This design comes from an exercise in tuning for small area, a short achievable clock period and few clock cycles on the open sky130 flow, not from production work. Where RTL was checked, it was by simulation tests only, not by an equivalence proof against the original. The series may have gaps, and a smaller design here may also do less where the tests do not look. The RTL of runs 3, 4 and 8 was laid out without a check of its function. No activity file was given, so power comes from the tool's default toggle rates.

### design/flow/design.v
module alu #(
   NBW_DATA       = 32
)(
   input  logic [NBW_DATA-1:0]   i_srcA,
   input  logic [NBW_DATA-1:0]   i_srcB,
   input  logic [3:0]            i_aluControl,
   output logic [NBW_DATA-1:0]   o_result,
   output logic                  o_zero
);
   always_comb begin
      case (i_aluControl)
         4'b0000: o_result = i_srcA + i_srcB;  
         4'b0001: o_result = i_srcA - i_srcB;  
         4'b0010: o_result = i_srcA & i_srcB;  
         4'b0011: o_result = i_srcA | i_srcB;  
         4'b0111: o_result = i_srcA ^ i_srcB;  
         4'b0101: o_result = (($signed(i_srcA)) < ($signed(i_srcB))) ? 32'b1 : 32'b0;  
         4'b0100: o_result = (i_srcA < i_srcB) ? 32'b1 : 32'b0;  
         4'b1000: o_result = (i_srcA << i_srcB[4:0]);  
         4'b1001: o_result = (i_srcA >> i_srcB[4:0]);  
         4'b1011: o_result = ($signed(i_srcA) >>> i_srcB[4:0]);  
         default: o_result = i_srcB;  
      endcase
   end
   assign o_zero = (o_result == '0) ? 1'b1 : 1'b0;
endmodule
module extend #(
   parameter   NBW_INST       = 32,
   parameter   NBW_REGISTER   = 32
)(
   input  logic [NBW_INST-1:0]      i_inst,
   input  logic [2:0]               i_immSrc,
   output logic [NBW_REGISTER-1:0]  o_immExt
);
   always_comb begin
      case(i_immSrc)
         3'b000: o_immExt = {{20{i_inst[31]}}, i_inst[31:20]};
         3'b001: o_immExt = {{20{i_inst[31]}}, i_inst[31:25], i_inst[11:7]};
         3'b010: o_immExt = {{20{i_inst[31]}}, i_inst[7], i_inst[30:25], i_inst[11:8], 1'b0};
         3'b011: o_immExt = {{12{i_inst[31]}}, i_inst[19:12], i_inst[20], i_inst[30:21], 1'b0};
         3'b100: o_immExt = {i_inst[31:12], 12'd0};
         default: o_immExt = {{20{i_inst[31]}}, i_inst[31:20]};
      endcase
   end
endmodule
module ctrl_unit #(
)(
   input  logic [6:0]   i_op,
   input  logic [2:0]   i_funct3,
   input  logic         i_funct7,
   output logic         o_regWrite,
   output logic [1:0]   o_resultSrc,
   output logic         o_memWrite,
   output logic         o_jump,
   output logic         o_branch,
   output logic [3:0]   o_aluControl,
   output logic         o_aluSrc,
   output logic [2:0]   o_immSrc,
   output logic         o_err_flag
);
   logic [1:0] ALUOp_w;
   logic [1:0] err_flag_w;
   assign o_err_flag = |err_flag_w;
   always_comb begin : Main_Decoder
      err_flag_w[0] = 1'b0;
      case(i_op)
         7'b0000011: begin  
            o_regWrite = 1'b1;
            o_immSrc = 3'b000;
            o_aluSrc = 1'b1;
            o_memWrite = 1'b0;
            o_resultSrc = 2'b01;
            o_branch = 1'b0;
            ALUOp_w = 2'b00;
            o_jump = 1'b0;
         end
         7'b0100011: begin  
            o_regWrite = 1'b0;
            o_immSrc = 3'b001;
            o_aluSrc = 1'b1;
            o_memWrite = 1'b1;
            o_resultSrc = 2'b00;  
            o_branch = 1'b0;
            ALUOp_w = 2'b00;
            o_jump = 1'b0;
         end
         7'b0110011: begin  
            o_regWrite = 1'b1;
            o_immSrc = 3'b000;  
            o_aluSrc = 1'b0;
            o_memWrite = 1'b0;
            o_resultSrc = 2'b00;
            o_branch = 1'b0;
            ALUOp_w = 2'b10;
            o_jump = 1'b0;
         end
         7'b1100011: begin  
            o_regWrite = 1'b0;
            o_immSrc = 3'b010;
            o_aluSrc = 1'b0;
            o_memWrite = 1'b0;
            o_resultSrc = 2'b00;  
            o_branch = 1'b1;
            ALUOp_w = 2'b01;
            o_jump = 1'b0;
         end
         7'b0010011: begin  
            o_regWrite = 1'b1;
            o_immSrc = 3'b000;
            o_aluSrc = 1'b1;
            o_memWrite = 1'b0;
            o_resultSrc = 2'b00;
            o_branch = 1'b0;
            ALUOp_w = 2'b10;
            o_jump = 1'b0;
         end
         7'b1101111: begin  
            o_regWrite = 1'b1;
            o_immSrc = 3'b011;
            o_aluSrc = 1'b0;
            o_memWrite = 1'b0;
            o_resultSrc = 2'b10;
            o_branch = 1'b0;
            ALUOp_w = 2'b11;  
            o_jump = 1'b1;
         end
         7'b1100111: begin  
            o_regWrite = 1'b1;
            o_immSrc = 3'b000;
            o_aluSrc = 1'b1;
            o_memWrite = 1'b0;
            o_resultSrc = 2'b10;
            o_branch = 1'b0;
            ALUOp_w = 2'b11;  
            o_jump = 1'b1;
         end
         7'b0110111: begin  
            o_regWrite = 1'b1;
            o_immSrc = 3'b100;
            o_aluSrc = 1'b1;
            o_memWrite = 1'b0;
            o_resultSrc = 2'b00;
            o_branch = 1'b0;
            ALUOp_w = 2'b11;
            o_jump = 1'b0;
         end
         7'b0010111: begin  
            o_regWrite = 1'b1;
            o_immSrc = 3'b100;
            o_aluSrc = 1'b0;
            o_memWrite = 1'b0;
            o_resultSrc = 2'b11;
            o_branch = 1'b0;
            ALUOp_w = 2'b11;
            o_jump = 1'b0;
         end
         default: begin
            o_regWrite = 1'b0;
            o_immSrc = 3'b000;
            o_aluSrc = 1'b0;
            o_memWrite = 1'b0;
            o_resultSrc = 2'b00;
            o_branch = 1'b0;
            ALUOp_w = 2'b11;
            o_jump = 1'b0;
            err_flag_w[0] = |i_op;
         end
      endcase
   end
   always_comb begin : ALU_Decoder
      err_flag_w[1] = 1'b0;
      case(ALUOp_w)
         2'b00: o_aluControl = 4'b0000;  
         2'b01: begin  
            case(i_funct3)
               3'b000:  o_aluControl = 4'b0001;  
               3'b001:  o_aluControl = 4'b0001;  
               3'b100:  o_aluControl = 4'b0101;  
               3'b101:  o_aluControl = 4'b0101;  
               3'b110:  o_aluControl = 4'b0100;  
               3'b111:  o_aluControl = 4'b0100;  
               default: begin
                  o_aluControl = 4'b0001;
                  err_flag_w[1] = 1'b1;
               end
            endcase
         end
         2'b10: begin
            case(i_funct3)
               3'b000: begin
                  if ({i_op[5],i_funct7} == 2'b11) begin 
                     o_aluControl = 4'b0001;  
                  end
                  else begin
                     o_aluControl = 4'b0000;  
                  end
               end
               3'b001: o_aluControl = 4'b1000;  
               3'b101: begin
                  case(i_funct7)
                     1'b0: o_aluControl = 4'b1001;  
                     1'b1: o_aluControl = 4'b1011;  
                  endcase
               end
               3'b010: o_aluControl = 4'b0101;  
               3'b011: o_aluControl = 4'b0100;  
               3'b100: o_aluControl = 4'b0111;  
               3'b110: o_aluControl = 4'b0011;  
               3'b111: o_aluControl = 4'b0010;  
               default: begin
                  o_aluControl = 4'b0000;
                  err_flag_w[1] = 1'b1;
               end
            endcase
         end
         default: o_aluControl = 4'b1111;  
      endcase
   end
endmodule
module reg_file #(
   parameter NBW_ADDR      = 5,
   parameter NBW_DATA      = 32
)(
   input  logic                  clk,
   input  logic                  rst_async_n,
   input  logic                  i_wr_en,
   input  logic [NBW_ADDR-1:0]   i_rd_addr_1,
   input  logic [NBW_ADDR-1:0]   i_rd_addr_2,
   input  logic [NBW_ADDR-1:0]   i_wr_addr,
   input  logic [NBW_DATA-1:0]   i_wr_dt,
   output logic [NBW_DATA-1:0]   o_rd_dt_1,
   output logic [NBW_DATA-1:0]   o_rd_dt_2
);
   logic [NBW_DATA-1:0]    reg_dt [(2**NBW_ADDR)-1:0];
   assign o_rd_dt_1 = reg_dt[i_rd_addr_1];
   assign o_rd_dt_2 = reg_dt[i_rd_addr_2];
   always_ff @( negedge clk or negedge rst_async_n ) begin
      if(!rst_async_n) begin
         for (int i = 0; i < (2**NBW_ADDR); i++) begin
            reg_dt[i] <= {NBW_DATA{1'b0}};
         end
      end
      else if (i_wr_en && (i_wr_addr != '0)) begin
         reg_dt[i_wr_addr] <= i_wr_dt;
      end
   end
endmodule
module ariscv_dec #(
   parameter NBW_INST      = 32,
   parameter NBW_PC        = 32,
   parameter NBW_REGISTER  = 32,
   parameter NBW_ADDR      = 5
)(
   input  logic                     de_aclk,
   input  logic                     reg_aclk,
   input  logic                     rst_async_n,
   input  logic [NBW_INST-1:0]      i_inst,
   input  logic [NBW_PC-1:0]        i_pc,
   input  logic [NBW_PC-1:0]        i_pc_plus4,
   input  logic [NBW_REGISTER-1:0]  i_wr_dt_reg,
   input  logic [NBW_ADDR-1:0]      i_wr_addr_reg,
   input  logic                     i_wr_en_reg,
   output logic [NBW_REGISTER-1:0]  o_rd1,
   output logic [NBW_REGISTER-1:0]  o_rd2,
   output logic [NBW_REGISTER-1:0]  o_immExt,
   output logic [NBW_ADDR-1:0]      o_wr_addr_reg,
   output logic [NBW_PC-1:0]        o_pc,
   output logic [NBW_PC-1:0]        o_pc_plus4,
   output logic                     o_regWrite,
   output logic [1:0]               o_resultSrc,
   output logic                     o_memWrite,
   output logic                     o_jump,
   output logic                     o_branch,
   output logic [3:0]               o_aluControl,
   output logic                     o_aluSrc,
   output logic [2:0]               o_funct3,
   input  logic                     i_flush_de,
   output logic [NBW_ADDR-1:0]      o_rs1_de,
   output logic [NBW_ADDR-1:0]      o_rs2_de
);
   logic [NBW_REGISTER-1:0]   immExt_w, immExt_ff;
   logic [NBW_REGISTER-1:0]   rd1_w, rd1_ff;
   logic [NBW_REGISTER-1:0]   rd2_w, rd2_ff;
   logic [NBW_ADDR-1:0]       rs1_w, rs1_ff, rs2_w, rs2_ff;
   logic         regWrite_w;
   logic [1:0]   resultSrc_w;
   logic         memWrite_w;
   logic         jump_w;
   logic         branch_w;
   logic [3:0]   aluControl_w;
   logic         aluSrc_w;
   logic [2:0]   immSrc_w;
   logic         err_flag_w, err_flag_ff;
   assign o_rd1 = rd1_ff;
   assign o_rd2 = rd2_ff;
   assign o_immExt = immExt_ff;
   assign o_rs1_de = rs1_ff;
   assign o_rs2_de = rs2_ff;
   assign rs1_w = i_inst[19:15];
   assign rs2_w = i_inst[24:20];
   always_ff @(posedge de_aclk or negedge rst_async_n) begin
      if (!rst_async_n) begin
         rd1_ff         <= '0;
         rd2_ff         <= '0;
         rs1_ff         <= '0;
         rs2_ff         <= '0;
         immExt_ff      <= '0;
         o_wr_addr_reg  <= '0;
         o_pc           <= '0;
         o_pc_plus4     <= '0;
         o_jump         <= '0;
         o_branch       <= '0;
         o_aluControl   <= '0;
         o_aluSrc       <= '0;
         o_memWrite     <= '0;
         o_regWrite     <= '0;
         o_resultSrc    <= '0;
         o_funct3       <= '0;
         err_flag_ff    <= '0;
      end
      else if (i_flush_de) begin
         rd1_ff         <= '0;
         rd2_ff         <= '0;
         rs1_ff         <= '0;
         rs2_ff         <= '0;
         immExt_ff      <= '0;
         o_wr_addr_reg  <= '0;
         o_pc           <= '0;
         o_pc_plus4     <= '0;
         o_jump         <= '0;
         o_branch       <= '0;
         o_aluControl   <= '0;
         o_aluSrc       <= '0;
         o_memWrite     <= '0;
         o_regWrite     <= '0;
         o_resultSrc    <= '0;
         o_funct3       <= '0;
         err_flag_ff    <= '0;
      end
      else begin
         rd1_ff         <= rd1_w;
         rd2_ff         <= rd2_w;
         rs1_ff         <= rs1_w;
         rs2_ff         <= rs2_w;
         immExt_ff      <= immExt_w;
         o_wr_addr_reg  <= i_inst[11:7];
         o_pc           <= i_pc;
         o_pc_plus4     <= i_pc_plus4;
         o_jump         <= jump_w;
         o_branch       <= branch_w;
         o_aluControl   <= aluControl_w;
         o_aluSrc       <= aluSrc_w;
         o_memWrite     <= memWrite_w;
         o_regWrite     <= regWrite_w;
         o_resultSrc    <= resultSrc_w;
         o_funct3       <= i_inst[14:12];
         err_flag_ff    <= err_flag_w || err_flag_ff;
      end
   end
   reg_file #(
      .NBW_ADDR      (NBW_ADDR),
      .NBW_DATA      (NBW_REGISTER)
   ) uu_reg_file (
      .clk           (reg_aclk),
      .rst_async_n   (rst_async_n),
      .i_wr_en       (i_wr_en_reg),
      .i_rd_addr_1   (rs1_w),
      .i_rd_addr_2   (rs2_w),
      .i_wr_addr     (i_wr_addr_reg),
      .i_wr_dt       (i_wr_dt_reg),
      .o_rd_dt_1     (rd1_w),
      .o_rd_dt_2     (rd2_w)
   );
   extend #(
      .NBW_INST      (NBW_INST),
      .NBW_REGISTER  (NBW_REGISTER)
   ) uu_extend (
      .i_inst        (i_inst),
      .i_immSrc      (immSrc_w),
      .o_immExt      (immExt_w)
   );
   ctrl_unit #(
   ) uu_ctrl_unit (
      .i_op          (i_inst[6:0]),
      .i_funct3      (i_inst[14:12]),
      .i_funct7      (i_inst[30]),
      .o_regWrite    (regWrite_w),
      .o_resultSrc   (resultSrc_w),
      .o_memWrite    (memWrite_w),
      .o_jump        (jump_w),
      .o_branch      (branch_w),
      .o_aluControl  (aluControl_w),
      .o_aluSrc      (aluSrc_w),
      .o_immSrc      (immSrc_w),
      .o_err_flag    (err_flag_w)
   );
endmodule
module ariscv_exec #(
   parameter NBW_PC                 = 32,
   parameter NBW_REGISTER           = 32,
   parameter NBW_ADDR               = 5
)(
   input  logic                     em_aclk,
   input  logic                     rst_async_n,
   input  logic [NBW_REGISTER-1:0]  i_rd1,
   input  logic [NBW_REGISTER-1:0]  i_rd2,
   input  logic [NBW_REGISTER-1:0]  i_immExt,
   input  logic [NBW_ADDR-1:0]      i_wr_addr_reg,
   input  logic [NBW_PC-1:0]        i_pc,
   input  logic [NBW_PC-1:0]        i_pc_plus4,
   input  logic                     i_regWrite,
   input  logic [1:0]               i_resultSrc,
   input  logic                     i_memWrite,
   input  logic                     i_jump,
   input  logic                     i_branch,
   input  logic [3:0]               i_aluControl,
   input  logic                     i_aluSrc,
   input  logic [2:0]               i_funct3,
   output logic [NBW_REGISTER-1:0]  o_aluResult,
   output logic [NBW_REGISTER-1:0]  o_writeData,
   output logic [NBW_ADDR-1:0]      o_wr_addr_reg,
   output logic [NBW_PC-1:0]        o_pc_plus4,
   output logic                     o_regWrite,
   output logic [1:0]               o_resultSrc,
   output logic                     o_memWrite,
   output logic [2:0]               o_funct3,
   output logic [NBW_PC-1:0]        o_pcTarget_ff,
   output logic [NBW_PC-1:0]        o_pcTarget,
   output logic                     o_PCSrc,
   input  logic [1:0]               i_forwardA,
   input  logic [1:0]               i_forwardB,
   input  logic [NBW_REGISTER-1:0]  i_result_wb
);
   logic  [NBW_REGISTER-1:0]        alu_srcB_w;
   logic                            zero_w;
   logic  [NBW_REGISTER-1:0]        aluResult_w, aluResult_ff;
   logic  [NBW_REGISTER-1:0]        writeData_w, writeData_ff;
   logic  [NBW_ADDR-1:0]            wr_addr_reg_w, wr_addr_reg_ff;
   logic  [NBW_PC-1:0]              pc_plus4_w, pc_plus4_ff;
   logic  [NBW_REGISTER-1:0]        srcA_forward_w, srcB_forward_w;
   assign o_aluResult = aluResult_ff;
   assign o_writeData = writeData_ff;
   assign o_wr_addr_reg = wr_addr_reg_ff;
   assign o_pc_plus4 = pc_plus4_ff;
   assign alu_srcB_w = (i_aluSrc) ? i_immExt : srcB_forward_w;
   assign o_pcTarget = (i_aluSrc) ? (i_immExt + srcA_forward_w) : (i_immExt + i_pc);
   assign o_PCSrc = i_jump | (i_branch & (zero_w ^ i_funct3[0] ^ i_funct3[2]));
   assign writeData_w = srcB_forward_w;
   assign wr_addr_reg_w = i_wr_addr_reg;
   assign pc_plus4_w = i_pc_plus4;
   always_comb begin : forwarding
      case(i_forwardA)
         2'b01:   srcA_forward_w = i_result_wb;
         2'b10:   srcA_forward_w = aluResult_ff;
         default: srcA_forward_w = i_rd1;
      endcase
      case(i_forwardB)
         2'b01:   srcB_forward_w = i_result_wb;
         2'b10:   srcB_forward_w = aluResult_ff;
         default: srcB_forward_w = i_rd2;
      endcase
   end
   always_ff @(posedge em_aclk or negedge rst_async_n) begin : em_reg
      if(!rst_async_n) begin
         aluResult_ff <= '0;
         writeData_ff <= '0;
         wr_addr_reg_ff <= '0;
         pc_plus4_ff <= '0;
         o_regWrite  <= '0;
         o_resultSrc <= '0;
         o_memWrite  <= '0;
         o_funct3 <= '0;
         o_pcTarget_ff <= '0;
      end
      else begin
         aluResult_ff <= aluResult_w;
         writeData_ff <= writeData_w;
         wr_addr_reg_ff <= wr_addr_reg_w;
         pc_plus4_ff <= pc_plus4_w;
         o_regWrite  <= i_regWrite;
         o_resultSrc <= i_resultSrc;
         o_memWrite  <= i_memWrite;
         o_funct3 <= i_funct3;
         o_pcTarget_ff <= o_pcTarget;
      end
   end
   alu #(
      .NBW_DATA      (NBW_REGISTER)
   ) uu_alu (
      .i_srcA        (srcA_forward_w),
      .i_srcB        (alu_srcB_w),
      .i_aluControl  (i_aluControl),
      .o_result      (aluResult_w),
      .o_zero        (zero_w)
   );
endmodule
module ariscv_fetch #(
   parameter NBW_INST   = 32,
   parameter NBW_PC     = 32
)(
   input  logic                  rst_async_n,
   input  logic                  pc_aclk,
   input  logic                  fd_aclk,
   input  logic                  i_pc_src,
   input  logic [NBW_PC-1:0]     i_pc_target,
   output logic [NBW_PC-1:0]     o_pc_fd,
   output logic [NBW_PC-1:0]     o_pc_plus4,
   output logic [NBW_INST-1:0]   o_inst,
   input  logic [NBW_INST-1:0]   i_inst,
   output logic [NBW_PC-1:0]     o_pc_mem,
   input logic                   i_stall_pc,
   input logic                   i_stall_fd,
   input logic                   i_flush_fd
);
   logic [NBW_PC-1:0]      pc_plus4_w;
   logic [NBW_PC-1:0]      next_pc_w;
   logic [NBW_PC-1:0]      pc_ff;
   logic [NBW_PC-1:0]      pc_fd_ff;
   logic [NBW_PC-1:0]      pc_plus4_ff;
   logic [NBW_INST-1:0]    inst_ff;
   assign o_pc_mem = pc_ff;
   assign o_inst = inst_ff;
   assign o_pc_fd = pc_fd_ff;
   assign o_pc_plus4 = pc_plus4_ff;
   assign pc_plus4_w = pc_ff + {{(NBW_PC-3){1'b0}}, 3'd4};
   assign next_pc_w = (i_pc_src) ?i_pc_target :pc_plus4_w;
   always_ff @(posedge pc_aclk or negedge rst_async_n) begin : pc_reg
      if (!rst_async_n) begin
         pc_ff <= '0;
      end
      else if (~i_stall_pc) begin
         pc_ff <= next_pc_w;
      end
   end
   always_ff @(posedge fd_aclk or negedge rst_async_n) begin : fd_reg
      if(!rst_async_n) begin
         inst_ff     <= '0;
         pc_fd_ff    <= '0;
         pc_plus4_ff <= '0;
      end
      else if (i_flush_fd) begin
         inst_ff     <= '0;
         pc_fd_ff    <= '0;
         pc_plus4_ff <= '0;
      end
      else if (~i_stall_fd)  begin
         inst_ff     <= i_inst;
         pc_fd_ff    <= pc_ff;
         pc_plus4_ff <= pc_plus4_w;
      end
   end
endmodule
module ariscv_mem #(
   parameter NBW_REGISTER        = 32,
   parameter NBW_ADDR            = 5,
   parameter NBW_PC              = 32
)(
   input  logic                     aclk,
   input  logic                     rst_async_n,
   input  logic [NBW_REGISTER-1:0]  i_aluResult,
   input  logic [NBW_REGISTER-1:0]  i_writeData,
   input  logic [NBW_ADDR-1:0]      i_wr_addr_reg,
   input  logic [NBW_PC-1:0]        i_pc_plus4,
   input  logic                     i_regWrite,
   input  logic [1:0]               i_resultSrc,
   input  logic                     i_memWrite,
   input  logic [2:0]               i_funct3,
   input  logic [NBW_PC-1:0]        i_pcTarget,
   output logic [NBW_REGISTER-1:0]  o_aluResult,
   output logic [NBW_REGISTER-1:0]  o_readData,
   output logic [NBW_ADDR-1:0]      o_wr_addr_reg,
   output logic [NBW_PC-1:0]        o_pc_plus4,
   output logic [NBW_PC-1:0]        o_pcTarget,
   output logic                     o_regWrite,
   output logic [1:0]               o_resultSrc,
   output logic [NBW_REGISTER-1:0]  o_writeData,
   output logic [NBW_REGISTER-1:0]  o_writeAddr,
   output logic                     o_memWrite,
   output logic [2:0]               o_writeWidth,
   input  logic [NBW_REGISTER-1:0]  i_readData
);
   assign o_writeData = i_writeData;
   assign o_writeAddr = i_aluResult;
   assign o_memWrite = i_memWrite;
   assign o_writeWidth = i_funct3;
   always_ff @( posedge aclk or negedge rst_async_n ) begin : mw_reg
      if(!rst_async_n) begin
         o_aluResult    <= '0;
         o_readData     <= '0;
         o_wr_addr_reg  <= '0;
         o_pc_plus4     <= '0;
         o_regWrite     <= '0;
         o_resultSrc    <= '0;
         o_pcTarget     <= '0;
      end
      else begin
         o_aluResult    <= i_aluResult;
         o_readData     <= i_readData;
         o_wr_addr_reg  <= i_wr_addr_reg;
         o_pc_plus4     <= i_pc_plus4;
         o_regWrite     <= i_regWrite;
         o_resultSrc    <= i_resultSrc;
         o_pcTarget     <= i_pcTarget;
      end
   end
endmodule
module ariscv_wb #(
   parameter NBW_REGISTER        = 32,
   parameter NBW_PC              = 32,
   parameter NBW_ADDR            = 5
)(
   input  logic [NBW_REGISTER-1:0]        i_readData,
   input  logic [NBW_REGISTER-1:0]        i_aluResult,
   input  logic [NBW_PC-1:0]              i_pc_plus4,
   input  logic [NBW_PC-1:0]              i_pcTarget,
   input  logic [NBW_ADDR-1:0]            i_wr_addr_reg,
   input  logic                           i_regWrite,
   input  logic [1:0]                     i_resultSrc,
   output logic [NBW_REGISTER-1:0]        o_result,
   output logic [NBW_ADDR-1:0]            o_wr_addr_reg,
   output logic                           o_regWrite
);
   assign o_wr_addr_reg = i_wr_addr_reg;
   assign o_regWrite = i_regWrite;
   always_comb begin
      case (i_resultSrc)
         2'b00: o_result = i_aluResult;
         2'b01: o_result = i_readData;
         2'b10: o_result = i_pc_plus4;
         2'b11: o_result = i_pcTarget;
      endcase
   end
endmodule
module ariscv_dtpath #(
   parameter NBW_ACLK      = 6,
   parameter NBW_INST      = 32,
   parameter NBW_REGISTER  = 32,
   parameter NBW_ADDR      = 32,
   parameter NBW_PC        = 32
)(
   input  logic [NBW_ACLK-1:0]   i_aclk,
   input  logic                  rst_async_n,
   input  logic [NBW_INST-1:0]   i_inst,
   output logic [NBW_PC-1:0]     o_pc,
   output logic [NBW_REGISTER-1:0]  o_writeData,
   output logic [NBW_REGISTER-1:0]  o_writeAddr,
   output logic                     o_memWrite,
   output logic [2:0]               o_writeWidth,
   input  logic [NBW_REGISTER-1:0]  i_readData
);
   logic                      pc_src;
   logic [NBW_PC-1:0]         pc_target;
   logic [NBW_PC-1:0]         pc_fd;
   logic [NBW_PC-1:0]         pc_plus4_fd;
   logic [NBW_INST-1:0]       inst;
   logic [NBW_REGISTER-1:0]   rd1;
   logic [NBW_REGISTER-1:0]   rd2;
   logic [NBW_REGISTER-1:0]   immExt;
   logic [NBW_ADDR-1:0]       wr_addr_reg_de;
   logic [NBW_PC-1:0]         pc_de;
   logic [NBW_PC-1:0]         pc_plus4_de;
   logic                      regWrite_de;
   logic [1:0]                resultSrc_de;
   logic                      memWrite_de;
   logic                      jump;
   logic                      branch;
   logic [3:0]                aluControl;
   logic                      aluSrc;
   logic [2:0]                funct3_de;
   logic [NBW_REGISTER-1:0]   wr_dt_reg;
   logic [NBW_ADDR-1:0]       wr_addr_reg_wd;
   logic                      wr_en_reg;
   logic [NBW_REGISTER-1:0]   aluResult_em;
   logic [NBW_REGISTER-1:0]   writeData;
   logic [NBW_ADDR-1:0]       wr_addr_reg_em;
   logic [NBW_PC-1:0]         pc_plus4_em;
   logic                      regWrite_em;
   logic [1:0]                resultSrc_em;
   logic                      memWrite_em;
   logic [2:0]                funct3_em;
   logic [NBW_PC-1:0]         pcTarget_em;
   logic [NBW_REGISTER-1:0]   aluResult_mw;
   logic [NBW_REGISTER-1:0]   readData_mw;
   logic [NBW_ADDR-1:0]       wr_addr_reg_mw;
   logic [NBW_PC-1:0]         pc_plus4_mw;
   logic [NBW_PC-1:0]         pcTarget_mw;
   logic                      regWrite_mw;
   logic [1:0]                resultSrc_mw;
   logic                      lw_stall;
   logic                      stall_pc;
   logic                      stall_fd;
   logic                      flush_fd;
   logic                      flush_de;
   logic [1:0]                forwardA_E;
   logic [1:0]                forwardB_E;
   logic [NBW_ADDR-1:0]       rs1_fd;
   logic [NBW_ADDR-1:0]       rs2_fd;
   logic [NBW_ADDR-1:0]       rs1_de;
   logic [NBW_ADDR-1:0]       rs2_de;
   assign rs1_fd = inst[19:15];
   assign rs2_fd = inst[24:20];
   assign lw_stall   = ((resultSrc_de[0]) & ((rs1_fd == wr_addr_reg_de) | (rs2_fd == wr_addr_reg_de))) ?1'b1 :1'b0;
   assign stall_pc   = lw_stall;
   assign stall_fd   = lw_stall;
   assign flush_fd   = pc_src;
   assign flush_de   = lw_stall | pc_src;
   always_comb begin : forwarding
      if (((rs1_de == wr_addr_reg_em) & regWrite_em) & (rs1_de != 0)) begin
         forwardA_E = 2'b10;
      end
      else if (((rs1_de == wr_addr_reg_wd) & wr_en_reg) & (rs1_de != 0)) begin
         forwardA_E = 2'b01;
      end
      else begin
         forwardA_E = 2'b00;
      end
      if (((rs2_de == wr_addr_reg_em) & regWrite_em) & (rs2_de != 0)) begin
         forwardB_E = 2'b10;
      end
      else if (((rs2_de == wr_addr_reg_wd) & wr_en_reg) & (rs2_de != 0)) begin
         forwardB_E = 2'b01;
      end
      else begin
         forwardB_E = 2'b00;
      end
   end
   ariscv_fetch #(
      .NBW_INST         (NBW_INST),
      .NBW_PC           (NBW_PC)
   ) uu_fetch (
      .rst_async_n      (rst_async_n),
      .pc_aclk          (i_aclk[0]),
      .fd_aclk          (i_aclk[1]),
      .i_pc_src         (pc_src),
      .i_pc_target      (pc_target),
      .o_pc_fd          (pc_fd),
      .o_pc_plus4       (pc_plus4_fd),
      .o_inst           (inst),
      .i_inst           (i_inst),
      .o_pc_mem         (o_pc),
      .i_stall_pc       (stall_pc),
      .i_stall_fd       (stall_fd),
      .i_flush_fd       (flush_fd)
   );
   ariscv_dec #(
      .NBW_INST      (NBW_INST),
      .NBW_PC        (NBW_PC),
      .NBW_REGISTER  (NBW_REGISTER),
      .NBW_ADDR      (NBW_ADDR)
   ) uu_dec (
      .de_aclk          (i_aclk[2]),
      .reg_aclk         (i_aclk[5]),
      .rst_async_n      (rst_async_n),
      .i_inst           (inst),
      .i_pc             (pc_fd),
      .i_pc_plus4       (pc_plus4_fd),
      .i_wr_dt_reg      (wr_dt_reg),
      .i_wr_addr_reg    (wr_addr_reg_wd),
      .i_wr_en_reg      (wr_en_reg),
      .o_rd1            (rd1),
      .o_rd2            (rd2),
      .o_immExt         (immExt),
      .o_wr_addr_reg    (wr_addr_reg_de),
      .o_pc             (pc_de),
      .o_pc_plus4       (pc_plus4_de),
      .o_regWrite       (regWrite_de),
      .o_resultSrc      (resultSrc_de),
      .o_memWrite       (memWrite_de),
      .o_jump           (jump),
      .o_branch         (branch),
      .o_aluControl     (aluControl),
      .o_aluSrc         (aluSrc),
      .o_funct3         (funct3_de),
      .i_flush_de      (flush_de),
      .o_rs1_de        (rs1_de),
      .o_rs2_de        (rs2_de)
   );
   ariscv_exec #(
      .NBW_PC        (NBW_PC),
      .NBW_REGISTER  (NBW_REGISTER),
      .NBW_ADDR      (NBW_ADDR)
   ) uu_exec (
      .em_aclk       (i_aclk[3]),
      .rst_async_n   (rst_async_n),
      .i_rd1         (rd1),
      .i_rd2         (rd2),
      .i_immExt      (immExt),
      .i_wr_addr_reg (wr_addr_reg_de),
      .i_pc          (pc_de),
      .i_pc_plus4    (pc_plus4_de),
      .i_regWrite    (regWrite_de),
      .i_resultSrc   (resultSrc_de),
      .i_memWrite    (memWrite_de),
      .i_jump        (jump),
      .i_branch      (branch),
      .i_aluControl  (aluControl),
      .i_aluSrc      (aluSrc),
      .i_funct3      (funct3_de),
      .o_aluResult   (aluResult_em),
      .o_writeData   (writeData),
      .o_wr_addr_reg (wr_addr_reg_em),
      .o_pc_plus4    (pc_plus4_em),
      .o_regWrite    (regWrite_em),
      .o_resultSrc   (resultSrc_em),
      .o_memWrite    (memWrite_em),
      .o_funct3      (funct3_em),
      .o_pcTarget_ff (pcTarget_em),
      .o_pcTarget    (pc_target),
      .o_PCSrc       (pc_src),
      .i_forwardA    (forwardA_E),
      .i_forwardB    (forwardB_E),
      .i_result_wb   (wr_dt_reg)
   );
   ariscv_mem #(
      .NBW_REGISTER  (NBW_REGISTER),
      .NBW_ADDR      (NBW_ADDR),
      .NBW_PC        (NBW_PC)
   ) uu_mem (
      .aclk          (i_aclk[4]),
      .rst_async_n   (rst_async_n),
      .i_aluResult   (aluResult_em),
      .i_writeData   (writeData),
      .i_wr_addr_reg (wr_addr_reg_em),
      .i_pc_plus4    (pc_plus4_em),
      .i_regWrite    (regWrite_em),
      .i_resultSrc   (resultSrc_em),
      .i_memWrite    (memWrite_em),
      .i_funct3      (funct3_em),
      .i_pcTarget    (pcTarget_em),
      .o_aluResult   (aluResult_mw),
      .o_readData    (readData_mw),
      .o_wr_addr_reg (wr_addr_reg_mw),
      .o_pc_plus4    (pc_plus4_mw),
      .o_pcTarget    (pcTarget_mw),
      .o_regWrite    (regWrite_mw),
      .o_resultSrc   (resultSrc_mw),
      .o_writeData   (o_writeData),
      .o_writeAddr   (o_writeAddr),
      .o_memWrite    (o_memWrite),
      .o_writeWidth  (o_writeWidth),
      .i_readData    (i_readData)
   );
   ariscv_wb #(
      .NBW_REGISTER  (NBW_REGISTER),
      .NBW_PC        (NBW_PC),
      .NBW_ADDR      (NBW_ADDR)
   ) uu_wb (
      .i_readData       (readData_mw),
      .i_aluResult      (aluResult_mw),
      .i_pc_plus4       (pc_plus4_mw),
      .i_pcTarget       (pcTarget_mw),
      .i_wr_addr_reg    (wr_addr_reg_mw),
      .i_regWrite       (regWrite_mw),
      .i_resultSrc      (resultSrc_mw),
      .o_result         (wr_dt_reg),
      .o_wr_addr_reg    (wr_addr_reg_wd),
      .o_regWrite       (wr_en_reg)
   );
endmodule
module ariscv #(
   parameter NBW_ACLK      = 6,
   parameter NBW_INST      = 32,
   parameter NBW_REGISTER  = 32,
   parameter NBW_ADDR      = 5,
   parameter NBW_PC        = 32
)(
   input logic                                  clk,
   input logic                                  rst_async_n,
   input  logic [NBW_INST-1:0]                  i_inst,
   output logic [NBW_PC-1:0]                    o_pc,
   output logic [NBW_REGISTER-1:0]              o_writeData,
   output logic [NBW_REGISTER-1:0]              o_writeAddr,
   output logic                                 o_memWrite,
   output logic [2:0]                           o_writeWidth,
   input  logic [NBW_REGISTER-1:0]              i_readData
);
   ariscv_dtpath #(
      .NBW_ACLK      (NBW_ACLK),
      .NBW_INST      (NBW_INST),
      .NBW_REGISTER  (NBW_REGISTER),
      .NBW_ADDR      (NBW_ADDR),
      .NBW_PC        (NBW_PC)
   ) uu_dtpath (
      .i_aclk        ({NBW_ACLK{clk}}),
      .rst_async_n   (rst_async_n),
      .i_inst        (i_inst),
      .o_pc          (o_pc),
      .o_writeData   (o_writeData),
      .o_writeAddr   (o_writeAddr),
      .o_memWrite    (o_memWrite),
      .o_writeWidth  (o_writeWidth),
      .i_readData    (i_readData)
   );
endmodule
### design/flow/run.sh
#!/bin/bash
# synth_recipe.tcl (not shown) runs the flow's synth.tcl, then flattens the netlist and writes it again
# the make line also repeats each setting of config.mk as NAME=value (left out here)
make -C /OpenROAD-flow-scripts/flow DESIGN_CONFIG=/design/flow/config.mk WORK_HOME=/design/flow/orfs CLKGATE_MAP_FILE= SYNTH_SCRIPT=/design/flow/synth_recipe.tcl finish
### design/flow/constraint.sdc
create_clock -name core_clock -period 11.0 [get_ports {clk}]
set_input_delay 2.2000 -clock core_clock [delete_from_list [all_inputs] [get_ports {clk}]]
set_output_delay 2.2000 -clock core_clock [all_outputs]
set_load 0.01 [all_outputs]
### design/flow/config.mk
export PLATFORM = sky130hd
export DESIGN_NAME = ariscv
export DESIGN_NICKNAME = ariscv
export VERILOG_FILES = /design/flow/design.v
export SDC_FILE = /design/flow/constraint.sdc
export NUM_CORES = 8
export LEC_CHECK = 0
export CAP_MARGIN = 20
export CORE_MARGIN = 2
export CORE_UTILIZATION = 40
export SLEW_MARGIN = 20
==> run_1/pdn.png <==
Drawn at 1 px/um. Pins as bars on the die edge.
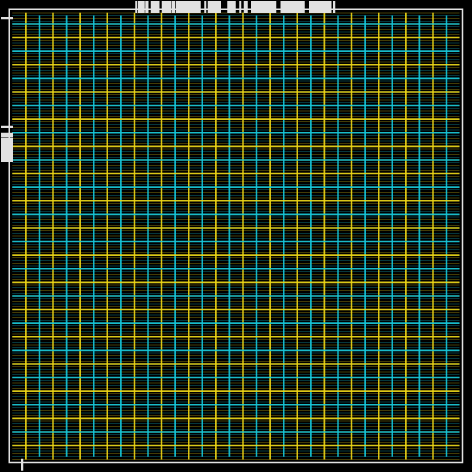
cyan -> VDD
yellow -> VSS
signal pins = 166
rows = 164
met1 rails = 165

==> run_1/cell_classes.png <==
Drawn at 1 px/um.
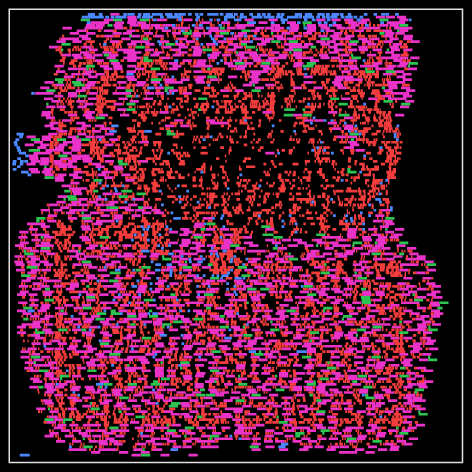
green -> clock drivers and dummy loads  # cells 318, share of their area 6.6%
blue -> other buffers and delay cells  # cells 423, share of their area 4.4%
red -> all other logic  # cells 6156, share of their area 43%
magenta -> flip-flops  # cells 1613, share of their area 46%

==> summary.md, run 1 <==
| Metric | Value |
|---|---|
| Outcome | timing/DRC/antenna clean |
| H-tree depth | 4 |
| Avg WL per Cell | 36.7 um |
| Non-filler instance count after layout | approximately 11k |
| CP delay by family, top | compound AO/OA/AOI/OAI gates |
| Met2 usage | 0.533 |
| CP startpoint | uu_dtpath.uu_mem.o_resultSrc[0]$_DFF_PN0_ |
| M1 wire length | 158 mm |
| FF-to-FF Start | uu_dtpath.uu_mem.o_resultSrc[0]$_DFF_PN0_ |
| Commonest non-fill, non-tap cell in the layout | nand2_1 |
| Post-synth top area share | 0.319 |
| Latest clock arrival within the worst-skew pair | 890 ps |
| Cell taking the most area after synthesis | dfrtn_1 |
| Fillcell total | approximately 19k |
| P per Cell Area | 172 nW/um2 |
| P_clk | 0.00605 W |
| Commonest non-fill, non-tap cells in the layout | nand2_1, o21ai_0, dfrtn_1, dfrtp_1, nor2_1 |
| Met1 Use GR | 0.525 |
| Hold endpoint | uu_dtpath.uu_mem.o_pc_plus4[23]$_DFF_PN0_ |
| Setup TNS Final | 0 ps |
| Sw Pwr | 0.00481 W |
| CTS tree | built |
| Max reg flops | roughly 1.0k |
| Core area | 199000 um2 |
| Yosys reg bits | 1613 |
| Layout cells sized above 1 | 0.0915 |
| Cell Area, Placed | around 85000 um2 |
| Syn Inst Count | roughly 8.6k |
| Tot Pwr | ~0.016 W |
| Final Util | 0.457 |
| Synth area leaders | dfrtn_1, dfrtp_1, o21ai_0 |
| Count of non-CTS buffers in the layout | about 420 |
| Netlist cell types | between 90 and 100 |
| Period utilization | 0.866 |
| Max-cap check violation count | 0 |
| Startpoint Class | flip-flop |
| Seq group | slightly above 0.007 W |
| Endpoint class of the critical path | flip-flop |
| Effective utilization at floorplan | 0.402 |
| Die X | between 400 and 500 um |
| Area of the multi-input gates | around 37000 um2 |
| Worst Max-Slew Pin Slew | 1390 ps |
| Final wirelength | between 400 and 500 mm |
| Asr flop ratio synth | 1.00 |
| Pre-antenna DRT Iters | 14 |
| WS Path Type | reg2reg |
| Clk sinks | about 1.6k |
| Comb pwr share | 0.160 |
| Number of multi-input logic gates | approximately 6.0k |
| Number of global-route vias before repair | a little over 70k |
Testbench counts for the RTL of run 1, summed over its fixed seeds: cycles 425,228.
==> run_1/clock_map.png <==
Drawn at 1 px/um.
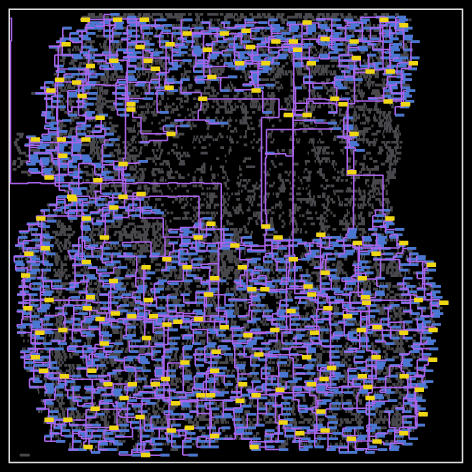
purple -> clock wires  # length 22.0 mm
blue -> flip-flops  # count 1613
yellow -> cells driving clock nets  # count 175
routed clock nets = 176

--- run 2 (changed files replaced; the others as in run 1) ---
==> design/flow/design.v <==
module alu (
   input  logic [31:0]  i_a,
   input  logic [31:0]  i_b,
   input  logic [2:0]   i_op,
   input  logic         i_sub,       
   input  logic         i_arith,     
   output logic [31:0]  o_result,
   output logic         o_lt,
   output logic         o_ltu
);
   logic [32:0] sum;
   logic        lt, ltu;
   logic [31:0] shin, shout, shr;
   logic        left;
   assign sum = {1'b0, i_a} + {1'b0, i_b ^ {32{i_sub}}} + {32'd0, i_sub};
   assign ltu = ~sum[32];
   assign lt  = (i_a[31] ^ i_b[31]) ? i_a[31] : sum[31];
   assign o_lt  = lt;
   assign o_ltu = ltu;
   assign left = ~i_op[2];
   always_comb begin
      for (int i = 0; i < 32; i++) shin[i] = left ? i_a[31-i] : i_a[i];
   end
   assign shr = 32'($signed({i_arith & i_a[31], shin}) >>> i_b[4:0]);
   always_comb begin
      for (int i = 0; i < 32; i++) shout[i] = left ? shr[31-i] : shr[i];
   end
   always_comb begin
      case (i_op)
         3'd0:    o_result = sum[31:0];
         3'd1:    o_result = shout;
         3'd2:    o_result = {31'd0, lt};
         3'd3:    o_result = {31'd0, ltu};
         3'd4:    o_result = i_a ^ i_b;
         3'd5:    o_result = shout;
         3'd6:    o_result = i_a | i_b;
         default: o_result = i_a & i_b;
      endcase
   end
endmodule
module reg_file (
   input  logic         clk,
   input  logic         i_wr_en,
   input  logic [4:0]   i_wr_addr,
   input  logic [31:0]  i_wr_dt,
   input  logic [4:0]   i_rd_addr_1,
   input  logic [4:0]   i_rd_addr_2,
   output logic [31:0]  o_rd_dt_1,
   output logic [31:0]  o_rd_dt_2
);
   logic [31:0] regs [1:31];
   always_ff @(posedge clk) begin
      if (i_wr_en) regs[i_wr_addr] <= i_wr_dt;
   end
   always_comb begin
      o_rd_dt_1 = '0;
      o_rd_dt_2 = '0;
      for (int i = 1; i < 32; i++) begin
         o_rd_dt_1 = o_rd_dt_1 | ({32{i_rd_addr_1 == 5'(i)}} & regs[i]);
         o_rd_dt_2 = o_rd_dt_2 | ({32{i_rd_addr_2 == 5'(i)}} & regs[i]);
      end
   end
endmodule
module ariscv #(
   parameter NBW_ACLK      = 6,
   parameter NBW_INST      = 32,
   parameter NBW_REGISTER  = 32,
   parameter NBW_ADDR      = 5,
   parameter NBW_PC        = 32
)(
   input  logic                        clk,
   input  logic                        rst_async_n,
   input  logic [NBW_INST-1:0]         i_inst,
   output logic [NBW_PC-1:0]           o_pc,
   output logic [NBW_REGISTER-1:0]     o_writeData,
   output logic [NBW_REGISTER-1:0]     o_writeAddr,
   output logic                        o_memWrite,
   output logic [2:0]                  o_writeWidth,
   input  logic [NBW_REGISTER-1:0]     i_readData
);
   localparam logic [4:0] OP_LOAD = 5'b00000, OP_STORE = 5'b01000, OP_BRANCH = 5'b11000,
                          OP_JALR = 5'b11001, OP_JAL   = 5'b11011, OP_OPIMM  = 5'b00100,
                          OP_OP   = 5'b01100, OP_AUIPC = 5'b00101, OP_LUI    = 5'b01101;
   logic [11:2]   pc_q;
   logic          x_redirect;
   logic [11:2]   x_target;
   logic [4:0]    f_op;
   logic          f_jal, f_bck, f_pred, f_auipc;
   logic [11:2]   f_off, f_target;
   logic [12:2]   f_pc4;
   logic [12:2]   f_alt;
   assign o_pc = {20'd0, pc_q, 2'b00};
   assign f_op    = i_inst[6:2];
   assign f_jal   = (f_op == OP_JAL);
   assign f_bck   = (f_op == OP_BRANCH) & i_inst[31];
   assign f_pred  = f_jal | f_bck;
   assign f_auipc = (f_op == OP_AUIPC);
   assign f_off   = f_jal ? {i_inst[20], i_inst[30:22]} : {i_inst[7], i_inst[30:25], i_inst[11:9]};
   assign f_target = pc_q + f_off;
   assign f_pc4   = {1'b0, pc_q} + 11'd1;
   assign f_alt   = f_auipc ? {1'b0, pc_q} : (f_pred | (f_op != OP_BRANCH)) ? f_pc4 : {1'b0, f_target};
   always_ff @(posedge clk or negedge rst_async_n) begin
      if (!rst_async_n)   pc_q <= '0;
      else if (x_redirect) pc_q <= x_target;
      else if (f_pred)     pc_q <= f_target;
      else                 pc_q <= f_pc4[11:2];
   end
   logic          d_valid;
   logic [31:0]   d_ir;
   logic          d_pred;
   logic [12:2]   d_alt;
   always_ff @(posedge clk or negedge rst_async_n) begin
      if (!rst_async_n) d_valid <= 1'b0;
      else              d_valid <= ~x_redirect;
   end
   always_ff @(posedge clk) begin
      d_ir   <= i_inst;
      d_pred <= f_pred;
      d_alt  <= f_alt;
   end
   logic [4:0]    d_op;
   logic [2:0]    d_f3;
   logic [4:0]    d_rs1, d_rs2, d_rd;
   logic [31:0]   d_imm;
   logic          d_wen;
   logic [31:0]   d_rd1, d_rd2;
   assign d_op  = d_ir[6:2];
   assign d_f3  = d_ir[14:12];
   assign d_rs1 = d_ir[19:15];
   assign d_rs2 = d_ir[24:20];
   assign d_rd  = d_ir[11:7];
   always_comb begin
      case (d_op)
         OP_STORE: d_imm = {{20{d_ir[31]}}, d_ir[31:25], d_ir[11:7]};
         OP_LUI:   d_imm = {d_ir[31:12], 12'd0};
         OP_AUIPC: d_imm = {d_ir[31:12], d_alt[11:2], 2'b00};
         default:  d_imm = {{20{d_ir[31]}}, d_ir[31:20]};
      endcase
   end
   assign d_wen = (d_op != OP_STORE) & (d_op != OP_BRANCH) & (d_rd != 5'd0);
   logic          x_valid, x_wen;
   logic [4:0]    x_rd;
   logic [31:0]   x_result;
   logic          x_we;
   assign x_we = x_valid & x_wen;
   reg_file uu_rf (
      .clk         (clk),
      .i_wr_en     (x_we),
      .i_wr_addr   (x_rd),
      .i_wr_dt     (x_result),
      .i_rd_addr_1 (d_rs1),
      .i_rd_addr_2 (d_rs2),
      .o_rd_dt_1   (d_rd1),
      .o_rd_dt_2   (d_rd2)
   );
   logic [31:0]   x_a, x_b, x_imm;
   logic [2:0]    x_f3;
   logic [2:0]    x_aluop;
   logic          x_sub, x_arith, x_useimm;
   logic          x_load, x_store, x_branch, x_jalr, x_jal, x_lui;
   logic          x_pred;
   logic [12:2]   x_alt;
   always_ff @(posedge clk or negedge rst_async_n) begin
      if (!rst_async_n) x_valid <= 1'b0;
      else              x_valid <= d_valid & ~x_redirect;
   end
   always_ff @(posedge clk) begin
      x_a      <= (x_we && x_rd == d_rs1) ? x_result : d_rd1;
      x_b      <= (x_we && x_rd == d_rs2) ? x_result : d_rd2;
      x_imm    <= d_imm;
      x_rd     <= d_rd;
      x_wen    <= d_wen;
      x_f3     <= d_f3;
      x_aluop  <= (d_op == OP_OP || d_op == OP_OPIMM) ? d_f3 : 3'd0;
      x_sub    <= (d_op == OP_OP && d_f3 == 3'd0 && d_ir[30]) || d_op == OP_BRANCH ||
                  ((d_op == OP_OP || d_op == OP_OPIMM) && d_f3[2:1] == 2'b01);
      x_arith  <= d_ir[30];
      x_useimm <= (d_op != OP_OP) & (d_op != OP_BRANCH);
      x_load   <= (d_op == OP_LOAD);
      x_store  <= (d_op == OP_STORE);
      x_branch <= (d_op == OP_BRANCH);
      x_jalr   <= (d_op == OP_JALR);
      x_jal    <= (d_op == OP_JAL) | (d_op == OP_JALR);
      x_lui    <= (d_op == OP_LUI) | (d_op == OP_AUIPC);
      x_pred   <= d_pred;
      x_alt    <= d_alt;
   end
   logic [31:0]   x_srcb, x_alu;
   logic          x_lt, x_ltu, x_eq, x_cond, x_taken;
   logic [11:0]   x_addr;
   assign x_srcb = x_useimm ? x_imm : x_b;
   alu uu_alu (
      .i_a      (x_a),
      .i_b      (x_srcb),
      .i_op     (x_aluop),
      .i_sub    (x_sub),
      .i_arith  (x_arith),
      .o_result (x_alu),
      .o_lt     (x_lt),
      .o_ltu    (x_ltu)
   );
   assign x_eq = (x_a == x_b);
   always_comb begin
      case (x_f3[2:1])
         2'b00:   x_cond = x_eq;
         2'b10:   x_cond = x_lt;
         default: x_cond = x_ltu;
      endcase
   end
   assign x_taken = x_cond ^ x_f3[0];
   assign x_addr = x_a[11:0] + x_imm[11:0];
   assign x_redirect = x_valid & (x_jalr | (x_branch & (x_taken ^ x_pred)));
   assign x_target   = x_jalr ? x_addr[11:2] : x_alt[11:2];
   always_comb begin
      if (x_load)      x_result = i_readData;
      else if (x_jal)  x_result = {19'd0, x_alt, 2'b00};
      else if (x_lui)  x_result = x_imm;
      else             x_result = x_alu;
   end
   assign o_writeAddr  = {20'd0, x_addr};
   assign o_writeData  = x_b;
   assign o_writeWidth = x_f3;
   assign o_memWrite   = x_valid & x_store;
endmodule
==> run_2/cell_classes.png <==
Drawn at 1 px/um.
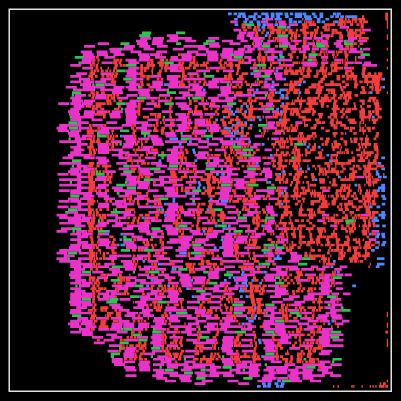
red -> all other logic  # cells 3207, share of their area 36%
blue -> other buffers and delay cells  # cells 292, share of their area 4.0%
magenta -> flip-flops  # cells 1175, share of their area 54%
green -> clock drivers and dummy loads  # cells 221, share of their area 6.2%

==> run_2/final_placement.png <==
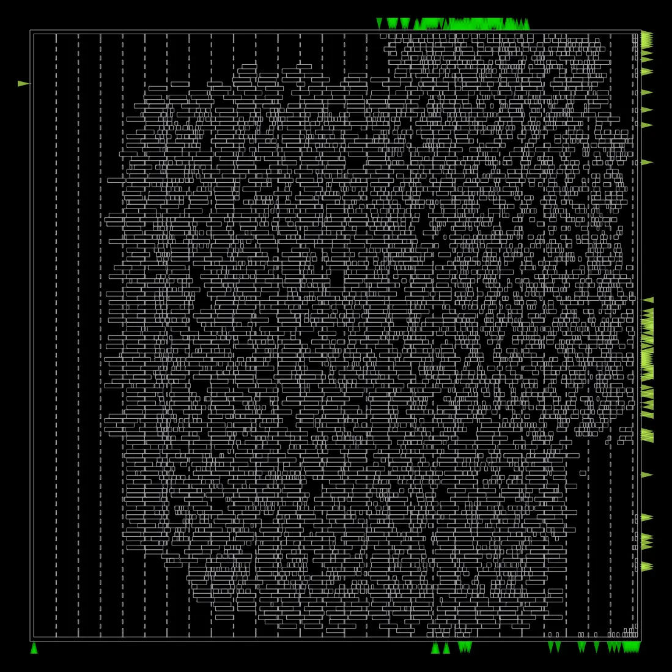
non-filler instance count after layout: 6794
core area: 141000 um2

==> run 2 against run 1 <==
Via count fell by 35%. Combinational power rose by 12%. Sequential cell count fell by 438. Critical path depth fell by 17. Sequential power fell by 17%. First-iteration DRC count fell by 20%. Non-clock buffer count fell by 131. Cell count fell by 39%. Utilization rose by 0.32 points. Wire length fell by 31%. Critical endpoint is now o_writeAddr[10]. Largest cell class unchanged. Largest power group unchanged. Highest routed layer unchanged.
==> summary.md, run 2 <==
| Metric | Value |
|---|---|
| Commonest non-fill, non-tap cells in the layout | edfxtp_1, a22oi_1, nand2_1, buf_4, nor2_1 |
| Tot Pwr | 0.0128 W (-18%) |
| WS Path Type | reg2out |
| Syn Inst Count | 4698 (-45%) |
| GRT Util Overall | 0.376 |
| FF-to-FF Start | x_useimm$_DFF_P_ |
| Final Skew | between 60 and 70 ps |
| Count of non-CTS buffers in the layout | 292 (-31%) |
| Avg WL per Cell | 41.6 um (+13%) |
| Peak VDD IR | 0.153 mV |
| Slew margin rel. | 0.106 |
| R2R setup slack | between 4000 and 5000 ps |
| Cell Area, Placed | 60900 um2 (-28%) |
| Synth cell count leaders | edfxtp_1, a22oi_1, nand2_1 |
| CTS tree | built |
| Hold endpoint | x_alt[12]$_DFF_P_ |
| Netlist cell types | 97 (+2.1%) |
| Seq group | 0.00592 W (-17%) |
| M1 wire length | 93.6 mm (-41%) |
| Max-cap check violation count | 0 (unchanged) |
| CP delay by family, top | compound AO/OA/AOI/OAI gates |
| Post-synth top area share | 0.525 (+0.206) |
| Period utilization | 0.581 (-0.285) |
| Largest reg by FF count | uu_rf.regs |
| Crit path required time | slightly below 9000 ps |
| Setup TNS Final | 0 ps (unchanged) |
| Post-DP HPWL | roughly 170 mm |
| Seq area share | 0.517 |
| DRT iter0 DRCs | between 10k and 15k |
| Layout cells sized above 1 | 0.113 (+0.0216) |
| Initial antenna violation count | 13 |
| Max reg flops | 992 (-3.1%) |
| Yosys reg bits | 1175 (-27%) |
| Fillcell total | 12.7k (-33%) |
| Mux share of post-synthesis cell area | 0.0370 |
| Die X | 381 um (-16%) |
| # DRC | 0 |
| Max-slew violation count | 0 |
| Final wirelength | 282 mm (-31%) |
| Post-route cell area | ~65000 um2 |
| Wire length on met3 | between 40 and 50 mm |
| P per Cell Area | 198 nW/um2 (+15%) |
| CP startpoint | x_a[0]$_DFF_P_ |
| Port Buffers | between 100 and 150 |
| Worst Max-Slew Pin Slew | 1340 ps (-53.4 ps) |
| Number of multi-input logic gates | 3097 (-49%) |
| Layout area overhead | 14.4% |
| P_clk | 0.00409 W (-32%) |
| Gr ovfl total | 0 |
| Effective utilization at floorplan | 0.402 (about the same) |
| Synth area leaders | edfxtp_1, a22oi_1, dfxtp_1 |
| Cell taking the most area after synthesis | edfxtp_1 |
| H-tree depth | 3 (-1) |
| Number of global-route vias before repair | 46.6k (-35%) |
| Startpoint Class | flip-flop |
| Post-Synth Adder-Cell Area | 0.0267 |
| Met1 Use GR | 0.459 (-0.0661) |
| Met2 usage | 0.529 (-0.00348) |
| Area of the multi-input gates | 22100 um2 (-41%) |
| Pre-antenna DRT Iters | 12 (-2) |
| Latest clock arrival within the worst-skew pair | 800 ps (-90 ps) |
| Comb pwr share | 0.220 (+0.060) |
| Commonest non-fill, non-tap cell in the layout | edfxtp_1 |
| Sw Pwr | 0.00410 W (-15%) |
| Ports | roughly 170 |
| Reg2reg end | uu_rf.regs[12][13]$_DFFE_PP_ |
| Clock buffer count | 150 |
| Outcome | timing/DRC/antenna clean |
| Asr flop ratio synth | 0.0102 (-0.990) |
| Clk sinks | 1175 (-27%) |
| Final Util | 0.460 (+0.00324) |
| Sequential fraction of the synthesis area | 0.591 |
| Endpoint class of the critical path | output pin |
| Fmax | 156 MHz |
Testbench counts for the RTL of run 2, summed over its fixed seeds: cycles 378,374.
==> run_2/metal_stack.png <==
Drawn at 2 px/um. Only two layers are drawn.
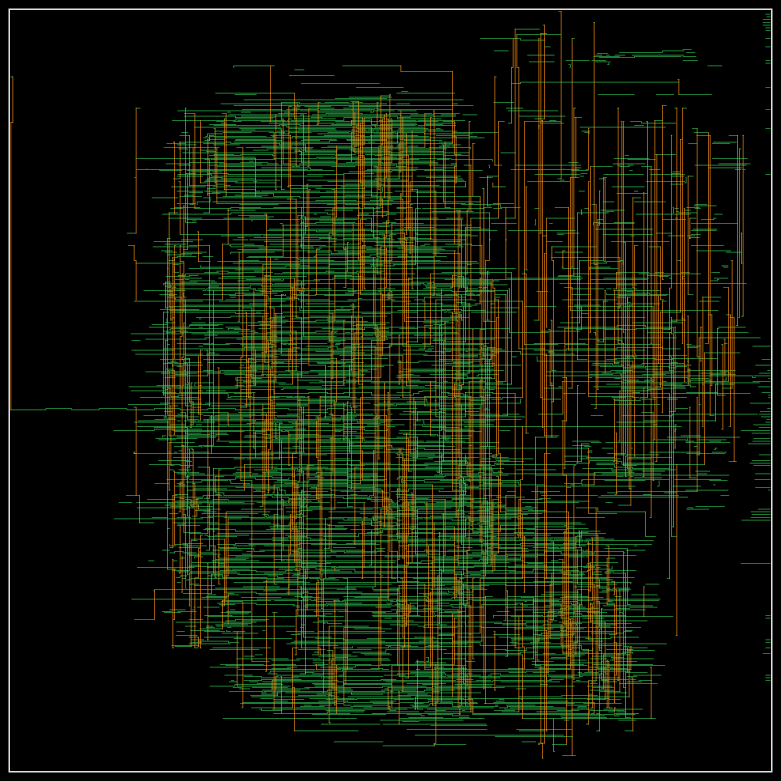
orange -> met4  # wire length 27.2 mm
green -> met3  # wire length 48.2 mm

--- run 3 (changed files replaced; the others as in run 2) ---
==> design/flow/design.v <==
module alu (
   input  logic [31:0]  i_a,
   input  logic [31:0]  i_b,
   input  logic         i_sub,       
   input  logic         i_arith,     
   input  logic         i_left,      
   input  logic         i_sel_sum,
   input  logic         i_sel_sh,
   input  logic         i_sel_xor,
   input  logic         i_sel_or,
   input  logic         i_sel_and,
   input  logic         i_sel_lt,
   input  logic         i_sel_ltu,
   input  logic         i_sel_b,
   output logic [31:0]  o_result,
   output logic         o_lt,
   output logic         o_ltu
);
   logic [32:0] sum;
   logic [31:0] shin, shout, shr;
   assign sum   = {1'b0, i_a} + {1'b0, i_b ^ {32{i_sub}}} + {32'd0, i_sub};
   assign o_ltu = ~sum[32];
   assign o_lt  = (i_a[31] ^ i_b[31]) ? i_a[31] : sum[31];
   always_comb begin
      for (int i = 0; i < 32; i++) shin[i] = i_left ? i_a[31-i] : i_a[i];
   end
   assign shr = 32'($signed({i_arith & i_a[31], shin}) >>> i_b[4:0]);
   always_comb begin
      for (int i = 0; i < 32; i++) shout[i] = i_left ? shr[31-i] : shr[i];
   end
   assign o_result = ({32{i_sel_sum}} & sum[31:0])
                   | ({32{i_sel_sh}}  & shout)
                   | ({32{i_sel_xor}} & (i_a ^ i_b))
                   | ({32{i_sel_or}}  & (i_a | i_b))
                   | ({32{i_sel_and}} & (i_a & i_b))
                   | ({32{i_sel_b}}   & i_b)
                   | {31'd0, (i_sel_lt & o_lt) | (i_sel_ltu & o_ltu)};
endmodule
module reg_file (
   input  logic         clk,
   input  logic         i_wr_en,
   input  logic [4:0]   i_wr_addr,
   input  logic [31:0]  i_wr_dt,
   input  logic [4:0]   i_rd_addr_1,
   input  logic [4:0]   i_rd_addr_2,
   output logic [31:0]  o_rd_dt_1,
   output logic [31:0]  o_rd_dt_2
);
   logic [31:0] regs [1:31];
   always_ff @(posedge clk) begin
      if (i_wr_en) regs[i_wr_addr] <= i_wr_dt;
   end
   always_comb begin
      o_rd_dt_1 = '0;
      o_rd_dt_2 = '0;
      for (int i = 1; i < 32; i++) begin
         o_rd_dt_1 = o_rd_dt_1 | ({32{i_rd_addr_1 == 5'(i)}} & regs[i]);
         o_rd_dt_2 = o_rd_dt_2 | ({32{i_rd_addr_2 == 5'(i)}} & regs[i]);
      end
   end
endmodule
module ariscv #(
   parameter NBW_ACLK      = 6,
   parameter NBW_INST      = 32,
   parameter NBW_REGISTER  = 32,
   parameter NBW_ADDR      = 5,
   parameter NBW_PC        = 32
)(
   input  logic                        clk,
   input  logic                        rst_async_n,
   input  logic [NBW_INST-1:0]         i_inst,
   output logic [NBW_PC-1:0]           o_pc,
   output logic [NBW_REGISTER-1:0]     o_writeData,
   output logic [NBW_REGISTER-1:0]     o_writeAddr,
   output logic                        o_memWrite,
   output logic [2:0]                  o_writeWidth,
   input  logic [NBW_REGISTER-1:0]     i_readData
);
   localparam logic [4:0] OP_LOAD = 5'b00000, OP_STORE = 5'b01000, OP_BRANCH = 5'b11000,
                          OP_JALR = 5'b11001, OP_JAL   = 5'b11011, OP_OPIMM  = 5'b00100,
                          OP_OP   = 5'b01100, OP_AUIPC = 5'b00101, OP_LUI    = 5'b01101;
   logic          x_redirect;
   logic [11:2]   x_target;
   logic          d_stall;
   logic [11:2]   pc_q;
   logic [4:0]    f_op;
   logic          f_jal, f_br, f_pred, f_auipc;
   logic [11:2]   f_off, f_target;
   logic [12:2]   f_pc4;
   logic [12:2]   f_alt;
   assign o_pc = {20'd0, pc_q, 2'b00};
   assign f_op    = i_inst[6:2];
   assign f_jal   = (f_op == OP_JAL);
   assign f_br    = (f_op == OP_BRANCH) & (i_inst[31] | i_inst[12]);
   assign f_pred  = f_jal | f_br;
   assign f_auipc = (f_op == OP_AUIPC);
   assign f_off   = f_jal ? {i_inst[20], i_inst[30:22]} : {i_inst[7], i_inst[30:25], i_inst[11:9]};
   assign f_target = pc_q + f_off;
   assign f_pc4   = {1'b0, pc_q} + 11'd1;
   assign f_alt   = f_auipc ? {1'b0, pc_q} : (f_pred | (f_op != OP_BRANCH)) ? f_pc4 : {1'b0, f_target};
   always_ff @(posedge clk or negedge rst_async_n) begin
      if (!rst_async_n)    pc_q <= '0;
      else if (x_redirect) pc_q <= x_target;
      else if (d_stall)    pc_q <= pc_q;
      else if (f_pred)     pc_q <= f_target;
      else                 pc_q <= f_pc4[11:2];
   end
   logic          d_valid;
   logic [31:0]   d_ir;
   logic          d_pred;
   logic [12:2]   d_alt;
   always_ff @(posedge clk or negedge rst_async_n) begin
      if (!rst_async_n)  d_valid <= 1'b0;
      else if (!d_stall) d_valid <= ~x_redirect;
      else               d_valid <= d_valid & ~x_redirect;
   end
   always_ff @(posedge clk) begin
      if (!d_stall) begin
         d_ir   <= i_inst;
         d_pred <= f_pred;
         d_alt  <= f_alt;
      end
   end
   logic [4:0]    d_op;
   logic [2:0]    d_f3;
   logic [4:0]    d_rs1, d_rs2, d_rd;
   logic [31:0]   d_imm;
   logic          d_wen, d_useimm, d_mem, d_opx;
   logic [31:0]   d_rd1, d_rd2;
   assign d_op  = d_ir[6:2];
   assign d_f3  = d_ir[14:12];
   assign d_rs1 = d_ir[19:15];
   assign d_rs2 = d_ir[24:20];
   assign d_rd  = d_ir[11:7];
   always_comb begin
      case (d_op)
         OP_STORE: d_imm = {{20{d_ir[31]}}, d_ir[31:25], d_ir[11:7]};
         OP_LUI:   d_imm = {d_ir[31:12], 12'd0};
         OP_AUIPC: d_imm = {d_ir[31:12], d_alt[11:2], 2'b00};
         default:  d_imm = {{20{d_ir[31]}}, d_ir[31:20]};
      endcase
   end
   assign d_wen    = (d_op != OP_STORE) & (d_op != OP_BRANCH) & (d_rd != 5'd0);
   assign d_useimm = (d_op != OP_OP) & (d_op != OP_BRANCH) & (d_op != OP_STORE);
   assign d_mem    = (d_op == OP_LOAD) | (d_op == OP_STORE) | (d_op == OP_JALR);
   assign d_opx    = (d_op == OP_OP) | (d_op == OP_OPIMM);
   logic          x_valid, x_wen;
   logic [4:0]    x_rd;
   logic [31:0]   x_result;
   logic          x_we;
   logic          fwd_a, fwd_b;
   assign x_we  = x_valid & x_wen;
   assign fwd_a = x_we & (x_rd == d_rs1);
   assign fwd_b = x_we & (x_rd == d_rs2) & ~d_useimm;
   assign d_stall = d_valid & d_mem & fwd_a;
   reg_file uu_rf (
      .clk         (clk),
      .i_wr_en     (x_we),
      .i_wr_addr   (x_rd),
      .i_wr_dt     (x_result),
      .i_rd_addr_1 (d_rs1),
      .i_rd_addr_2 (d_rs2),
      .o_rd_dt_1   (d_rd1),
      .o_rd_dt_2   (d_rd2)
   );
   logic [31:0]   x_a, x_b;
   logic [11:0]   x_addr;
   logic [2:0]    x_f3;
   logic          x_sub, x_arith, x_left;
   logic          x_sel_sum, x_sel_sh, x_sel_xor, x_sel_or, x_sel_and, x_sel_lt, x_sel_ltu, x_sel_b;
   logic          x_load, x_store, x_branch, x_jalr, x_link;
   logic          x_pred;
   logic [12:2]   x_alt;
   always_ff @(posedge clk or negedge rst_async_n) begin
      if (!rst_async_n) x_valid <= 1'b0;
      else              x_valid <= d_valid & ~x_redirect & ~d_stall;
   end
   always_ff @(posedge clk) begin
      x_a       <= fwd_a ? x_result : d_rd1;
      x_b       <= fwd_b ? x_result : (d_useimm ? d_imm : d_rd2);
      x_addr    <= d_rd1[11:0] + d_imm[11:0];
      x_rd      <= d_rd;
      x_wen     <= d_wen;
      x_f3      <= d_f3;
      x_sub     <= (d_op == OP_BRANCH) | (d_opx & (d_f3[2:1] == 2'b01)) |
                   ((d_op == OP_OP) & (d_f3 == 3'd0) & d_ir[30]);
      x_arith   <= d_ir[30];
      x_left    <= ~d_f3[2];
      x_sel_sum <= d_opx & (d_f3 == 3'd0);
      x_sel_sh  <= d_opx & (d_f3[1:0] == 2'b01);
      x_sel_xor <= d_opx & (d_f3 == 3'd4);
      x_sel_or  <= d_opx & (d_f3 == 3'd6);
      x_sel_and <= d_opx & (d_f3 == 3'd7);
      x_sel_lt  <= d_opx & (d_f3 == 3'd2);
      x_sel_ltu <= d_opx & (d_f3 == 3'd3);
      x_sel_b   <= (d_op == OP_LUI) | (d_op == OP_AUIPC);
      x_load    <= (d_op == OP_LOAD);
      x_store   <= (d_op == OP_STORE);
      x_branch  <= (d_op == OP_BRANCH);
      x_jalr    <= (d_op == OP_JALR);
      x_link    <= (d_op == OP_JAL) | (d_op == OP_JALR);
      x_pred    <= d_pred;
      x_alt     <= d_alt;
   end
   logic [31:0]   x_alu;
   logic          x_lt, x_ltu, x_eq, x_cond, x_taken;
   alu uu_alu (
      .i_a       (x_a),
      .i_b       (x_b),
      .i_sub     (x_sub),
      .i_arith   (x_arith),
      .i_left    (x_left),
      .i_sel_sum (x_sel_sum),
      .i_sel_sh  (x_sel_sh),
      .i_sel_xor (x_sel_xor),
      .i_sel_or  (x_sel_or),
      .i_sel_and (x_sel_and),
      .i_sel_lt  (x_sel_lt),
      .i_sel_ltu (x_sel_ltu),
      .i_sel_b   (x_sel_b),
      .o_result  (x_alu),
      .o_lt      (x_lt),
      .o_ltu     (x_ltu)
   );
   assign x_eq = (x_a == x_b);
   always_comb begin
      case (x_f3[2:1])
         2'b00:   x_cond = x_eq;
         2'b10:   x_cond = x_lt;
         default: x_cond = x_ltu;
      endcase
   end
   assign x_taken = x_cond ^ x_f3[0];
   assign x_redirect = x_valid & (x_jalr | (x_branch & (x_taken ^ x_pred)));
   assign x_target   = x_jalr ? x_addr[11:2] : x_alt[11:2];
   assign x_result = x_load ? i_readData : (x_alu | {19'd0, {11{x_link}} & x_alt, 2'b00});
   assign o_writeAddr  = {20'd0, x_addr};
   assign o_writeData  = x_b;
   assign o_writeWidth = x_f3;
   assign o_memWrite   = x_valid & x_store;
endmodule
==> design/flow/config.mk <==
export PLATFORM = sky130hd
export DESIGN_NAME = ariscv
export DESIGN_NICKNAME = ariscv
export VERILOG_FILES = /design/flow/design.v
export SDC_FILE = /design/flow/constraint.sdc
export NUM_CORES = 8
export LEC_CHECK = 0
export CAP_MARGIN = 20
export CORE_MARGIN = 2
export CORE_UTILIZATION = 40
export SETUP_SLACK_MARGIN = 5
export SLEW_MARGIN = 20
==> run_3/cell_classes.png <==
Drawn at 1 px/um.
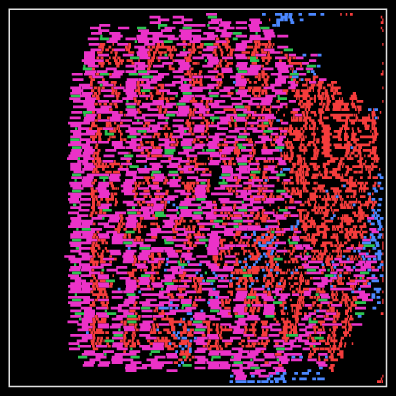
red -> all other logic  # cells 2857, share of their area 35%
blue -> other buffers and delay cells  # cells 269, share of their area 3.9%
green -> clock drivers and dummy loads  # cells 205, share of their area 5.8%
magenta -> flip-flops  # cells 1159, share of their area 55%

==> run_3/metal_stack.png <==
Drawn at 2 px/um. Only two layers are drawn.
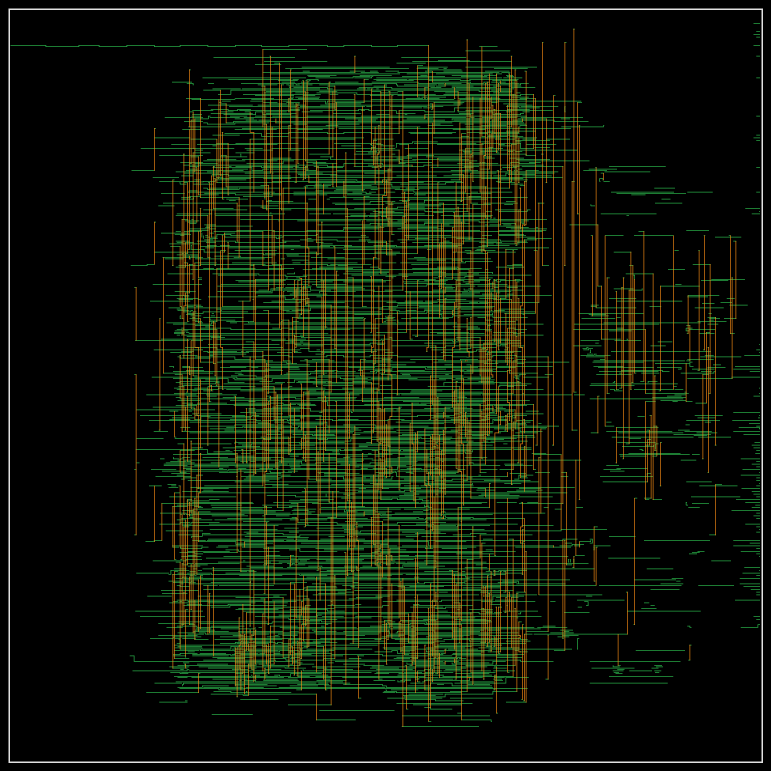
green -> met3  # wire length 46.2 mm
orange -> met4  # wire length 22.7 mm

==> run 3 against run 2 <==
Clock power fell by 7.6%. Combinational power fell by 34%. Via count fell by 5.2%. Global-route usage fell by 1.3 points. Die area fell by 2.5%. First-iteration DRC count rose by 0.13%. Critical endpoint is now x_addr[10]$_DFF_P_. Utilization fell by 0.18 points. Setup slack improved by 560 ps. Count of clock-buffer cells in the layout fell by 10. Highest routed layer unchanged. Register-to-register slack improved by 330 ps. Hold slack improved by 14 ps. Sequential share of layout area rose by 1.8 points.
==> summary.md, run 3 <==
| Metric | Value |
|---|---|
| Reg2reg end | x_addr[10]$_DFF_P_ |
| Mux share of post-synthesis cell area | 0.0319 (-0.00508) |
| FF-to-FF Start | d_ir[15]$_DFFE_PN_ |
| Syn Inst Count | 4320 (-8.0%) |
| Startpoint Class | flip-flop |
| Endpoint class of the critical path | flip-flop |
| Synth area leaders | edfxtp_1, a22oi_1, dfxtp_1 |
| CP startpoint | d_ir[15]$_DFFE_PN_ |
| Fillcell total | 12.1k (-4.8%) |
| Effective utilization at floorplan | 0.402 (+0.000433) |
| Crit path required time | 11680 ps (+2880 ps) |
| DRT iter0 DRCs | 11.3k (+0.13%) |
| Non-filler instance count after layout | 6290 (-7.4%) |
| Area of the multi-input gates | 20700 um2 (-6.4%) |
| Core area | 137000 um2 (-2.7%) |
| WS Path Type | reg2reg |
| Worst Max-Slew Pin Slew | 1350 ps (+16.6 ps) |
| Peak VDD IR | 0.129 mV (-16%) |
| Post-DP HPWL | 147 mm (-13%) |
| H-tree depth | 3 (unchanged) |
| Final Skew | 37.2 ps (-27.2 ps) |
| Final Util | 0.458 (-0.00178) |
| Ports | 166 (unchanged) |
| Yosys reg bits | 1159 (-1.4%) |
| Sw Pwr | 0.00314 W (-23%) |
| Pre-antenna DRT Iters | 9 (-3) |
| Outcome | timing/DRC/antenna clean |
| Post-Synth Adder-Cell Area | 0.0274 (+0.000698) |
| Max-cap check violation count | 0 (unchanged) |
| Seq group | 0.00526 W (-11%) |
| Max-slew violation count | 0 (unchanged) |
| Fmax | 171 MHz (+9.5%) |
| Clock buffer count | 140 (-6.7%) |
| Seq area share | 0.535 (+0.0177) |
| CP delay by family, top | simple AND/OR/NAND/NOR gates |
| Netlist cell types | 77 (-21%) |
| Count of non-CTS buffers in the layout | 269 (-7.9%) |
| Sequential fraction of the synthesis area | 0.608 (+0.0173) |
| Gr ovfl total | 0 (unchanged) |
| Setup TNS Final | 0 ps (unchanged) |
| # DRC | 0 (unchanged) |
| R2R setup slack | 5160 ps (+330 ps) |
| Commonest non-fill, non-tap cells in the layout | edfxtp_1, a22oi_1, nand2_1, a22o_1, a221oi_1 |
| Commonest non-fill, non-tap cell in the layout | edfxtp_1 |
| Wire length on met3 | 46.2 mm (-4.3%) |
| Hold endpoint | x_alt[12]$_DFF_P_ |
| Cell Area, Placed | 59300 um2 (-2.7%) |
| Avg WL per Cell | 42.2 um (+1.4%) |
| Die X | 376 um (-1.3%) |
| Clk sinks | 1159 (-1.4%) |
| Final wirelength | 265 mm (-6.1%) |
| Number of global-route vias before repair | 43.6k (-6.4%) |
| Asr flop ratio synth | 0.0104 (+0.000141) |
==> run_3/pdn.png <==
Drawn at 1 px/um. Pins as bars on the die edge.
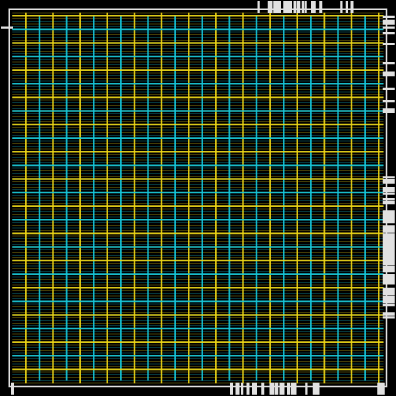
cyan -> VDD
yellow -> VSS
signal pins = 166
met5 straps = 27
rows = 136

--- run 4 (diff from run 3) ---
--- a/design/flow/design.v
+++ b/design/flow/design.v
@@ -41,8 +41,10 @@
    input  logic         i_wr_en,
    input  logic [4:0]   i_wr_addr,
    input  logic [31:0]  i_wr_dt,
-   input  logic [4:0]   i_rd_addr_1,
-   input  logic [4:0]   i_rd_addr_2,
+   input  logic [3:0]   i_rd1_lo,
+   input  logic [7:0]   i_rd1_hi,
+   input  logic [3:0]   i_rd2_lo,
+   input  logic [7:0]   i_rd2_hi,
    output logic [31:0]  o_rd_dt_1,
    output logic [31:0]  o_rd_dt_2
 );
@@ -54,8 +56,8 @@
       o_rd_dt_1 = '0;
       o_rd_dt_2 = '0;
       for (int i = 1; i < 32; i++) begin
-         o_rd_dt_1 = o_rd_dt_1 | ({32{i_rd_addr_1 == 5'(i)}} & regs[i]);
-         o_rd_dt_2 = o_rd_dt_2 | ({32{i_rd_addr_2 == 5'(i)}} & regs[i]);
+         o_rd_dt_1 = o_rd_dt_1 | ({32{i_rd1_lo[i%4] & i_rd1_hi[i/4]}} & regs[i]);
+         o_rd_dt_2 = o_rd_dt_2 | ({32{i_rd2_lo[i%4] & i_rd2_hi[i/4]}} & regs[i]);
       end
    end
 endmodule
@@ -85,7 +87,7 @@
    logic [11:2]   pc_q;
    logic [4:0]    f_op;
    logic          f_jal, f_br, f_pred, f_auipc;
-   logic [11:2]   f_off, f_target;
+   logic [11:2]   f_tj, f_tb, f_target;
    logic [12:2]   f_pc4;
    logic [12:2]   f_alt;
    assign o_pc = {20'd0, pc_q, 2'b00};
@@ -94,21 +96,25 @@
    assign f_br    = (f_op == OP_BRANCH) & (i_inst[31] | i_inst[12]);
    assign f_pred  = f_jal | f_br;
    assign f_auipc = (f_op == OP_AUIPC);
-   assign f_off   = f_jal ? {i_inst[20], i_inst[30:22]} : {i_inst[7], i_inst[30:25], i_inst[11:9]};
-   assign f_target = pc_q + f_off;
+   assign f_tj    = pc_q + {i_inst[20], i_inst[30:22]};
+   assign f_tb    = pc_q + {i_inst[7], i_inst[30:25], i_inst[11:9]};
+   assign f_target = f_jal ? f_tj : f_tb;
    assign f_pc4   = {1'b0, pc_q} + 11'd1;
-   assign f_alt   = f_auipc ? {1'b0, pc_q} : (f_pred | (f_op != OP_BRANCH)) ? f_pc4 : {1'b0, f_target};
+   assign f_alt   = f_auipc ? {1'b0, pc_q} : (f_pred | (f_op != OP_BRANCH)) ? f_pc4 : {1'b0, f_tb};
    always_ff @(posedge clk or negedge rst_async_n) begin
       if (!rst_async_n)    pc_q <= '0;
       else if (x_redirect) pc_q <= x_target;
       else if (d_stall)    pc_q <= pc_q;
-      else if (f_pred)     pc_q <= f_target;
+      else if (f_jal)      pc_q <= f_tj;
+      else if (f_br)       pc_q <= f_tb;
       else                 pc_q <= f_pc4[11:2];
    end
    logic          d_valid;
    logic [31:0]   d_ir;
    logic          d_pred;
    logic [12:2]   d_alt;
+   logic [3:0]    d_rs1_lo, d_rs2_lo;
+   logic [7:0]    d_rs1_hi, d_rs2_hi;
    always_ff @(posedge clk or negedge rst_async_n) begin
       if (!rst_async_n)  d_valid <= 1'b0;
       else if (!d_stall) d_valid <= ~x_redirect;
@@ -119,6 +125,14 @@
          d_ir   <= i_inst;
          d_pred <= f_pred;
          d_alt  <= f_alt;
+         for (int i = 0; i < 4; i++) begin
+            d_rs1_lo[i] <= (i_inst[16:15] == 2'(i));
+            d_rs2_lo[i] <= (i_inst[21:20] == 2'(i));
+         end
+         for (int i = 0; i < 8; i++) begin
+            d_rs1_hi[i] <= (i_inst[19:17] == 3'(i));
+            d_rs2_hi[i] <= (i_inst[24:22] == 3'(i));
+         end
       end
    end
    logic [4:0]    d_op;
@@ -158,8 +172,10 @@
       .i_wr_en     (x_we),
       .i_wr_addr   (x_rd),
       .i_wr_dt     (x_result),
-      .i_rd_addr_1 (d_rs1),
-      .i_rd_addr_2 (d_rs2),
+      .i_rd1_lo    (d_rs1_lo),
+      .i_rd1_hi    (d_rs1_hi),
+      .i_rd2_lo    (d_rs2_lo),
+      .i_rd2_hi    (d_rs2_hi),
       .o_rd_dt_1   (d_rd1),
       .o_rd_dt_2   (d_rd2)
    );
==> design/flow/flow/run.sh (new file) <==
#!/bin/bash
# The standard layout, with the resizer asked for more setup slack than
# the 11 ns clock needs. The SDC and every other setting are the standard flow's own.
# ORFS writes each step's log under orfs/logs/; the make output goes to flow.log.
set -o pipefail
bash standard.sh SETUP_SLACK_MARGIN=6.5 finish > flow.log 2>&1
==> design/flow/standard.sh (new file) <==
#!/bin/bash
# synth_recipe.tcl (not shown) runs the flow's synth.tcl, then flattens the netlist and writes it again
# the make line also repeats each setting of config.mk as NAME=value (left out here)
make -C /OpenROAD-flow-scripts/flow DESIGN_CONFIG=/design/flow/config.mk WORK_HOME=/design/flow/orfs CLKGATE_MAP_FILE= SYNTH_SCRIPT=/design/flow/synth_recipe.tcl "${@:-finish}"
--- a/design/flow/config.mk
+++ b/design/flow/config.mk
@@ -8,5 +8,4 @@
 export CAP_MARGIN = 20
 export CORE_MARGIN = 2
 export CORE_UTILIZATION = 40
-export SETUP_SLACK_MARGIN = 5
 export SLEW_MARGIN = 20
removed: design/flow/run.sh
==> run_4/clock_map.png <==
Drawn at 1.5 px/um.
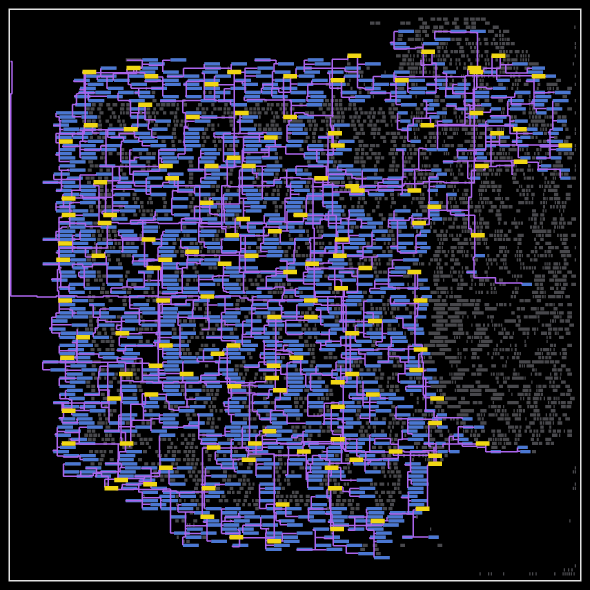
blue -> flip-flops  # count 1183
purple -> clock wires  # length 14500 um
yellow -> cells driving clock nets  # count 130
routed clock nets = 131

==> run_4/pdn.png <==
Drawn at 1 px/um. Pins as bars on the die edge.
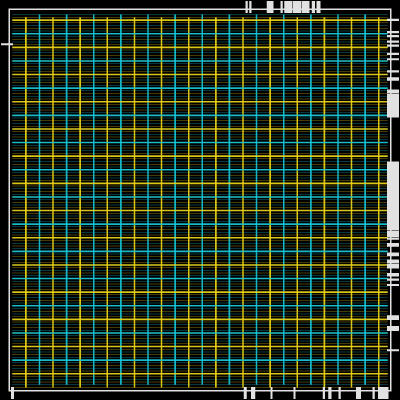
cyan -> VDD
yellow -> VSS
met4 straps = 27
met5 straps = 27

==> run 4 against run 3 <==
Still clean on timing, DRC and antenna. Cell count grew 1.9%. Utilization grew 0.63 points. Combinational power grew 9%. Count of clock-buffer cells in the layout grew 16. Sequential power grew 2%. Clock power grew 16%. Setup slack gained 1300 ps. Wire length grew 4.2%. Critical path type unchanged. Critical endpoint is now uu_rf.regs[12][17]$_DFFE_PP_.
==> summary.md, run 4 <==
| Metric | Value |
|---|---|
| Fillcell total | 12.5k (+2.9%) |
| Largest reg by FF count | uu_rf.regs |
| Asr flop ratio synth | 0.0101 (-0.000210) |
| Core area | 140000 um2 (+1.9%) |
| Synth area leaders | edfxtp_1, a22oi_1, a221oi_1 |
| First-pass GRT wire length | approximately 370 mm |
| DP Worst Slack | roughly 5400 ps |
| Endpoint class of the critical path | flip-flop |
| Die X | 380 um (+1.2%) |
| Sw Pwr | 0.00344 W (+9.6%) |
| WS Path Type | reg2reg |
| R2R setup slack | 6490 ps (+1330 ps) |
| Fmax | 222 MHz (+29%) |
| Area of the multi-input gates | 20800 um2 (+0.45%) |
| Gr ovfl total | 0 (unchanged) |
| Routed wl met2 | roughly 110 mm |
| Non-filler instance count after layout | 6409 (+1.9%) |
| Startpoint Class | flip-flop |
| Seq area share | 0.529 (-0.00580) |
| Clk sinks | 1183 (+2.1%) |
| CP startpoint | x_sub$_DFF_P_ |
| Seq group | 0.00537 W (+2%) |
| Crit path required time | 11430 ps (-250 ps) |
| Number of global-route vias before repair | 44.5k (+2.1%) |
| Netlist cell types | 94 (+22%) |
| Max-cap check violation count | 0 (unchanged) |
| Commonest non-fill, non-tap cells in the layout | edfxtp_1, a22oi_1, a221oi_1, a22o_1, buf_4 |
| Fin Hold WS | approximately 350 ps |
| Clock buffer count | 156 (+11%) |
| Syn Inst Count | 4323 (+0.069%) |
| Hold_buf cts | 0 |
| H-tree depth | 4 (+1) |
| Post-DP HPWL | 159 mm (+7.6%) |
| Outcome | timing/DRC/antenna clean |
| Post-Synth Adder-Cell Area | 0.0277 (+0.000387) |
| Commonest non-fill, non-tap cell in the layout | edfxtp_1 |
| Avg WL per Cell | 43.1 um (+2.2%) |
| Max-slew violation count | 0 (unchanged) |
| FF-to-FF Start | x_sub$_DFF_P_ |
| Yosys reg bits | 1183 (+2.1%) |
| Synth cell count leaders | edfxtp_1, a22oi_1, a221oi_1 |
| Setup TNS Final | 0 ps (unchanged) |
| Wire length on met3 | 45.9 mm (-0.58%) |
| Cell Area, Placed | 60300 um2 (+1.7%) |
| Count of non-CTS buffers in the layout | 309 (+15%) |
| Final wirelength | 276 mm (+4.2%) |
| Reg2reg end | uu_rf.regs[12][17]$_DFFE_PP_ |
| CP delay by family, top | compound AO/OA/AOI/OAI gates |
| DRT iter0 DRCs | 11.5k (+1.4%) |
| Ports | 166 (unchanged) |
| Most used cell, CP | a21oi_1 |
| Sequential fraction of the synthesis area | 0.607 (-0.00128) |
| Final Skew | 57.0 ps (+19.8 ps) |
| Comb pwr share | 0.171 |
| Mux share of post-synthesis cell area | 0.0360 (+0.00413) |
| Peak VDD IR | 0.160 mV (+24%) |
| Pre-antenna DRT Iters | 11 (+2) |
| Sequential Area | approximately 34000 um2 |
==> run_4/final_placement.png <==
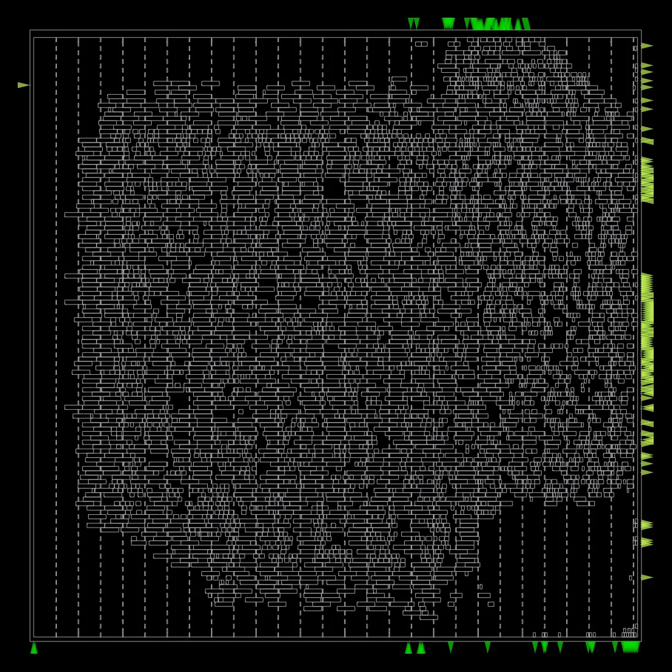
tap cells: 1876
Final Util: 0.464

--- run 5 (diff from run 4) ---
--- a/design/flow/design.v
+++ b/design/flow/design.v
@@ -113,6 +113,8 @@
    logic [31:0]   d_ir;
    logic          d_pred;
    logic [12:2]   d_alt;
+   logic          d_useimm, d_mem, d_wen, d_opx, d_load, d_store, d_branch, d_jalr, d_link, d_upper;
+   logic [1:0]    d_immsel;
    logic [3:0]    d_rs1_lo, d_rs2_lo;
    logic [7:0]    d_rs1_hi, d_rs2_hi;
    always_ff @(posedge clk or negedge rst_async_n) begin
@@ -125,6 +127,17 @@
          d_ir   <= i_inst;
          d_pred <= f_pred;
          d_alt  <= f_alt;
+         d_useimm <= (f_op != OP_OP) & (f_op != OP_BRANCH) & (f_op != OP_STORE);
+         d_mem    <= (f_op == OP_LOAD) | (f_op == OP_STORE) | (f_op == OP_JALR);
+         d_wen    <= (f_op != OP_STORE) & (f_op != OP_BRANCH) & (i_inst[11:7] != 5'd0);
+         d_opx    <= (f_op == OP_OP) | (f_op == OP_OPIMM);
+         d_load   <= (f_op == OP_LOAD);
+         d_store  <= (f_op == OP_STORE);
+         d_branch <= (f_op == OP_BRANCH);
+         d_jalr   <= (f_op == OP_JALR);
+         d_link   <= (f_op == OP_JAL) | (f_op == OP_JALR);
+         d_upper  <= (f_op == OP_LUI) | (f_op == OP_AUIPC);
+         d_immsel <= (f_op == OP_STORE) ? 2'd1 : (f_op == OP_LUI) ? 2'd2 : f_auipc ? 2'd3 : 2'd0;
          for (int i = 0; i < 4; i++) begin
             d_rs1_lo[i] <= (i_inst[16:15] == 2'(i));
             d_rs2_lo[i] <= (i_inst[21:20] == 2'(i));
@@ -135,29 +148,22 @@
          end
       end
    end
-   logic [4:0]    d_op;
    logic [2:0]    d_f3;
    logic [4:0]    d_rs1, d_rs2, d_rd;
    logic [31:0]   d_imm;
-   logic          d_wen, d_useimm, d_mem, d_opx;
    logic [31:0]   d_rd1, d_rd2;
-   assign d_op  = d_ir[6:2];
    assign d_f3  = d_ir[14:12];
    assign d_rs1 = d_ir[19:15];
    assign d_rs2 = d_ir[24:20];
    assign d_rd  = d_ir[11:7];
    always_comb begin
-      case (d_op)
-         OP_STORE: d_imm = {{20{d_ir[31]}}, d_ir[31:25], d_ir[11:7]};
-         OP_LUI:   d_imm = {d_ir[31:12], 12'd0};
-         OP_AUIPC: d_imm = {d_ir[31:12], d_alt[11:2], 2'b00};
-         default:  d_imm = {{20{d_ir[31]}}, d_ir[31:20]};
+      case (d_immsel)
+         2'd1:    d_imm = {{20{d_ir[31]}}, d_ir[31:25], d_ir[11:7]};
+         2'd2:    d_imm = {d_ir[31:12], 12'd0};
+         2'd3:    d_imm = {d_ir[31:12], d_alt[11:2], 2'b00};
+         default: d_imm = {{20{d_ir[31]}}, d_ir[31:20]};
       endcase
    end
-   assign d_wen    = (d_op != OP_STORE) & (d_op != OP_BRANCH) & (d_rd != 5'd0);
-   assign d_useimm = (d_op != OP_OP) & (d_op != OP_BRANCH) & (d_op != OP_STORE);
-   assign d_mem    = (d_op == OP_LOAD) | (d_op == OP_STORE) | (d_op == OP_JALR);
-   assign d_opx    = (d_op == OP_OP) | (d_op == OP_OPIMM);
    logic          x_valid, x_wen;
    logic [4:0]    x_rd;
    logic [31:0]   x_result;
@@ -198,8 +204,8 @@
       x_rd      <= d_rd;
       x_wen     <= d_wen;
       x_f3      <= d_f3;
-      x_sub     <= (d_op == OP_BRANCH) | (d_opx & (d_f3[2:1] == 2'b01)) |
-                   ((d_op == OP_OP) & (d_f3 == 3'd0) & d_ir[30]);
+      x_sub     <= d_branch | (d_opx & (d_f3[2:1] == 2'b01)) |
+                   (~d_useimm & d_opx & (d_f3 == 3'd0) & d_ir[30]);
       x_arith   <= d_ir[30];
       x_left    <= ~d_f3[2];
       x_sel_sum <= d_opx & (d_f3 == 3'd0);
@@ -209,12 +215,12 @@
       x_sel_and <= d_opx & (d_f3 == 3'd7);
       x_sel_lt  <= d_opx & (d_f3 == 3'd2);
       x_sel_ltu <= d_opx & (d_f3 == 3'd3);
-      x_sel_b   <= (d_op == OP_LUI) | (d_op == OP_AUIPC);
-      x_load    <= (d_op == OP_LOAD);
-      x_store   <= (d_op == OP_STORE);
-      x_branch  <= (d_op == OP_BRANCH);
-      x_jalr    <= (d_op == OP_JALR);
-      x_link    <= (d_op == OP_JAL) | (d_op == OP_JALR);
+      x_sel_b   <= d_upper;
+      x_load    <= d_load;
+      x_store   <= d_store;
+      x_branch  <= d_branch;
+      x_jalr    <= d_jalr;
+      x_link    <= d_link;
       x_pred    <= d_pred;
       x_alt     <= d_alt;
    end
==> design/flow/flow/run.sh (replaced) <==
#!/bin/bash
# The standard layout, with the resizer asked for more setup slack than
# the 11 ns clock needs. The SDC and every other setting are the standard flow's own.
# ORFS writes each step's log under orfs/logs/; the make output goes to flow.log.
set -o pipefail
bash standard.sh SETUP_SLACK_MARGIN=7 finish > flow.log 2>&1
==> run_5/cell_classes.png <==
Drawn at 1 px/um.
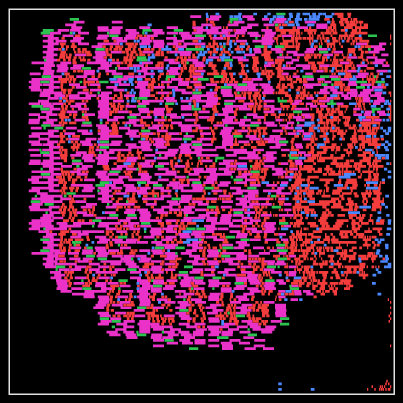
red -> all other logic  # cells 2966, share of their area 35%
blue -> other buffers and delay cells  # cells 402, share of their area 6.2%
green -> clock drivers and dummy loads  # cells 215, share of their area 5.7%
magenta -> flip-flops  # cells 1190, share of their area 53%

==> run_5/pdn.png <==
Drawn at 1 px/um. Pins as bars on the die edge.
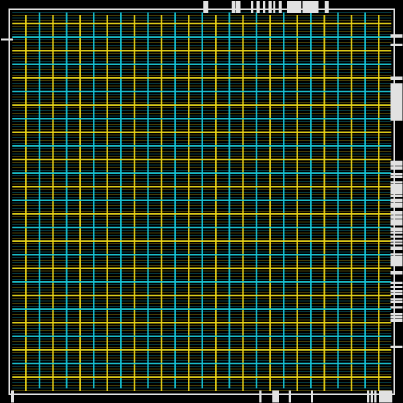
cyan -> VDD
yellow -> VSS
met5 straps = 27
rows = 139
signal pins = 166
met1 rails = 140
met4 straps = 27

==> run 5 against run 4 <==
The layout now fails its checks (max-capacitance violations, max-slew violations). Power is 1.0% higher. First-iteration DRC count increased by 1.8%. Synthesized cell count increased by 4.0%. Clock power shrank 9.3%. Design area up 4.6%.
==> summary.md, run 5 <==
| Metric | Value |
|---|---|
| Area of the multi-input gates | 22400 um2 (+7.6%) |
| FF-to-FF Start | x_sub$_DFF_P_ |
| Regs by FF count | uu_rf.regs x992, x_a x32, x_b x32 |
| DRT iter0 DRCs | 11.7k (+1.8%) |
| Final wirelength | 284 mm (+3.0%) |
| Largest reg by FF count | uu_rf.regs |
| WS Path Type | reg2reg |
| Syn Inst Count | 4496 (+4.0%) |
| Seq area share | 0.509 (-0.0193) |
| CP startpoint | x_sub$_DFF_P_ |
| R2R setup slack | 6890 ps (+400 ps) |
| Met1 Use GR | 0.450 |
| Cell Area, Placed | 61200 um2 (+1.5%) |
| Max-slew violation count | 5 (+5) |
| Count of non-CTS buffers in the layout | 402 (+30%) |
| Sequential fraction of the synthesis area | 0.600 (-0.00712) |
| Fillcell total | 12.6k (+1.1%) |
| Endpoint class of the critical path | flip-flop |
| Final Skew | 105 ps (+48.4 ps) |
| Fmax | 243 MHz (+9.8%) |
| Clock root cell | clkbuf_16 |
| Core area | 143000 um2 (+2.5%) |
| P_clk | between 0.003 and 0.004 W |
| Number of global-route vias before repair | 45.9k (+2.9%) |
| Pre-antenna DRT Iters | 12 (+1) |
| Startpoint Class | flip-flop |
| Yosys reg bits | 1190 (+0.59%) |
| Final Util | 0.474 (+0.00984) |
| Seq group | 0.00541 W (+0.7%) |
| RSZ-0062 raised after global routing | true |
| Clk buf depth | 3 |
| Hold_buf cts | 0 (unchanged) |
| Failed Checks | max-capacitance violations, max-slew violations |
| Main combinational cell family by area after synthesis | compound AO/OA/AOI/OAI gates |
| Clk sinks | 1190 (+0.59%) |
| Post-DP HPWL | 157 mm (-1.2%) |
| Outcome | finished with violations |
| First-pass GRT wire length | 375 mm (+2.2%) |
| Fin Hold WS | 343 ps (-2.66 ps) |
| Routed wl met2 | 114 mm (+1.8%) |
| Synth area leaders | edfxtp_1, a22oi_1, dfxtp_1 |
| Critical path depth | 19 |
| Clock buffer count | 141 (-9.6%) |
| Non-filler instance count after layout | 6684 (+4.3%) |
| Sequential Area | 34600 um2 (+0.81%) |
| Asr flop ratio synth | 0.0101 (-0.0000597) |
| Gr ovfl total | 0 (unchanged) |
| Tap cells | 1903 (+1.4%) |
| Netlist cell types | 92 (-2.1%) |
| Crit path required time | 11510 ps (+80 ps) |
| Effective utilization at floorplan | 0.402 |
| Post-synth top area share | 0.555 |
| Synth cell count leaders | edfxtp_1, a22oi_1, clkbuf_1 |
| Post-Synth Adder-Cell Area | 0.0272 (-0.000492) |
| Max-cap check violation count | 1 (+1) |
| Ports | 166 (unchanged) |
| Reg2reg end | uu_rf.regs[18][27]$_DFFE_PP_ |
| Peak VDD IR | 0.170 mV (+6.1%) |
| DP Worst Slack | 5280 ps (-165 ps) |
| Wire length on met3 | 51.2 mm (+11%) |
| Mux share of post-synthesis cell area | 0.0403 (+0.00434) |
| Die X | 383 um (+0.89%) |
| Commonest non-fill, non-tap cell in the layout | edfxtp_1 |
| H-tree depth | 3 (-1) |
| Comb pwr share | 0.211 (+0.040) |
| Setup TNS Final | 0 ps (unchanged) |
| Sw Pwr | 0.00358 W (+4.0%) |
Testbench counts for the RTL of run 5, summed over its fixed seeds: cycles 367,173.
==> run_5/clock_map.png <==
Drawn at 1.5 px/um.
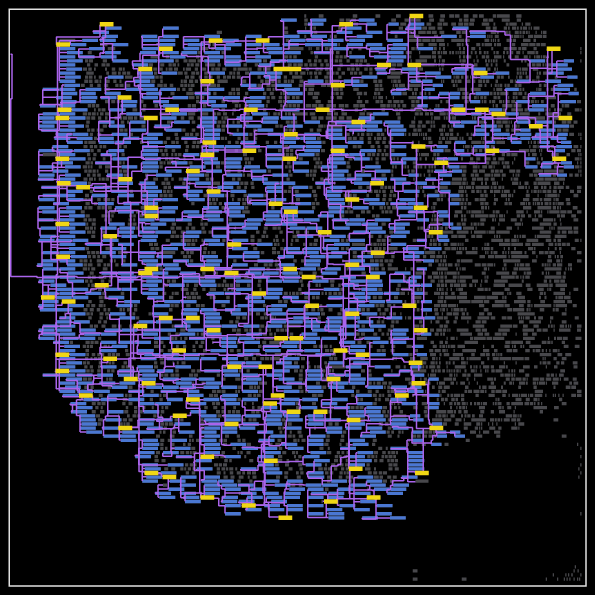
yellow -> cells driving clock nets  # count 117
purple -> clock wires  # length 14000 um
blue -> flip-flops  # count 1190
routed clock nets = 118
flops lie = widely spread

--- run 6 (diff from run 5) ---
==> design/flow/flow/run.sh (replaced) <==
#!/bin/bash
# The standard layout, with the resizer asked for more setup slack than
# the 11 ns clock needs. The SDC and every other setting are the standard flow's own.
# ORFS writes each step's log under orfs/logs/; the make output goes to flow.log.
set -o pipefail
bash standard.sh SETUP_SLACK_MARGIN=7.5 finish > flow.log 2>&1
==> run_6/metal_stack.png <==
Drawn at 1.5 px/um. Only two layers are drawn.
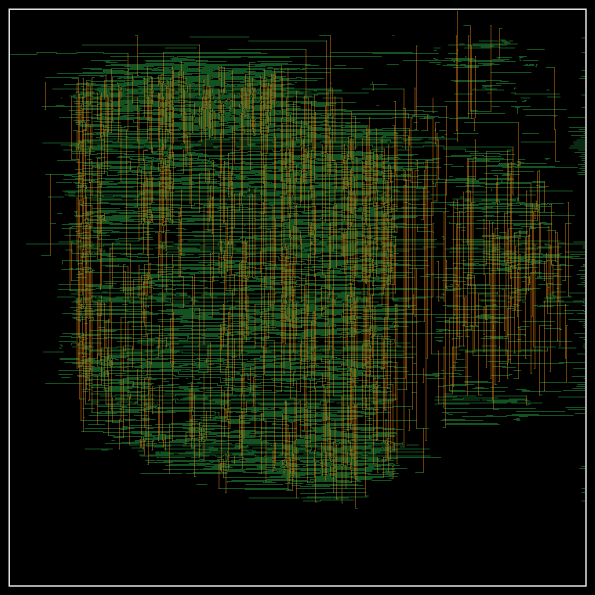
green -> met3  # wire length 55.7 mm
orange -> met4  # wire length 29.4 mm

==> run_6/pdn.png <==
Drawn at 1 px/um. Pins as bars on the die edge.
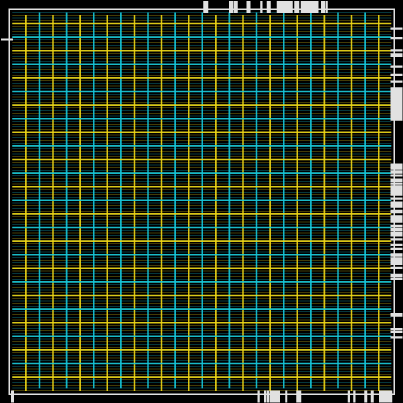
cyan -> VDD
yellow -> VSS
signal pins = 166
met5 straps = 27
met4 straps = 27
met1 rails = 140

==> run 6 against run 5 <==
The run now finishes clean. Hold slack lost 0.99 ps. Utilization grew 2.8 points. Synthesized cell count is the same. Clock skew grew 14 ps. Design area grew 5.8%. Register-to-register slack gained 180 ps. Global-route usage grew 2.2 points. Largest cell class unchanged.
==> summary.md, run 6 <==
| Metric | Value |
|---|---|
| CP startpoint | x_sub$_DFF_P_ |
| Met2 usage | 0.541 |
| Die H | between 300 and 400 um |
| Max-slew violation count | 0 (-5) |
| Slew margin rel. | 0.166 |
| Fillcell total | 12.2k (-3.1%) |
| Main combinational cell family by area after synthesis | compound AO/OA/AOI/OAI gates |
| Mux share of post-synthesis cell area | 0.0403 (unchanged) |
| Startpoint Class | flip-flop |
| Clk buf depth | 3 (unchanged) |
| Commonest non-fill, non-tap cells in the layout | edfxtp_1, a22oi_1, buf_4, a22o_1, a221oi_1 |
| Post-synthesis compound-gate area fraction | 0.203 |
| Worst Max-Slew Pin Slew | 1250 ps |
| Pint | around 0.0086 W |
| Die X | 383 um (unchanged) |
| Sequential fraction of the synthesis area | 0.600 (unchanged) |
| First-pass GRT wire length | 396 mm (+5.7%) |
| Clock power frac | 0.324 |
| Diodes inserted | 16 |
| Post-synth top area share | 0.555 (unchanged) |
| Cell Area, Placed | 61300 um2 (+0.26%) |
| Hold_buf cts | 0 (unchanged) |
| Met1 Use GR | 0.461 (+0.0108) |
| Endpoint class of the critical path | flip-flop |
| ClkCell Share | 0.0531 |
| Comb pwr share | 0.240 (+0.029) |
| Fmax | 254 MHz (+4.5%) |
| RSZ-0062 raised after global routing | true |
| Asr flop ratio synth | 0.0101 (unchanged) |
| Effective utilization at floorplan | 0.402 (unchanged) |
| Buf/Inv on CP | 5 |
| Avg WL per Cell | 43.1 um |
| Wire length on met3 | 55.7 mm (+8.9%) |
| Outcome | timing/DRC/antenna clean |
| Yosys reg bits | 1190 (unchanged) |
| H-tree depth | 3 (unchanged) |
| Top layer in use | met5 |
| Post-DP HPWL | 161 mm (+3.1%) |
| Synth area leaders | edfxtp_1, a22oi_1, dfxtp_1 |
| Clk sinks | 1190 (unchanged) |
| Routed wl met2 | 117 mm (+2.8%) |
| Sw Pwr | 0.00382 W (+6.7%) |
| Area of the multi-input gates | 23800 um2 (+6.3%) |
| Row count | 139 |
| Mapped cell area | around 58000 um2 |
| Number of global-route vias before repair | 48.3k (+5.4%) |
| Cell taking the most area after synthesis | edfxtp_1 |
| Synth cell count leaders | edfxtp_1, a22oi_1, clkbuf_1 |
| Sequential Area | 34700 um2 (+0.29%) |
| Final #Nets | 5101 |
| Peak VDD IR | 0.143 mV (-16%) |
| CTS tree | built |
| Port Buffers | roughly 120 |
| Reg2reg end | uu_rf.regs[30][28]$_DFFE_PP_ |
| Syn Inst Count | 4496 (unchanged) |
| Post-Synth XOR/XNOR Area | 0.0131 |
| Gr ovfl total | 0 (unchanged) |
| Final wirelength | 298 mm (+4.9%) |
| Fin Hold WS | 342 ps (-0.991 ps) |
| Tap cells | 1903 (unchanged) |
| Sw Share | 0.308 |
| Crit path required time | 11480 ps (-30 ps) |
| Post-Synth Adder-Cell Area | 0.0272 (unchanged) |
| Critical path depth | 15 (-4) |
| WS Path Type | reg2reg |
| Tot Pwr | around 0.012 W |
| Hold endpoint | x_load$_DFF_P_ |
| DRT iter0 DRCs | 12.8k (+9.8%) |
| Latest clock arrival within the worst-skew pair | 800 ps |
| Max-cap check violation count | 0 (-1) |
| Seq_cells | roughly 1.2k |
| Clk pin slew, worst setup/hold paths | ~70 ps |
| Top cell category | registers |
| Seq pwr share | 0.436 |
| Commonest non-fill, non-tap cell in the layout | edfxtp_1 |
| NonClk Buf Share | 0.0871 |
| Max incr delay on CP | approximately 400 ps |
| Final Skew | 120 ps (+14.3 ps) |
| Post-route cell area | around 72000 um2 |
| Max reg flops | about 990 |
| # DRC | 0 |
| P_clk | 0.00403 W (+1%) |
| Ports | 166 (unchanged) |
| R2R setup slack | 7070 ps (+180 ps) |
| Final Util | 0.502 (+0.0276) |
| Cell count after placement | 6296 |
| Netlist cell types | 92 (unchanged) |
| Pre-antenna DRT Iters | 12 (unchanged) |
| Hold Startpoint | d_load$_DFFE_PN_ |
| FF-to-FF Start | x_sub$_DFF_P_ |
| Seq area share | 0.483 (-0.0266) |
| Largest reg by FF count | uu_rf.regs |
| Dominant power group | sequential cells |
| Crit-path slowest cell | o32a_4 |
| Layout cells sized above 1 | 0.274 |
| Setup TNS Final | 0 ps (unchanged) |
| Cell chain of the critical path | buf_12, buf_8, xor2_1, ha_1, nand4_1, buf_4, nor3_4, o2111ai_4, a31oi_4, o31a_1, buf_6, o21a_1, nor3_4, buf_6, o32a_4 |
| Regs by FF count | uu_rf.regs x992, x_a x32, x_b x32 |
| Clock root cell | clkbuf_16 |
| Clock buffer count | 136 (-3.5%) |
| Count of non-CTS buffers in the layout | 625 (+55%) |
| Non-filler instance count after layout | 6931 (+3.7%) |
| Largest net degree at the start of global routing | between 50 and 60 |
| Seq group | 0.00541 W (about the same) |
| Core area | 143000 um2 (unchanged) |
| Worst-path fanout max | 8 |
| Placer Congestion | just under 1 |
| DP Worst Slack | 5690 ps (+404 ps) |
==> run_6/clock_map.png <==
Drawn at 1.5 px/um.
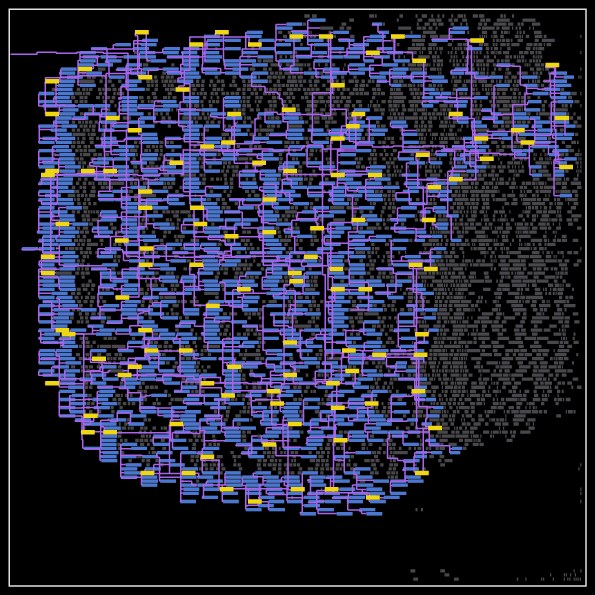
purple -> clock wires  # length 13800 um
blue -> flip-flops  # count 1190
yellow -> cells driving clock nets  # count 115
routed clock nets = 116
flops lie = widely spread

--- run 7 (diff from run 6) ---
==> design/flow/flow/run.sh (replaced) <==
#!/bin/bash
# The standard layout (standard.sh: its synthesis and ORFS steps, its SDC),
# with these changes to how the layout is made:
#  - the resizer is asked for more setup slack than the 11 ns clock needs;
#  - no gate cloning in timing repair (clones added after the last design
#    repair could leave slew violations);
#  - CTS without dummy loads;
#  - ports buffered with buf_2 instead of the default delay buffer.
# ORFS writes each step's log under orfs/logs/; make's output goes to flow.log.
set -o pipefail
bash standard.sh SETUP_SLACK_MARGIN=7 SKIP_GATE_CLONING=1 \
  "CTS_ARGS=-sink_clustering_enable -repair_clock_nets -dont_use_dummy_load" \
  "BUFFER_PORTS_ARGS=-buffer_cell sky130_fd_sc_hd__buf_2" \
  finish > flow.log 2>&1
==> run_7/final_placement.png <==
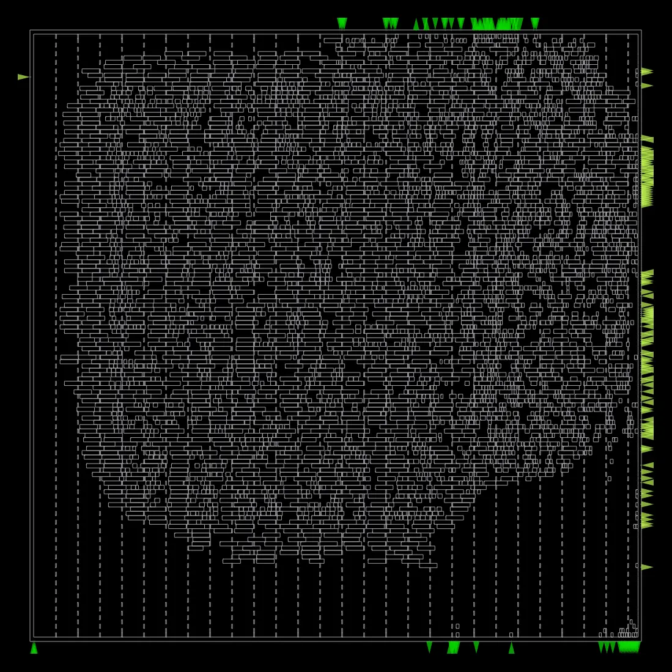
tap cells: 1903
seq_cells: 1190
fillcell total: 12.7k

==> run_7/clock_map.png <==
Drawn at 1.5 px/um.
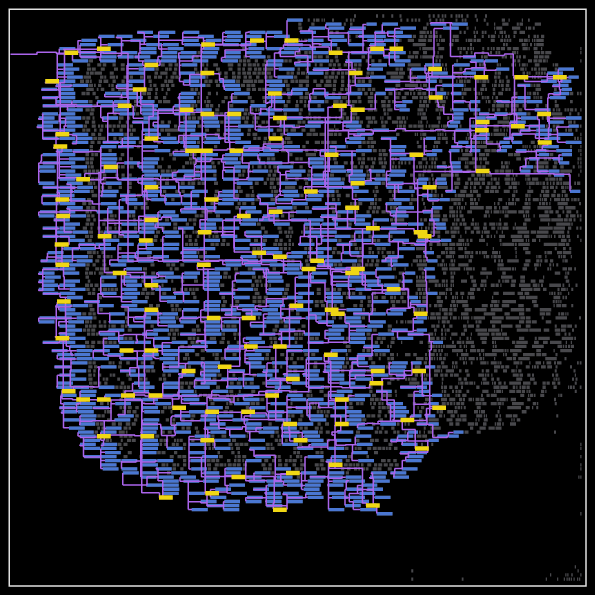
yellow -> cells driving clock nets  # count 118
purple -> clock wires  # length 13800 um
blue -> flip-flops  # count 1190
flops lie = widely spread
routed clock nets = 119

==> run 7 against run 6 <==
Largest cell class unchanged. Clock power down 13%. Still clean on timing, DRC and antenna. Critical path depth down 2. Design area down 8.9%. Sequential cell count unchanged. First-iteration DRC count down 15%. Clock skew down 18 ps. Utilization down 4.5 points. Critical path type unchanged. Via count down 6.1%.
==> summary.md, run 7 <==
| Metric | Value |
|---|---|
| Outcome | timing/DRC/antenna clean |
| Final Skew | 102 ps (-17.6 ps) |
| ClkCell Share | 0.0451 (-0.00806) |
| Clock power frac | 0.312 (-0.012) |
| Post-DP HPWL | 159 mm (-1.4%) |
| Main combinational cell family by area after synthesis | compound AO/OA/AOI/OAI gates |
| Netlist cell types | 92 (unchanged) |
| Tot Pwr | 0.0112 W (-10%) |
| Count of non-CTS buffers in the layout | 383 (-39%) |
| Post-Synth Adder-Cell Area | 0.0272 (unchanged) |
| Hold_buf cts | 0 (unchanged) |
| Mux share of post-synthesis cell area | 0.0403 (unchanged) |
| Buf/Inv on CP | 2 (-3) |
| Slew margin rel. | 0.105 (-0.0611) |
| Max-cap check violation count | 0 (unchanged) |
| Reg2reg end | x_addr[11]$_DFF_P_ |
| Core area | 143000 um2 (unchanged) |
| Crit path required time | 11590 ps (+110 ps) |
| Synth cell count leaders | edfxtp_1, a22oi_1, clkbuf_1 |
| Non-filler instance count after layout | 6535 (-5.7%) |
| Regs by FF count | uu_rf.regs x992, x_a x32, x_b x32 |
| Sequential fraction of the synthesis area | 0.600 (unchanged) |
| Die X | 383 um (unchanged) |
| Asr flop ratio synth | 0.0101 (unchanged) |
| RSZ-0062 raised after global routing | true |
| Effective utilization at floorplan | 0.402 (unchanged) |
| FF-to-FF Start | d_rs1_hi[2]$_DFFE_PN_ |
| Post-route cell area | 65500 um2 (-8.9%) |
| Routed wl met2 | 113 mm (-3.8%) |
| CTS tree | built |
| Mapped cell area | 57600 um2 (unchanged) |
| # DRC | 0 (unchanged) |
| Commonest non-fill, non-tap cell in the layout | edfxtp_1 |
| Cell count after placement | 6301 (+0.079%) |
| WS Path Type | reg2reg |
| Largest reg by FF count | uu_rf.regs |
| Setup TNS Final | 0 ps (unchanged) |
| Port Buffers | 121 (unchanged) |
| Top cell category | registers |
| Pre-antenna DRT Iters | 10 (-2) |
| Area of the multi-input gates | 22000 um2 (-7.7%) |
| Final Util | 0.457 (-0.0447) |
| Peak VDD IR | 0.150 mV (+5.1%) |
| Final #Nets | 4819 (-5.5%) |
| H-tree depth | 3 (unchanged) |
| Gr ovfl total | 0 (unchanged) |
| Clock buffer count | 118 (-13%) |
==> run_7/metal_stack.png <==
Drawn at 1.5 px/um. Only two layers are drawn.
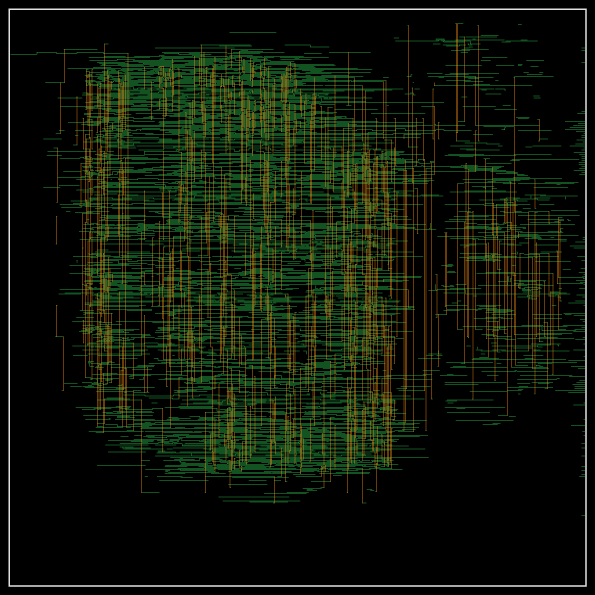
green -> met3  # wire length 48.8 mm
orange -> met4  # wire length 22.3 mm

--- run 8 (diff from run 7) ---
--- a/design/flow/design.v
+++ b/design/flow/design.v
@@ -14,27 +14,58 @@
    input  logic         i_sel_b,
    output logic [31:0]  o_result,
    output logic         o_lt,
-   output logic         o_ltu
+   output logic         o_ltu,
+   output logic         o_eq         
 );
    logic [32:0] sum;
-   logic [31:0] shin, shout, shr;
-   assign sum   = {1'b0, i_a} + {1'b0, i_b ^ {32{i_sub}}} + {32'd0, i_sub};
+   logic [31:0] shin, shl, shr, x;
+   add_sk #(.W(32)) uu_add (.i_a(i_a), .i_b(i_b), .i_cin(i_sub), .o_sum(sum[31:0]), .o_cout(sum[32]));
    assign o_ltu = ~sum[32];
-   assign o_lt  = (i_a[31] ^ i_b[31]) ? i_a[31] : sum[31];
+   assign o_lt  = (i_a[31] ^ ~i_b[31]) ? i_a[31] : sum[31];
+   assign x     = i_a ^ i_b;
+   assign o_eq  = &x;
    always_comb begin
       for (int i = 0; i < 32; i++) shin[i] = i_left ? i_a[31-i] : i_a[i];
    end
    assign shr = 32'($signed({i_arith & i_a[31], shin}) >>> i_b[4:0]);
    always_comb begin
-      for (int i = 0; i < 32; i++) shout[i] = i_left ? shr[31-i] : shr[i];
+      for (int i = 0; i < 32; i++) shl[i] = shr[31-i];
    end
    assign o_result = ({32{i_sel_sum}} & sum[31:0])
-                   | ({32{i_sel_sh}}  & shout)
-                   | ({32{i_sel_xor}} & (i_a ^ i_b))
+                   | ({32{i_sel_sh & ~i_left}} & shr)
+                   | ({32{i_sel_sh & i_left}}  & shl)
+                   | ({32{i_sel_xor}} & x)
                    | ({32{i_sel_or}}  & (i_a | i_b))
                    | ({32{i_sel_and}} & (i_a & i_b))
                    | ({32{i_sel_b}}   & i_b)
                    | {31'd0, (i_sel_lt & o_lt) | (i_sel_ltu & o_ltu)};
+endmodule
+module add_sk #(
+   parameter W = 32
+)(
+   input  logic [W-1:0]  i_a,
+   input  logic [W-1:0]  i_b,
+   input  logic          i_cin,
+   output logic [W-1:0]  o_sum,
+   output logic          o_cout
+);
+   logic [W:0] g0, p0, G, P;
+   assign g0 = {i_a & i_b, i_cin};
+   assign p0 = {i_a ^ i_b, 1'b0};
+   always_comb begin
+      G = g0;
+      P = p0;
+      for (int l = 0; (1 << l) <= W; l++) begin
+         for (int i = W; i >= 0; i--) begin
+            if ((i >> l) & 1) begin
+               G[i] = G[i] | (P[i] & G[((i >> l) << l) - 1]);
+               P[i] = P[i] & P[((i >> l) << l) - 1];
+            end
+         end
+      end
+   end
+   assign o_sum  = p0[W:1] ^ G[W-1:0];
+   assign o_cout = G[W];
 endmodule
 module reg_file (
    input  logic         clk,
@@ -96,8 +127,8 @@
    assign f_br    = (f_op == OP_BRANCH) & (i_inst[31] | i_inst[12]);
    assign f_pred  = f_jal | f_br;
    assign f_auipc = (f_op == OP_AUIPC);
-   assign f_tj    = pc_q + {i_inst[20], i_inst[30:22]};
-   assign f_tb    = pc_q + {i_inst[7], i_inst[30:25], i_inst[11:9]};
+   add_sk #(.W(10)) uu_tj (.i_a(pc_q), .i_b({i_inst[20], i_inst[30:22]}), .i_cin(1'b0), .o_sum(f_tj), .o_cout());
+   add_sk #(.W(10)) uu_tb (.i_a(pc_q), .i_b({i_inst[7], i_inst[30:25], i_inst[11:9]}), .i_cin(1'b0), .o_sum(f_tb), .o_cout());
    assign f_target = f_jal ? f_tj : f_tb;
    assign f_pc4   = {1'b0, pc_q} + 11'd1;
    assign f_alt   = f_auipc ? {1'b0, pc_q} : (f_pred | (f_op != OP_BRANCH)) ? f_pc4 : {1'b0, f_tb};
@@ -164,6 +195,9 @@
          default: d_imm = {{20{d_ir[31]}}, d_ir[31:20]};
       endcase
    end
+   logic          d_sub;
+   assign d_sub = d_branch | (d_opx & (d_f3[2:1] == 2'b01)) |
+                  (~d_useimm & d_opx & (d_f3 == 3'd0) & d_ir[30]);
    logic          x_valid, x_wen;
    logic [4:0]    x_rd;
    logic [31:0]   x_result;
@@ -185,6 +219,8 @@
       .o_rd_dt_1   (d_rd1),
       .o_rd_dt_2   (d_rd2)
    );
+   logic [11:0]   d_addr;
+   add_sk #(.W(12)) uu_addr (.i_a(d_rd1[11:0]), .i_b(d_imm[11:0]), .i_cin(1'b0), .o_sum(d_addr), .o_cout());
    logic [31:0]   x_a, x_b;
    logic [11:0]   x_addr;
    logic [2:0]    x_f3;
@@ -199,13 +235,12 @@
    end
    always_ff @(posedge clk) begin
       x_a       <= fwd_a ? x_result : d_rd1;
-      x_b       <= fwd_b ? x_result : (d_useimm ? d_imm : d_rd2);
-      x_addr    <= d_rd1[11:0] + d_imm[11:0];
+      x_b       <= {32{d_sub}} ^ (fwd_b ? x_result : (d_useimm ? d_imm : d_rd2));
+      x_addr    <= d_addr;
       x_rd      <= d_rd;
       x_wen     <= d_wen;
       x_f3      <= d_f3;
-      x_sub     <= d_branch | (d_opx & (d_f3[2:1] == 2'b01)) |
-                   (~d_useimm & d_opx & (d_f3 == 3'd0) & d_ir[30]);
+      x_sub     <= d_sub;
       x_arith   <= d_ir[30];
       x_left    <= ~d_f3[2];
       x_sel_sum <= d_opx & (d_f3 == 3'd0);
@@ -242,9 +277,9 @@
       .i_sel_b   (x_sel_b),
       .o_result  (x_alu),
       .o_lt      (x_lt),
-      .o_ltu     (x_ltu)
+      .o_ltu     (x_ltu),
+      .o_eq      (x_eq)
    );
-   assign x_eq = (x_a == x_b);
    always_comb begin
       case (x_f3[2:1])
          2'b00:   x_cond = x_eq;
==> run_8/cell_classes.png <==
Drawn at 1 px/um.
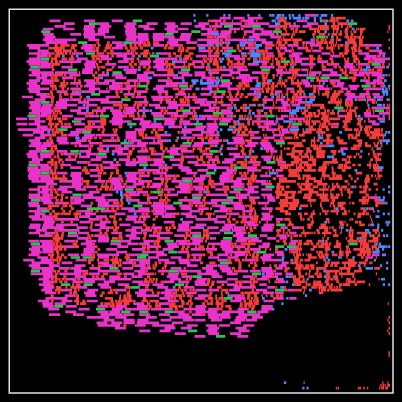
green -> cells driving clock nets  # cells 116, share of their area 4.7%
magenta -> flip-flops  # cells 1190, share of their area 55%
blue -> other buffers and delay cells  # cells 337, share of their area 4.3%
red -> all other logic  # cells 2848, share of their area 36%

==> run_8/metal_stack.png <==
Drawn at 1.5 px/um. Only two layers are drawn.
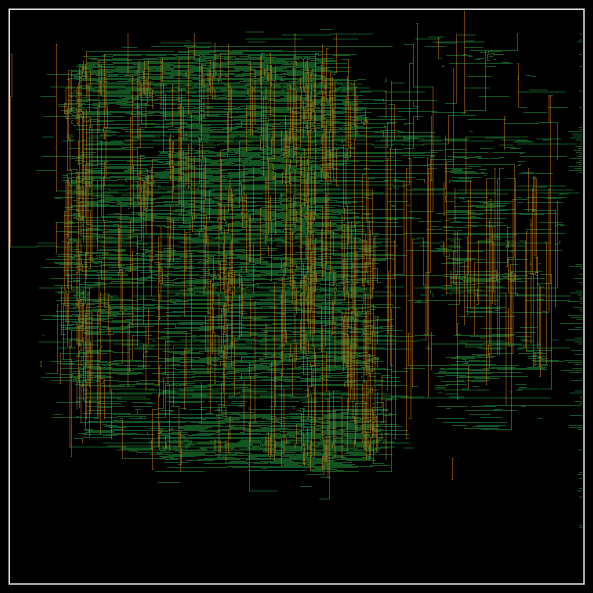
orange -> met4  # wire length 24.0 mm
green -> met3  # wire length 52.7 mm

==> run 8 against run 7 <==
Cell count shrank 2.1%. Still clean on timing, DRC and antenna. Maximum frequency shrank 1.6%. Via count grew 1.0%. Critical path type unchanged. Sequential cell count is the same.
==> summary.md, run 8 <==
| Metric | Value |
|---|---|
| Outcome | timing/DRC/antenna clean |
| Setup TNS Final | 0 ps (unchanged) |
| Clock root cell | clkbuf_16 |
| Worst hold stages | 0 |
| Synth cell count leaders | edfxtp_1, a22oi_1, a221oi_1 |
| ClkCell Share | 0.0448 (-0.000281) |
| Largest reg by FF count | uu_rf.regs |
| CTS tree | built |
| P_clk | 0.00348 W |
| Arrival @ worst endpoint | ~4700 ps |
| Pint | between 0.007 and 0.008 W |
| Final Skew | 131 ps (+28.7 ps) |
| Initial antenna violation count | 22 |
| M1 wire length | around 95 mm |
| Post-CTS resize count | 164 |
| Sw Share | 0.299 |
| Post-Synth Adder-Cell Area | 0.0249 (-0.00239) |
| Mapped cell area | 57200 um2 (-0.68%) |
| Met3 Track Usage GR | 0.192 |
| Worst-path fanout max | 17 |
| GRT Util Overall | 0.378 |
| Latest clock arrival within the worst-skew pair | approximately 790 ps |
| RSZ-0062 raised after global routing | true |
| Top layer in use | met5 |
| Non-filler instance count after layout | 6398 (-2.1%) |
| Critical path depth | 9 |
| Sw Pwr | about 0.0033 W |
| Port Buffers | 121 (unchanged) |
| YS warnings | 6 |
| Invs w/o clock | 127 |
| Setup WS post-layout | between 6000 and 7000 ps |
| Pre-antenna DRT Iters | 11 (+1) |
| Post-DP HPWL | 164 mm (+2.9%) |
| Syn Inst Count | about 4.4k |
| Worst Max-Slew Pin Slew | approximately 1300 ps |
| Number of global-route vias before repair | between 40k and 50k |
| Diodes inserted | 17 |
| Seq pwr share | 0.489 |
| Cell chain of the critical path | and2_2, buf_4, a221o_1, a221oi_1, nand4_1, nor3_2, or3_1, o21ai_1, xnor2_1 |
| Post-synthesis compound-gate area fraction | 0.208 |
| Crit path required time | 11610 ps (+20 ps) |
| Top cell category | registers |
| Reg2reg end | x_b[17]$_DFF_P_ |
| Count of non-CTS buffers in the layout | 337 (-12%) |
| Main combinational cell family by area after synthesis | compound AO/OA/AOI/OAI gates |
| Peak VDD IR | 0.143 mV (-4.9%) |
| Crit-path slowest cell | edfxtp_1 |
| Commonest non-fill, non-tap cell in the layout | edfxtp_1 |
| DP Worst Slack | around 5000 ps |
| Cell count after placement | 6199 (-1.6%) |
| Most frequent cell after synthesis | edfxtp_1 |
| Clock buffer count | 116 (-1.7%) |
| Tot Pwr | 0.0111 W (-0.58%) |
| P_leak | roughly 22 nW |
| Number of multi-input logic gates | 2721 |
| Hold crit path type | reg2reg |
| Met1 Use GR | 0.459 |
| Row count | 138 |
| H-tree depth | 3 (unchanged) |
| Syn avg cell area | between 10 and 15 um2 |
| Max-cap check violation count | 0 (unchanged) |
| # DRC | 0 (unchanged) |
| Effective utilization at floorplan | 0.403 (+0.00161) |
| Post-synth EDFFs | roughly 1.1k |
| Hold_buf cts | 0 (unchanged) |
| Asr flop ratio synth | 0.0101 (unchanged) |
| Drt via density | 7.82 |
| Final #Nets | 4663 (-3.2%) |
| Slew margin rel. | 0.155 (+0.0494) |
| Clock period minus worst slack | slightly above 4000 ps |
| Routed wl met2 | 116 mm (+2.7%) |
| Startpoint Class | flip-flop |
| Layout area overhead | 13.3% |
| Final setup violation count | 0 |
| Post-synth top area share | 0.559 |
| Die X | 382 um (-0.34%) |
| Max-slew violation count | 0 |
| Largest net degree at the start of global routing | 70 |
| WS Path Type | reg2reg |
| Ys flop type | edfxtp_1 |
| Gr ovfl total | 0 (unchanged) |
| Fillcell total | 12.5k (-1.5%) |
| Seq_cells | 1190 (unchanged) |
| Core area | 142000 um2 (-1.1%) |
| CTS Buf Count | roughly 120 |
| Layout cells sized above 1 | 0.182 |
| Seq group | 0.00543 W |
| Post-route cell area | 64800 um2 (-1.1%) |
| Crit path capture | x_b[17]$_DFF_P_ |
| Tap cells | 1890 (-0.68%) |
| Area of the multi-input gates | 21700 um2 (-1.4%) |
| Ports | approximately 170 |
| Final Util | 0.457 (about the same) |
| Clk buf depth | 3 |
| First-pass GRT wire length | between 300 and 400 mm |
| Buf/Inv on CP | 1 (-1) |
| Hold endpoint | x_pred$_DFF_P_ |
| Seq area share | 0.534 |
| Post-Synth Simple-Gate Area | 0.0746 |
| Final wirelength | around 290 mm |
| FF-to-FF Start | d_rs2_hi[2]$_DFFE_PN_ |
| Endpoint class of the critical path | flip-flop |
| Mux share of post-synthesis cell area | 0.0376 (-0.00278) |
| Regs by FF count | uu_rf.regs x992, x_a x32, x_b x32 |
| Netlist cell types | 103 (+12%) |
| Post-Synth XOR/XNOR Area | 0.0112 |
| Sequential fraction of the synthesis area | 0.604 (+0.00413) |
| Clock power frac | 0.313 (about the same) |
==> run_8/pdn.png <==
Drawn at 1 px/um. Pins as bars on the die edge.
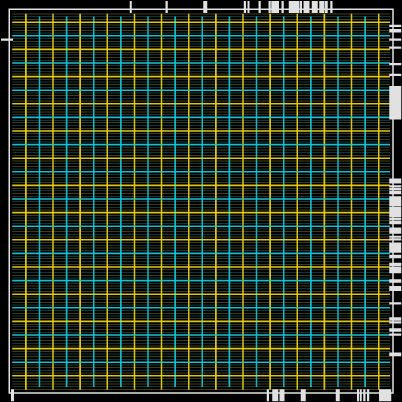
yellow -> VSS
cyan -> VDD
rows = 138
signal pins = 166


==> gallery <==
Placement view.
picture 1
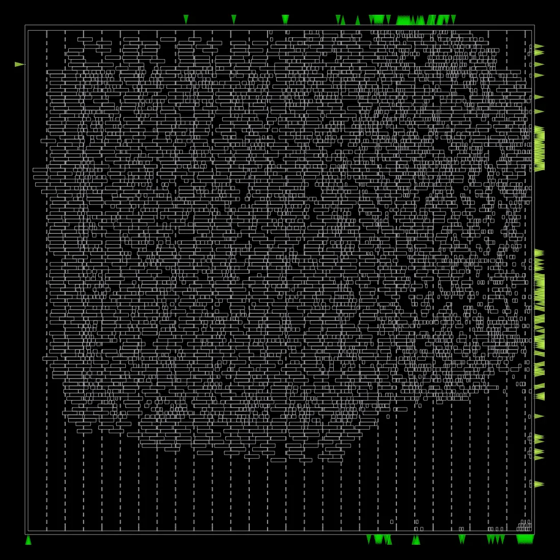
picture 2
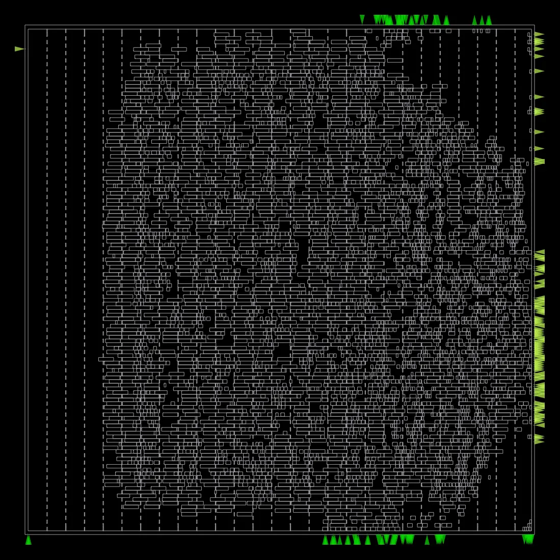
picture 3
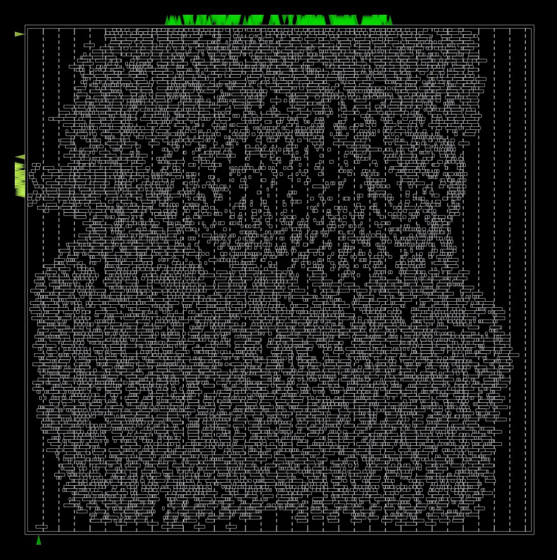
| picture | from |
|---|---|
| picture 2 | run 3 |
| picture 1 | run 8 |
| picture 3 | run 1 |
The one with the most cells is picture 3.


## Gallery

Routed clock nets over the placement.
Drawn at 1.5 px/um.
panel A
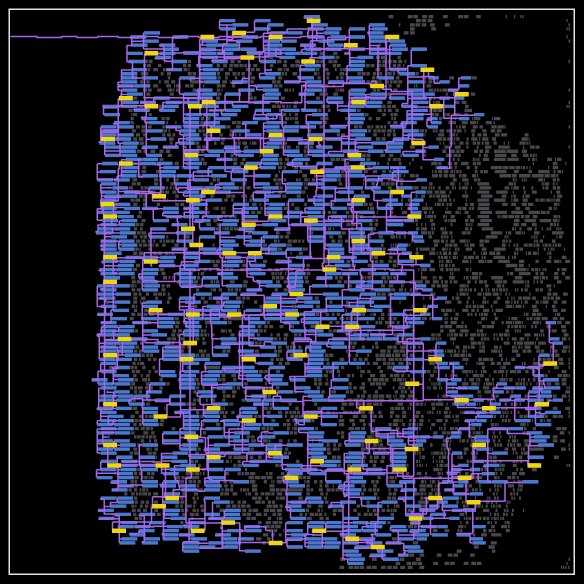
panel B
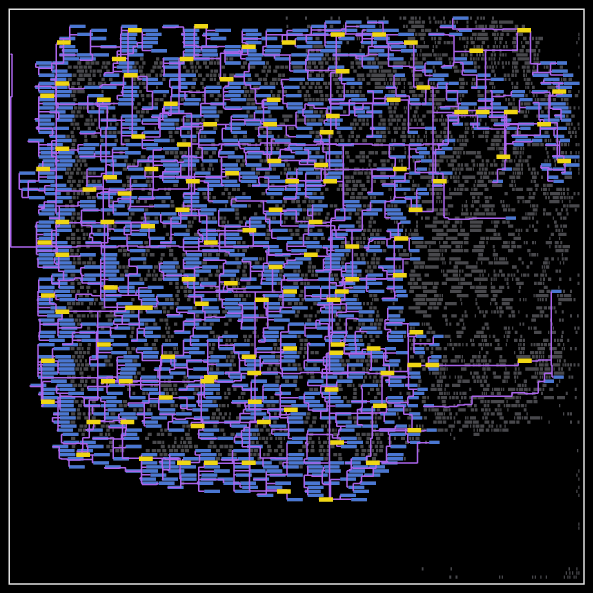
panel C
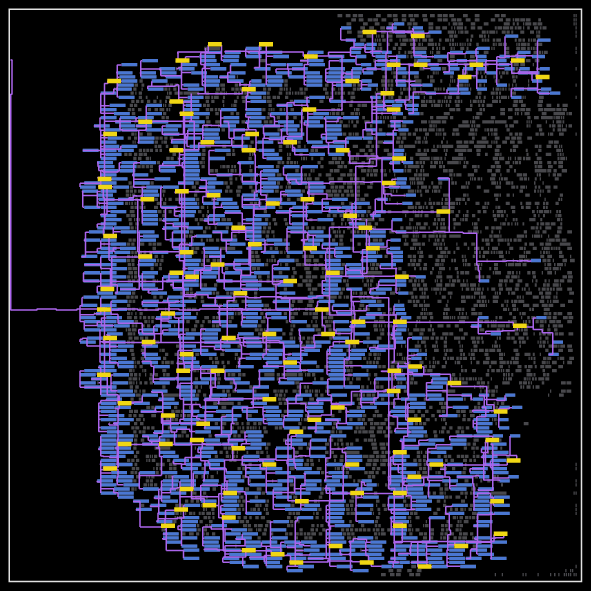
Panel B comes from run 8.
Panel A comes from run 3.
Panel C comes from run 2.

Key to panel A:
blue -> flip-flops  # count 1159
yellow -> cells driving clock nets  # count 110
purple -> clock wires  # length 13300 um
routed clock nets = 111

==> static timing again, ports no longer ideal <==
Ports are ideal in the flow. The routed layouts listed here were re-timed in OpenROAD. Step 1 assumes that a clkbuf_16 drives the clock port and a buf_2 every other input. Step 2 also shifts input and output timing later by t, the mid clock arrival at the registers, as if the neighbouring blocks saw the same clock. Three values: no drivers, after step 1, after step 2; two values: the first two.
run | t (ns) | setup slack, ns | worst hold slack (ns) | pins driven straight from the clock port
run 2 | 0.847 | 4.607 / 4.530 / 4.759 | 0.326 / 0.326 / 0.326 | 1
run 3 | 0.821 | 5.162 / 5.162 / 4.579 | 0.340 / 0.340 / 0.340 | 1
run 4 | 0.858 | 6.491 / 6.491 / 5.880 | 0.346 / 0.346 / 0.346 | 1
run 5 | 0.818 | 6.892 / 6.892 / 6.289 | 0.343 / 0.343 / 0.343 | 1
run 6 | 0.831 | 7.068 / 7.068 / 6.385 | 0.342 / 0.342 / 0.342 | 1
run 7 | 0.805 | 6.979 / 6.979 / 6.316 | 0.342 / 0.342 / 0.342 | 1
run 8 | 0.795 | 6.914 / 6.914 / 6.293 | 0.339 / 0.339 / 0.339 | 1
The setup slack of run 6, which loses most, moves by 0.000 ns with the drivers and by -0.683 ns with both steps.
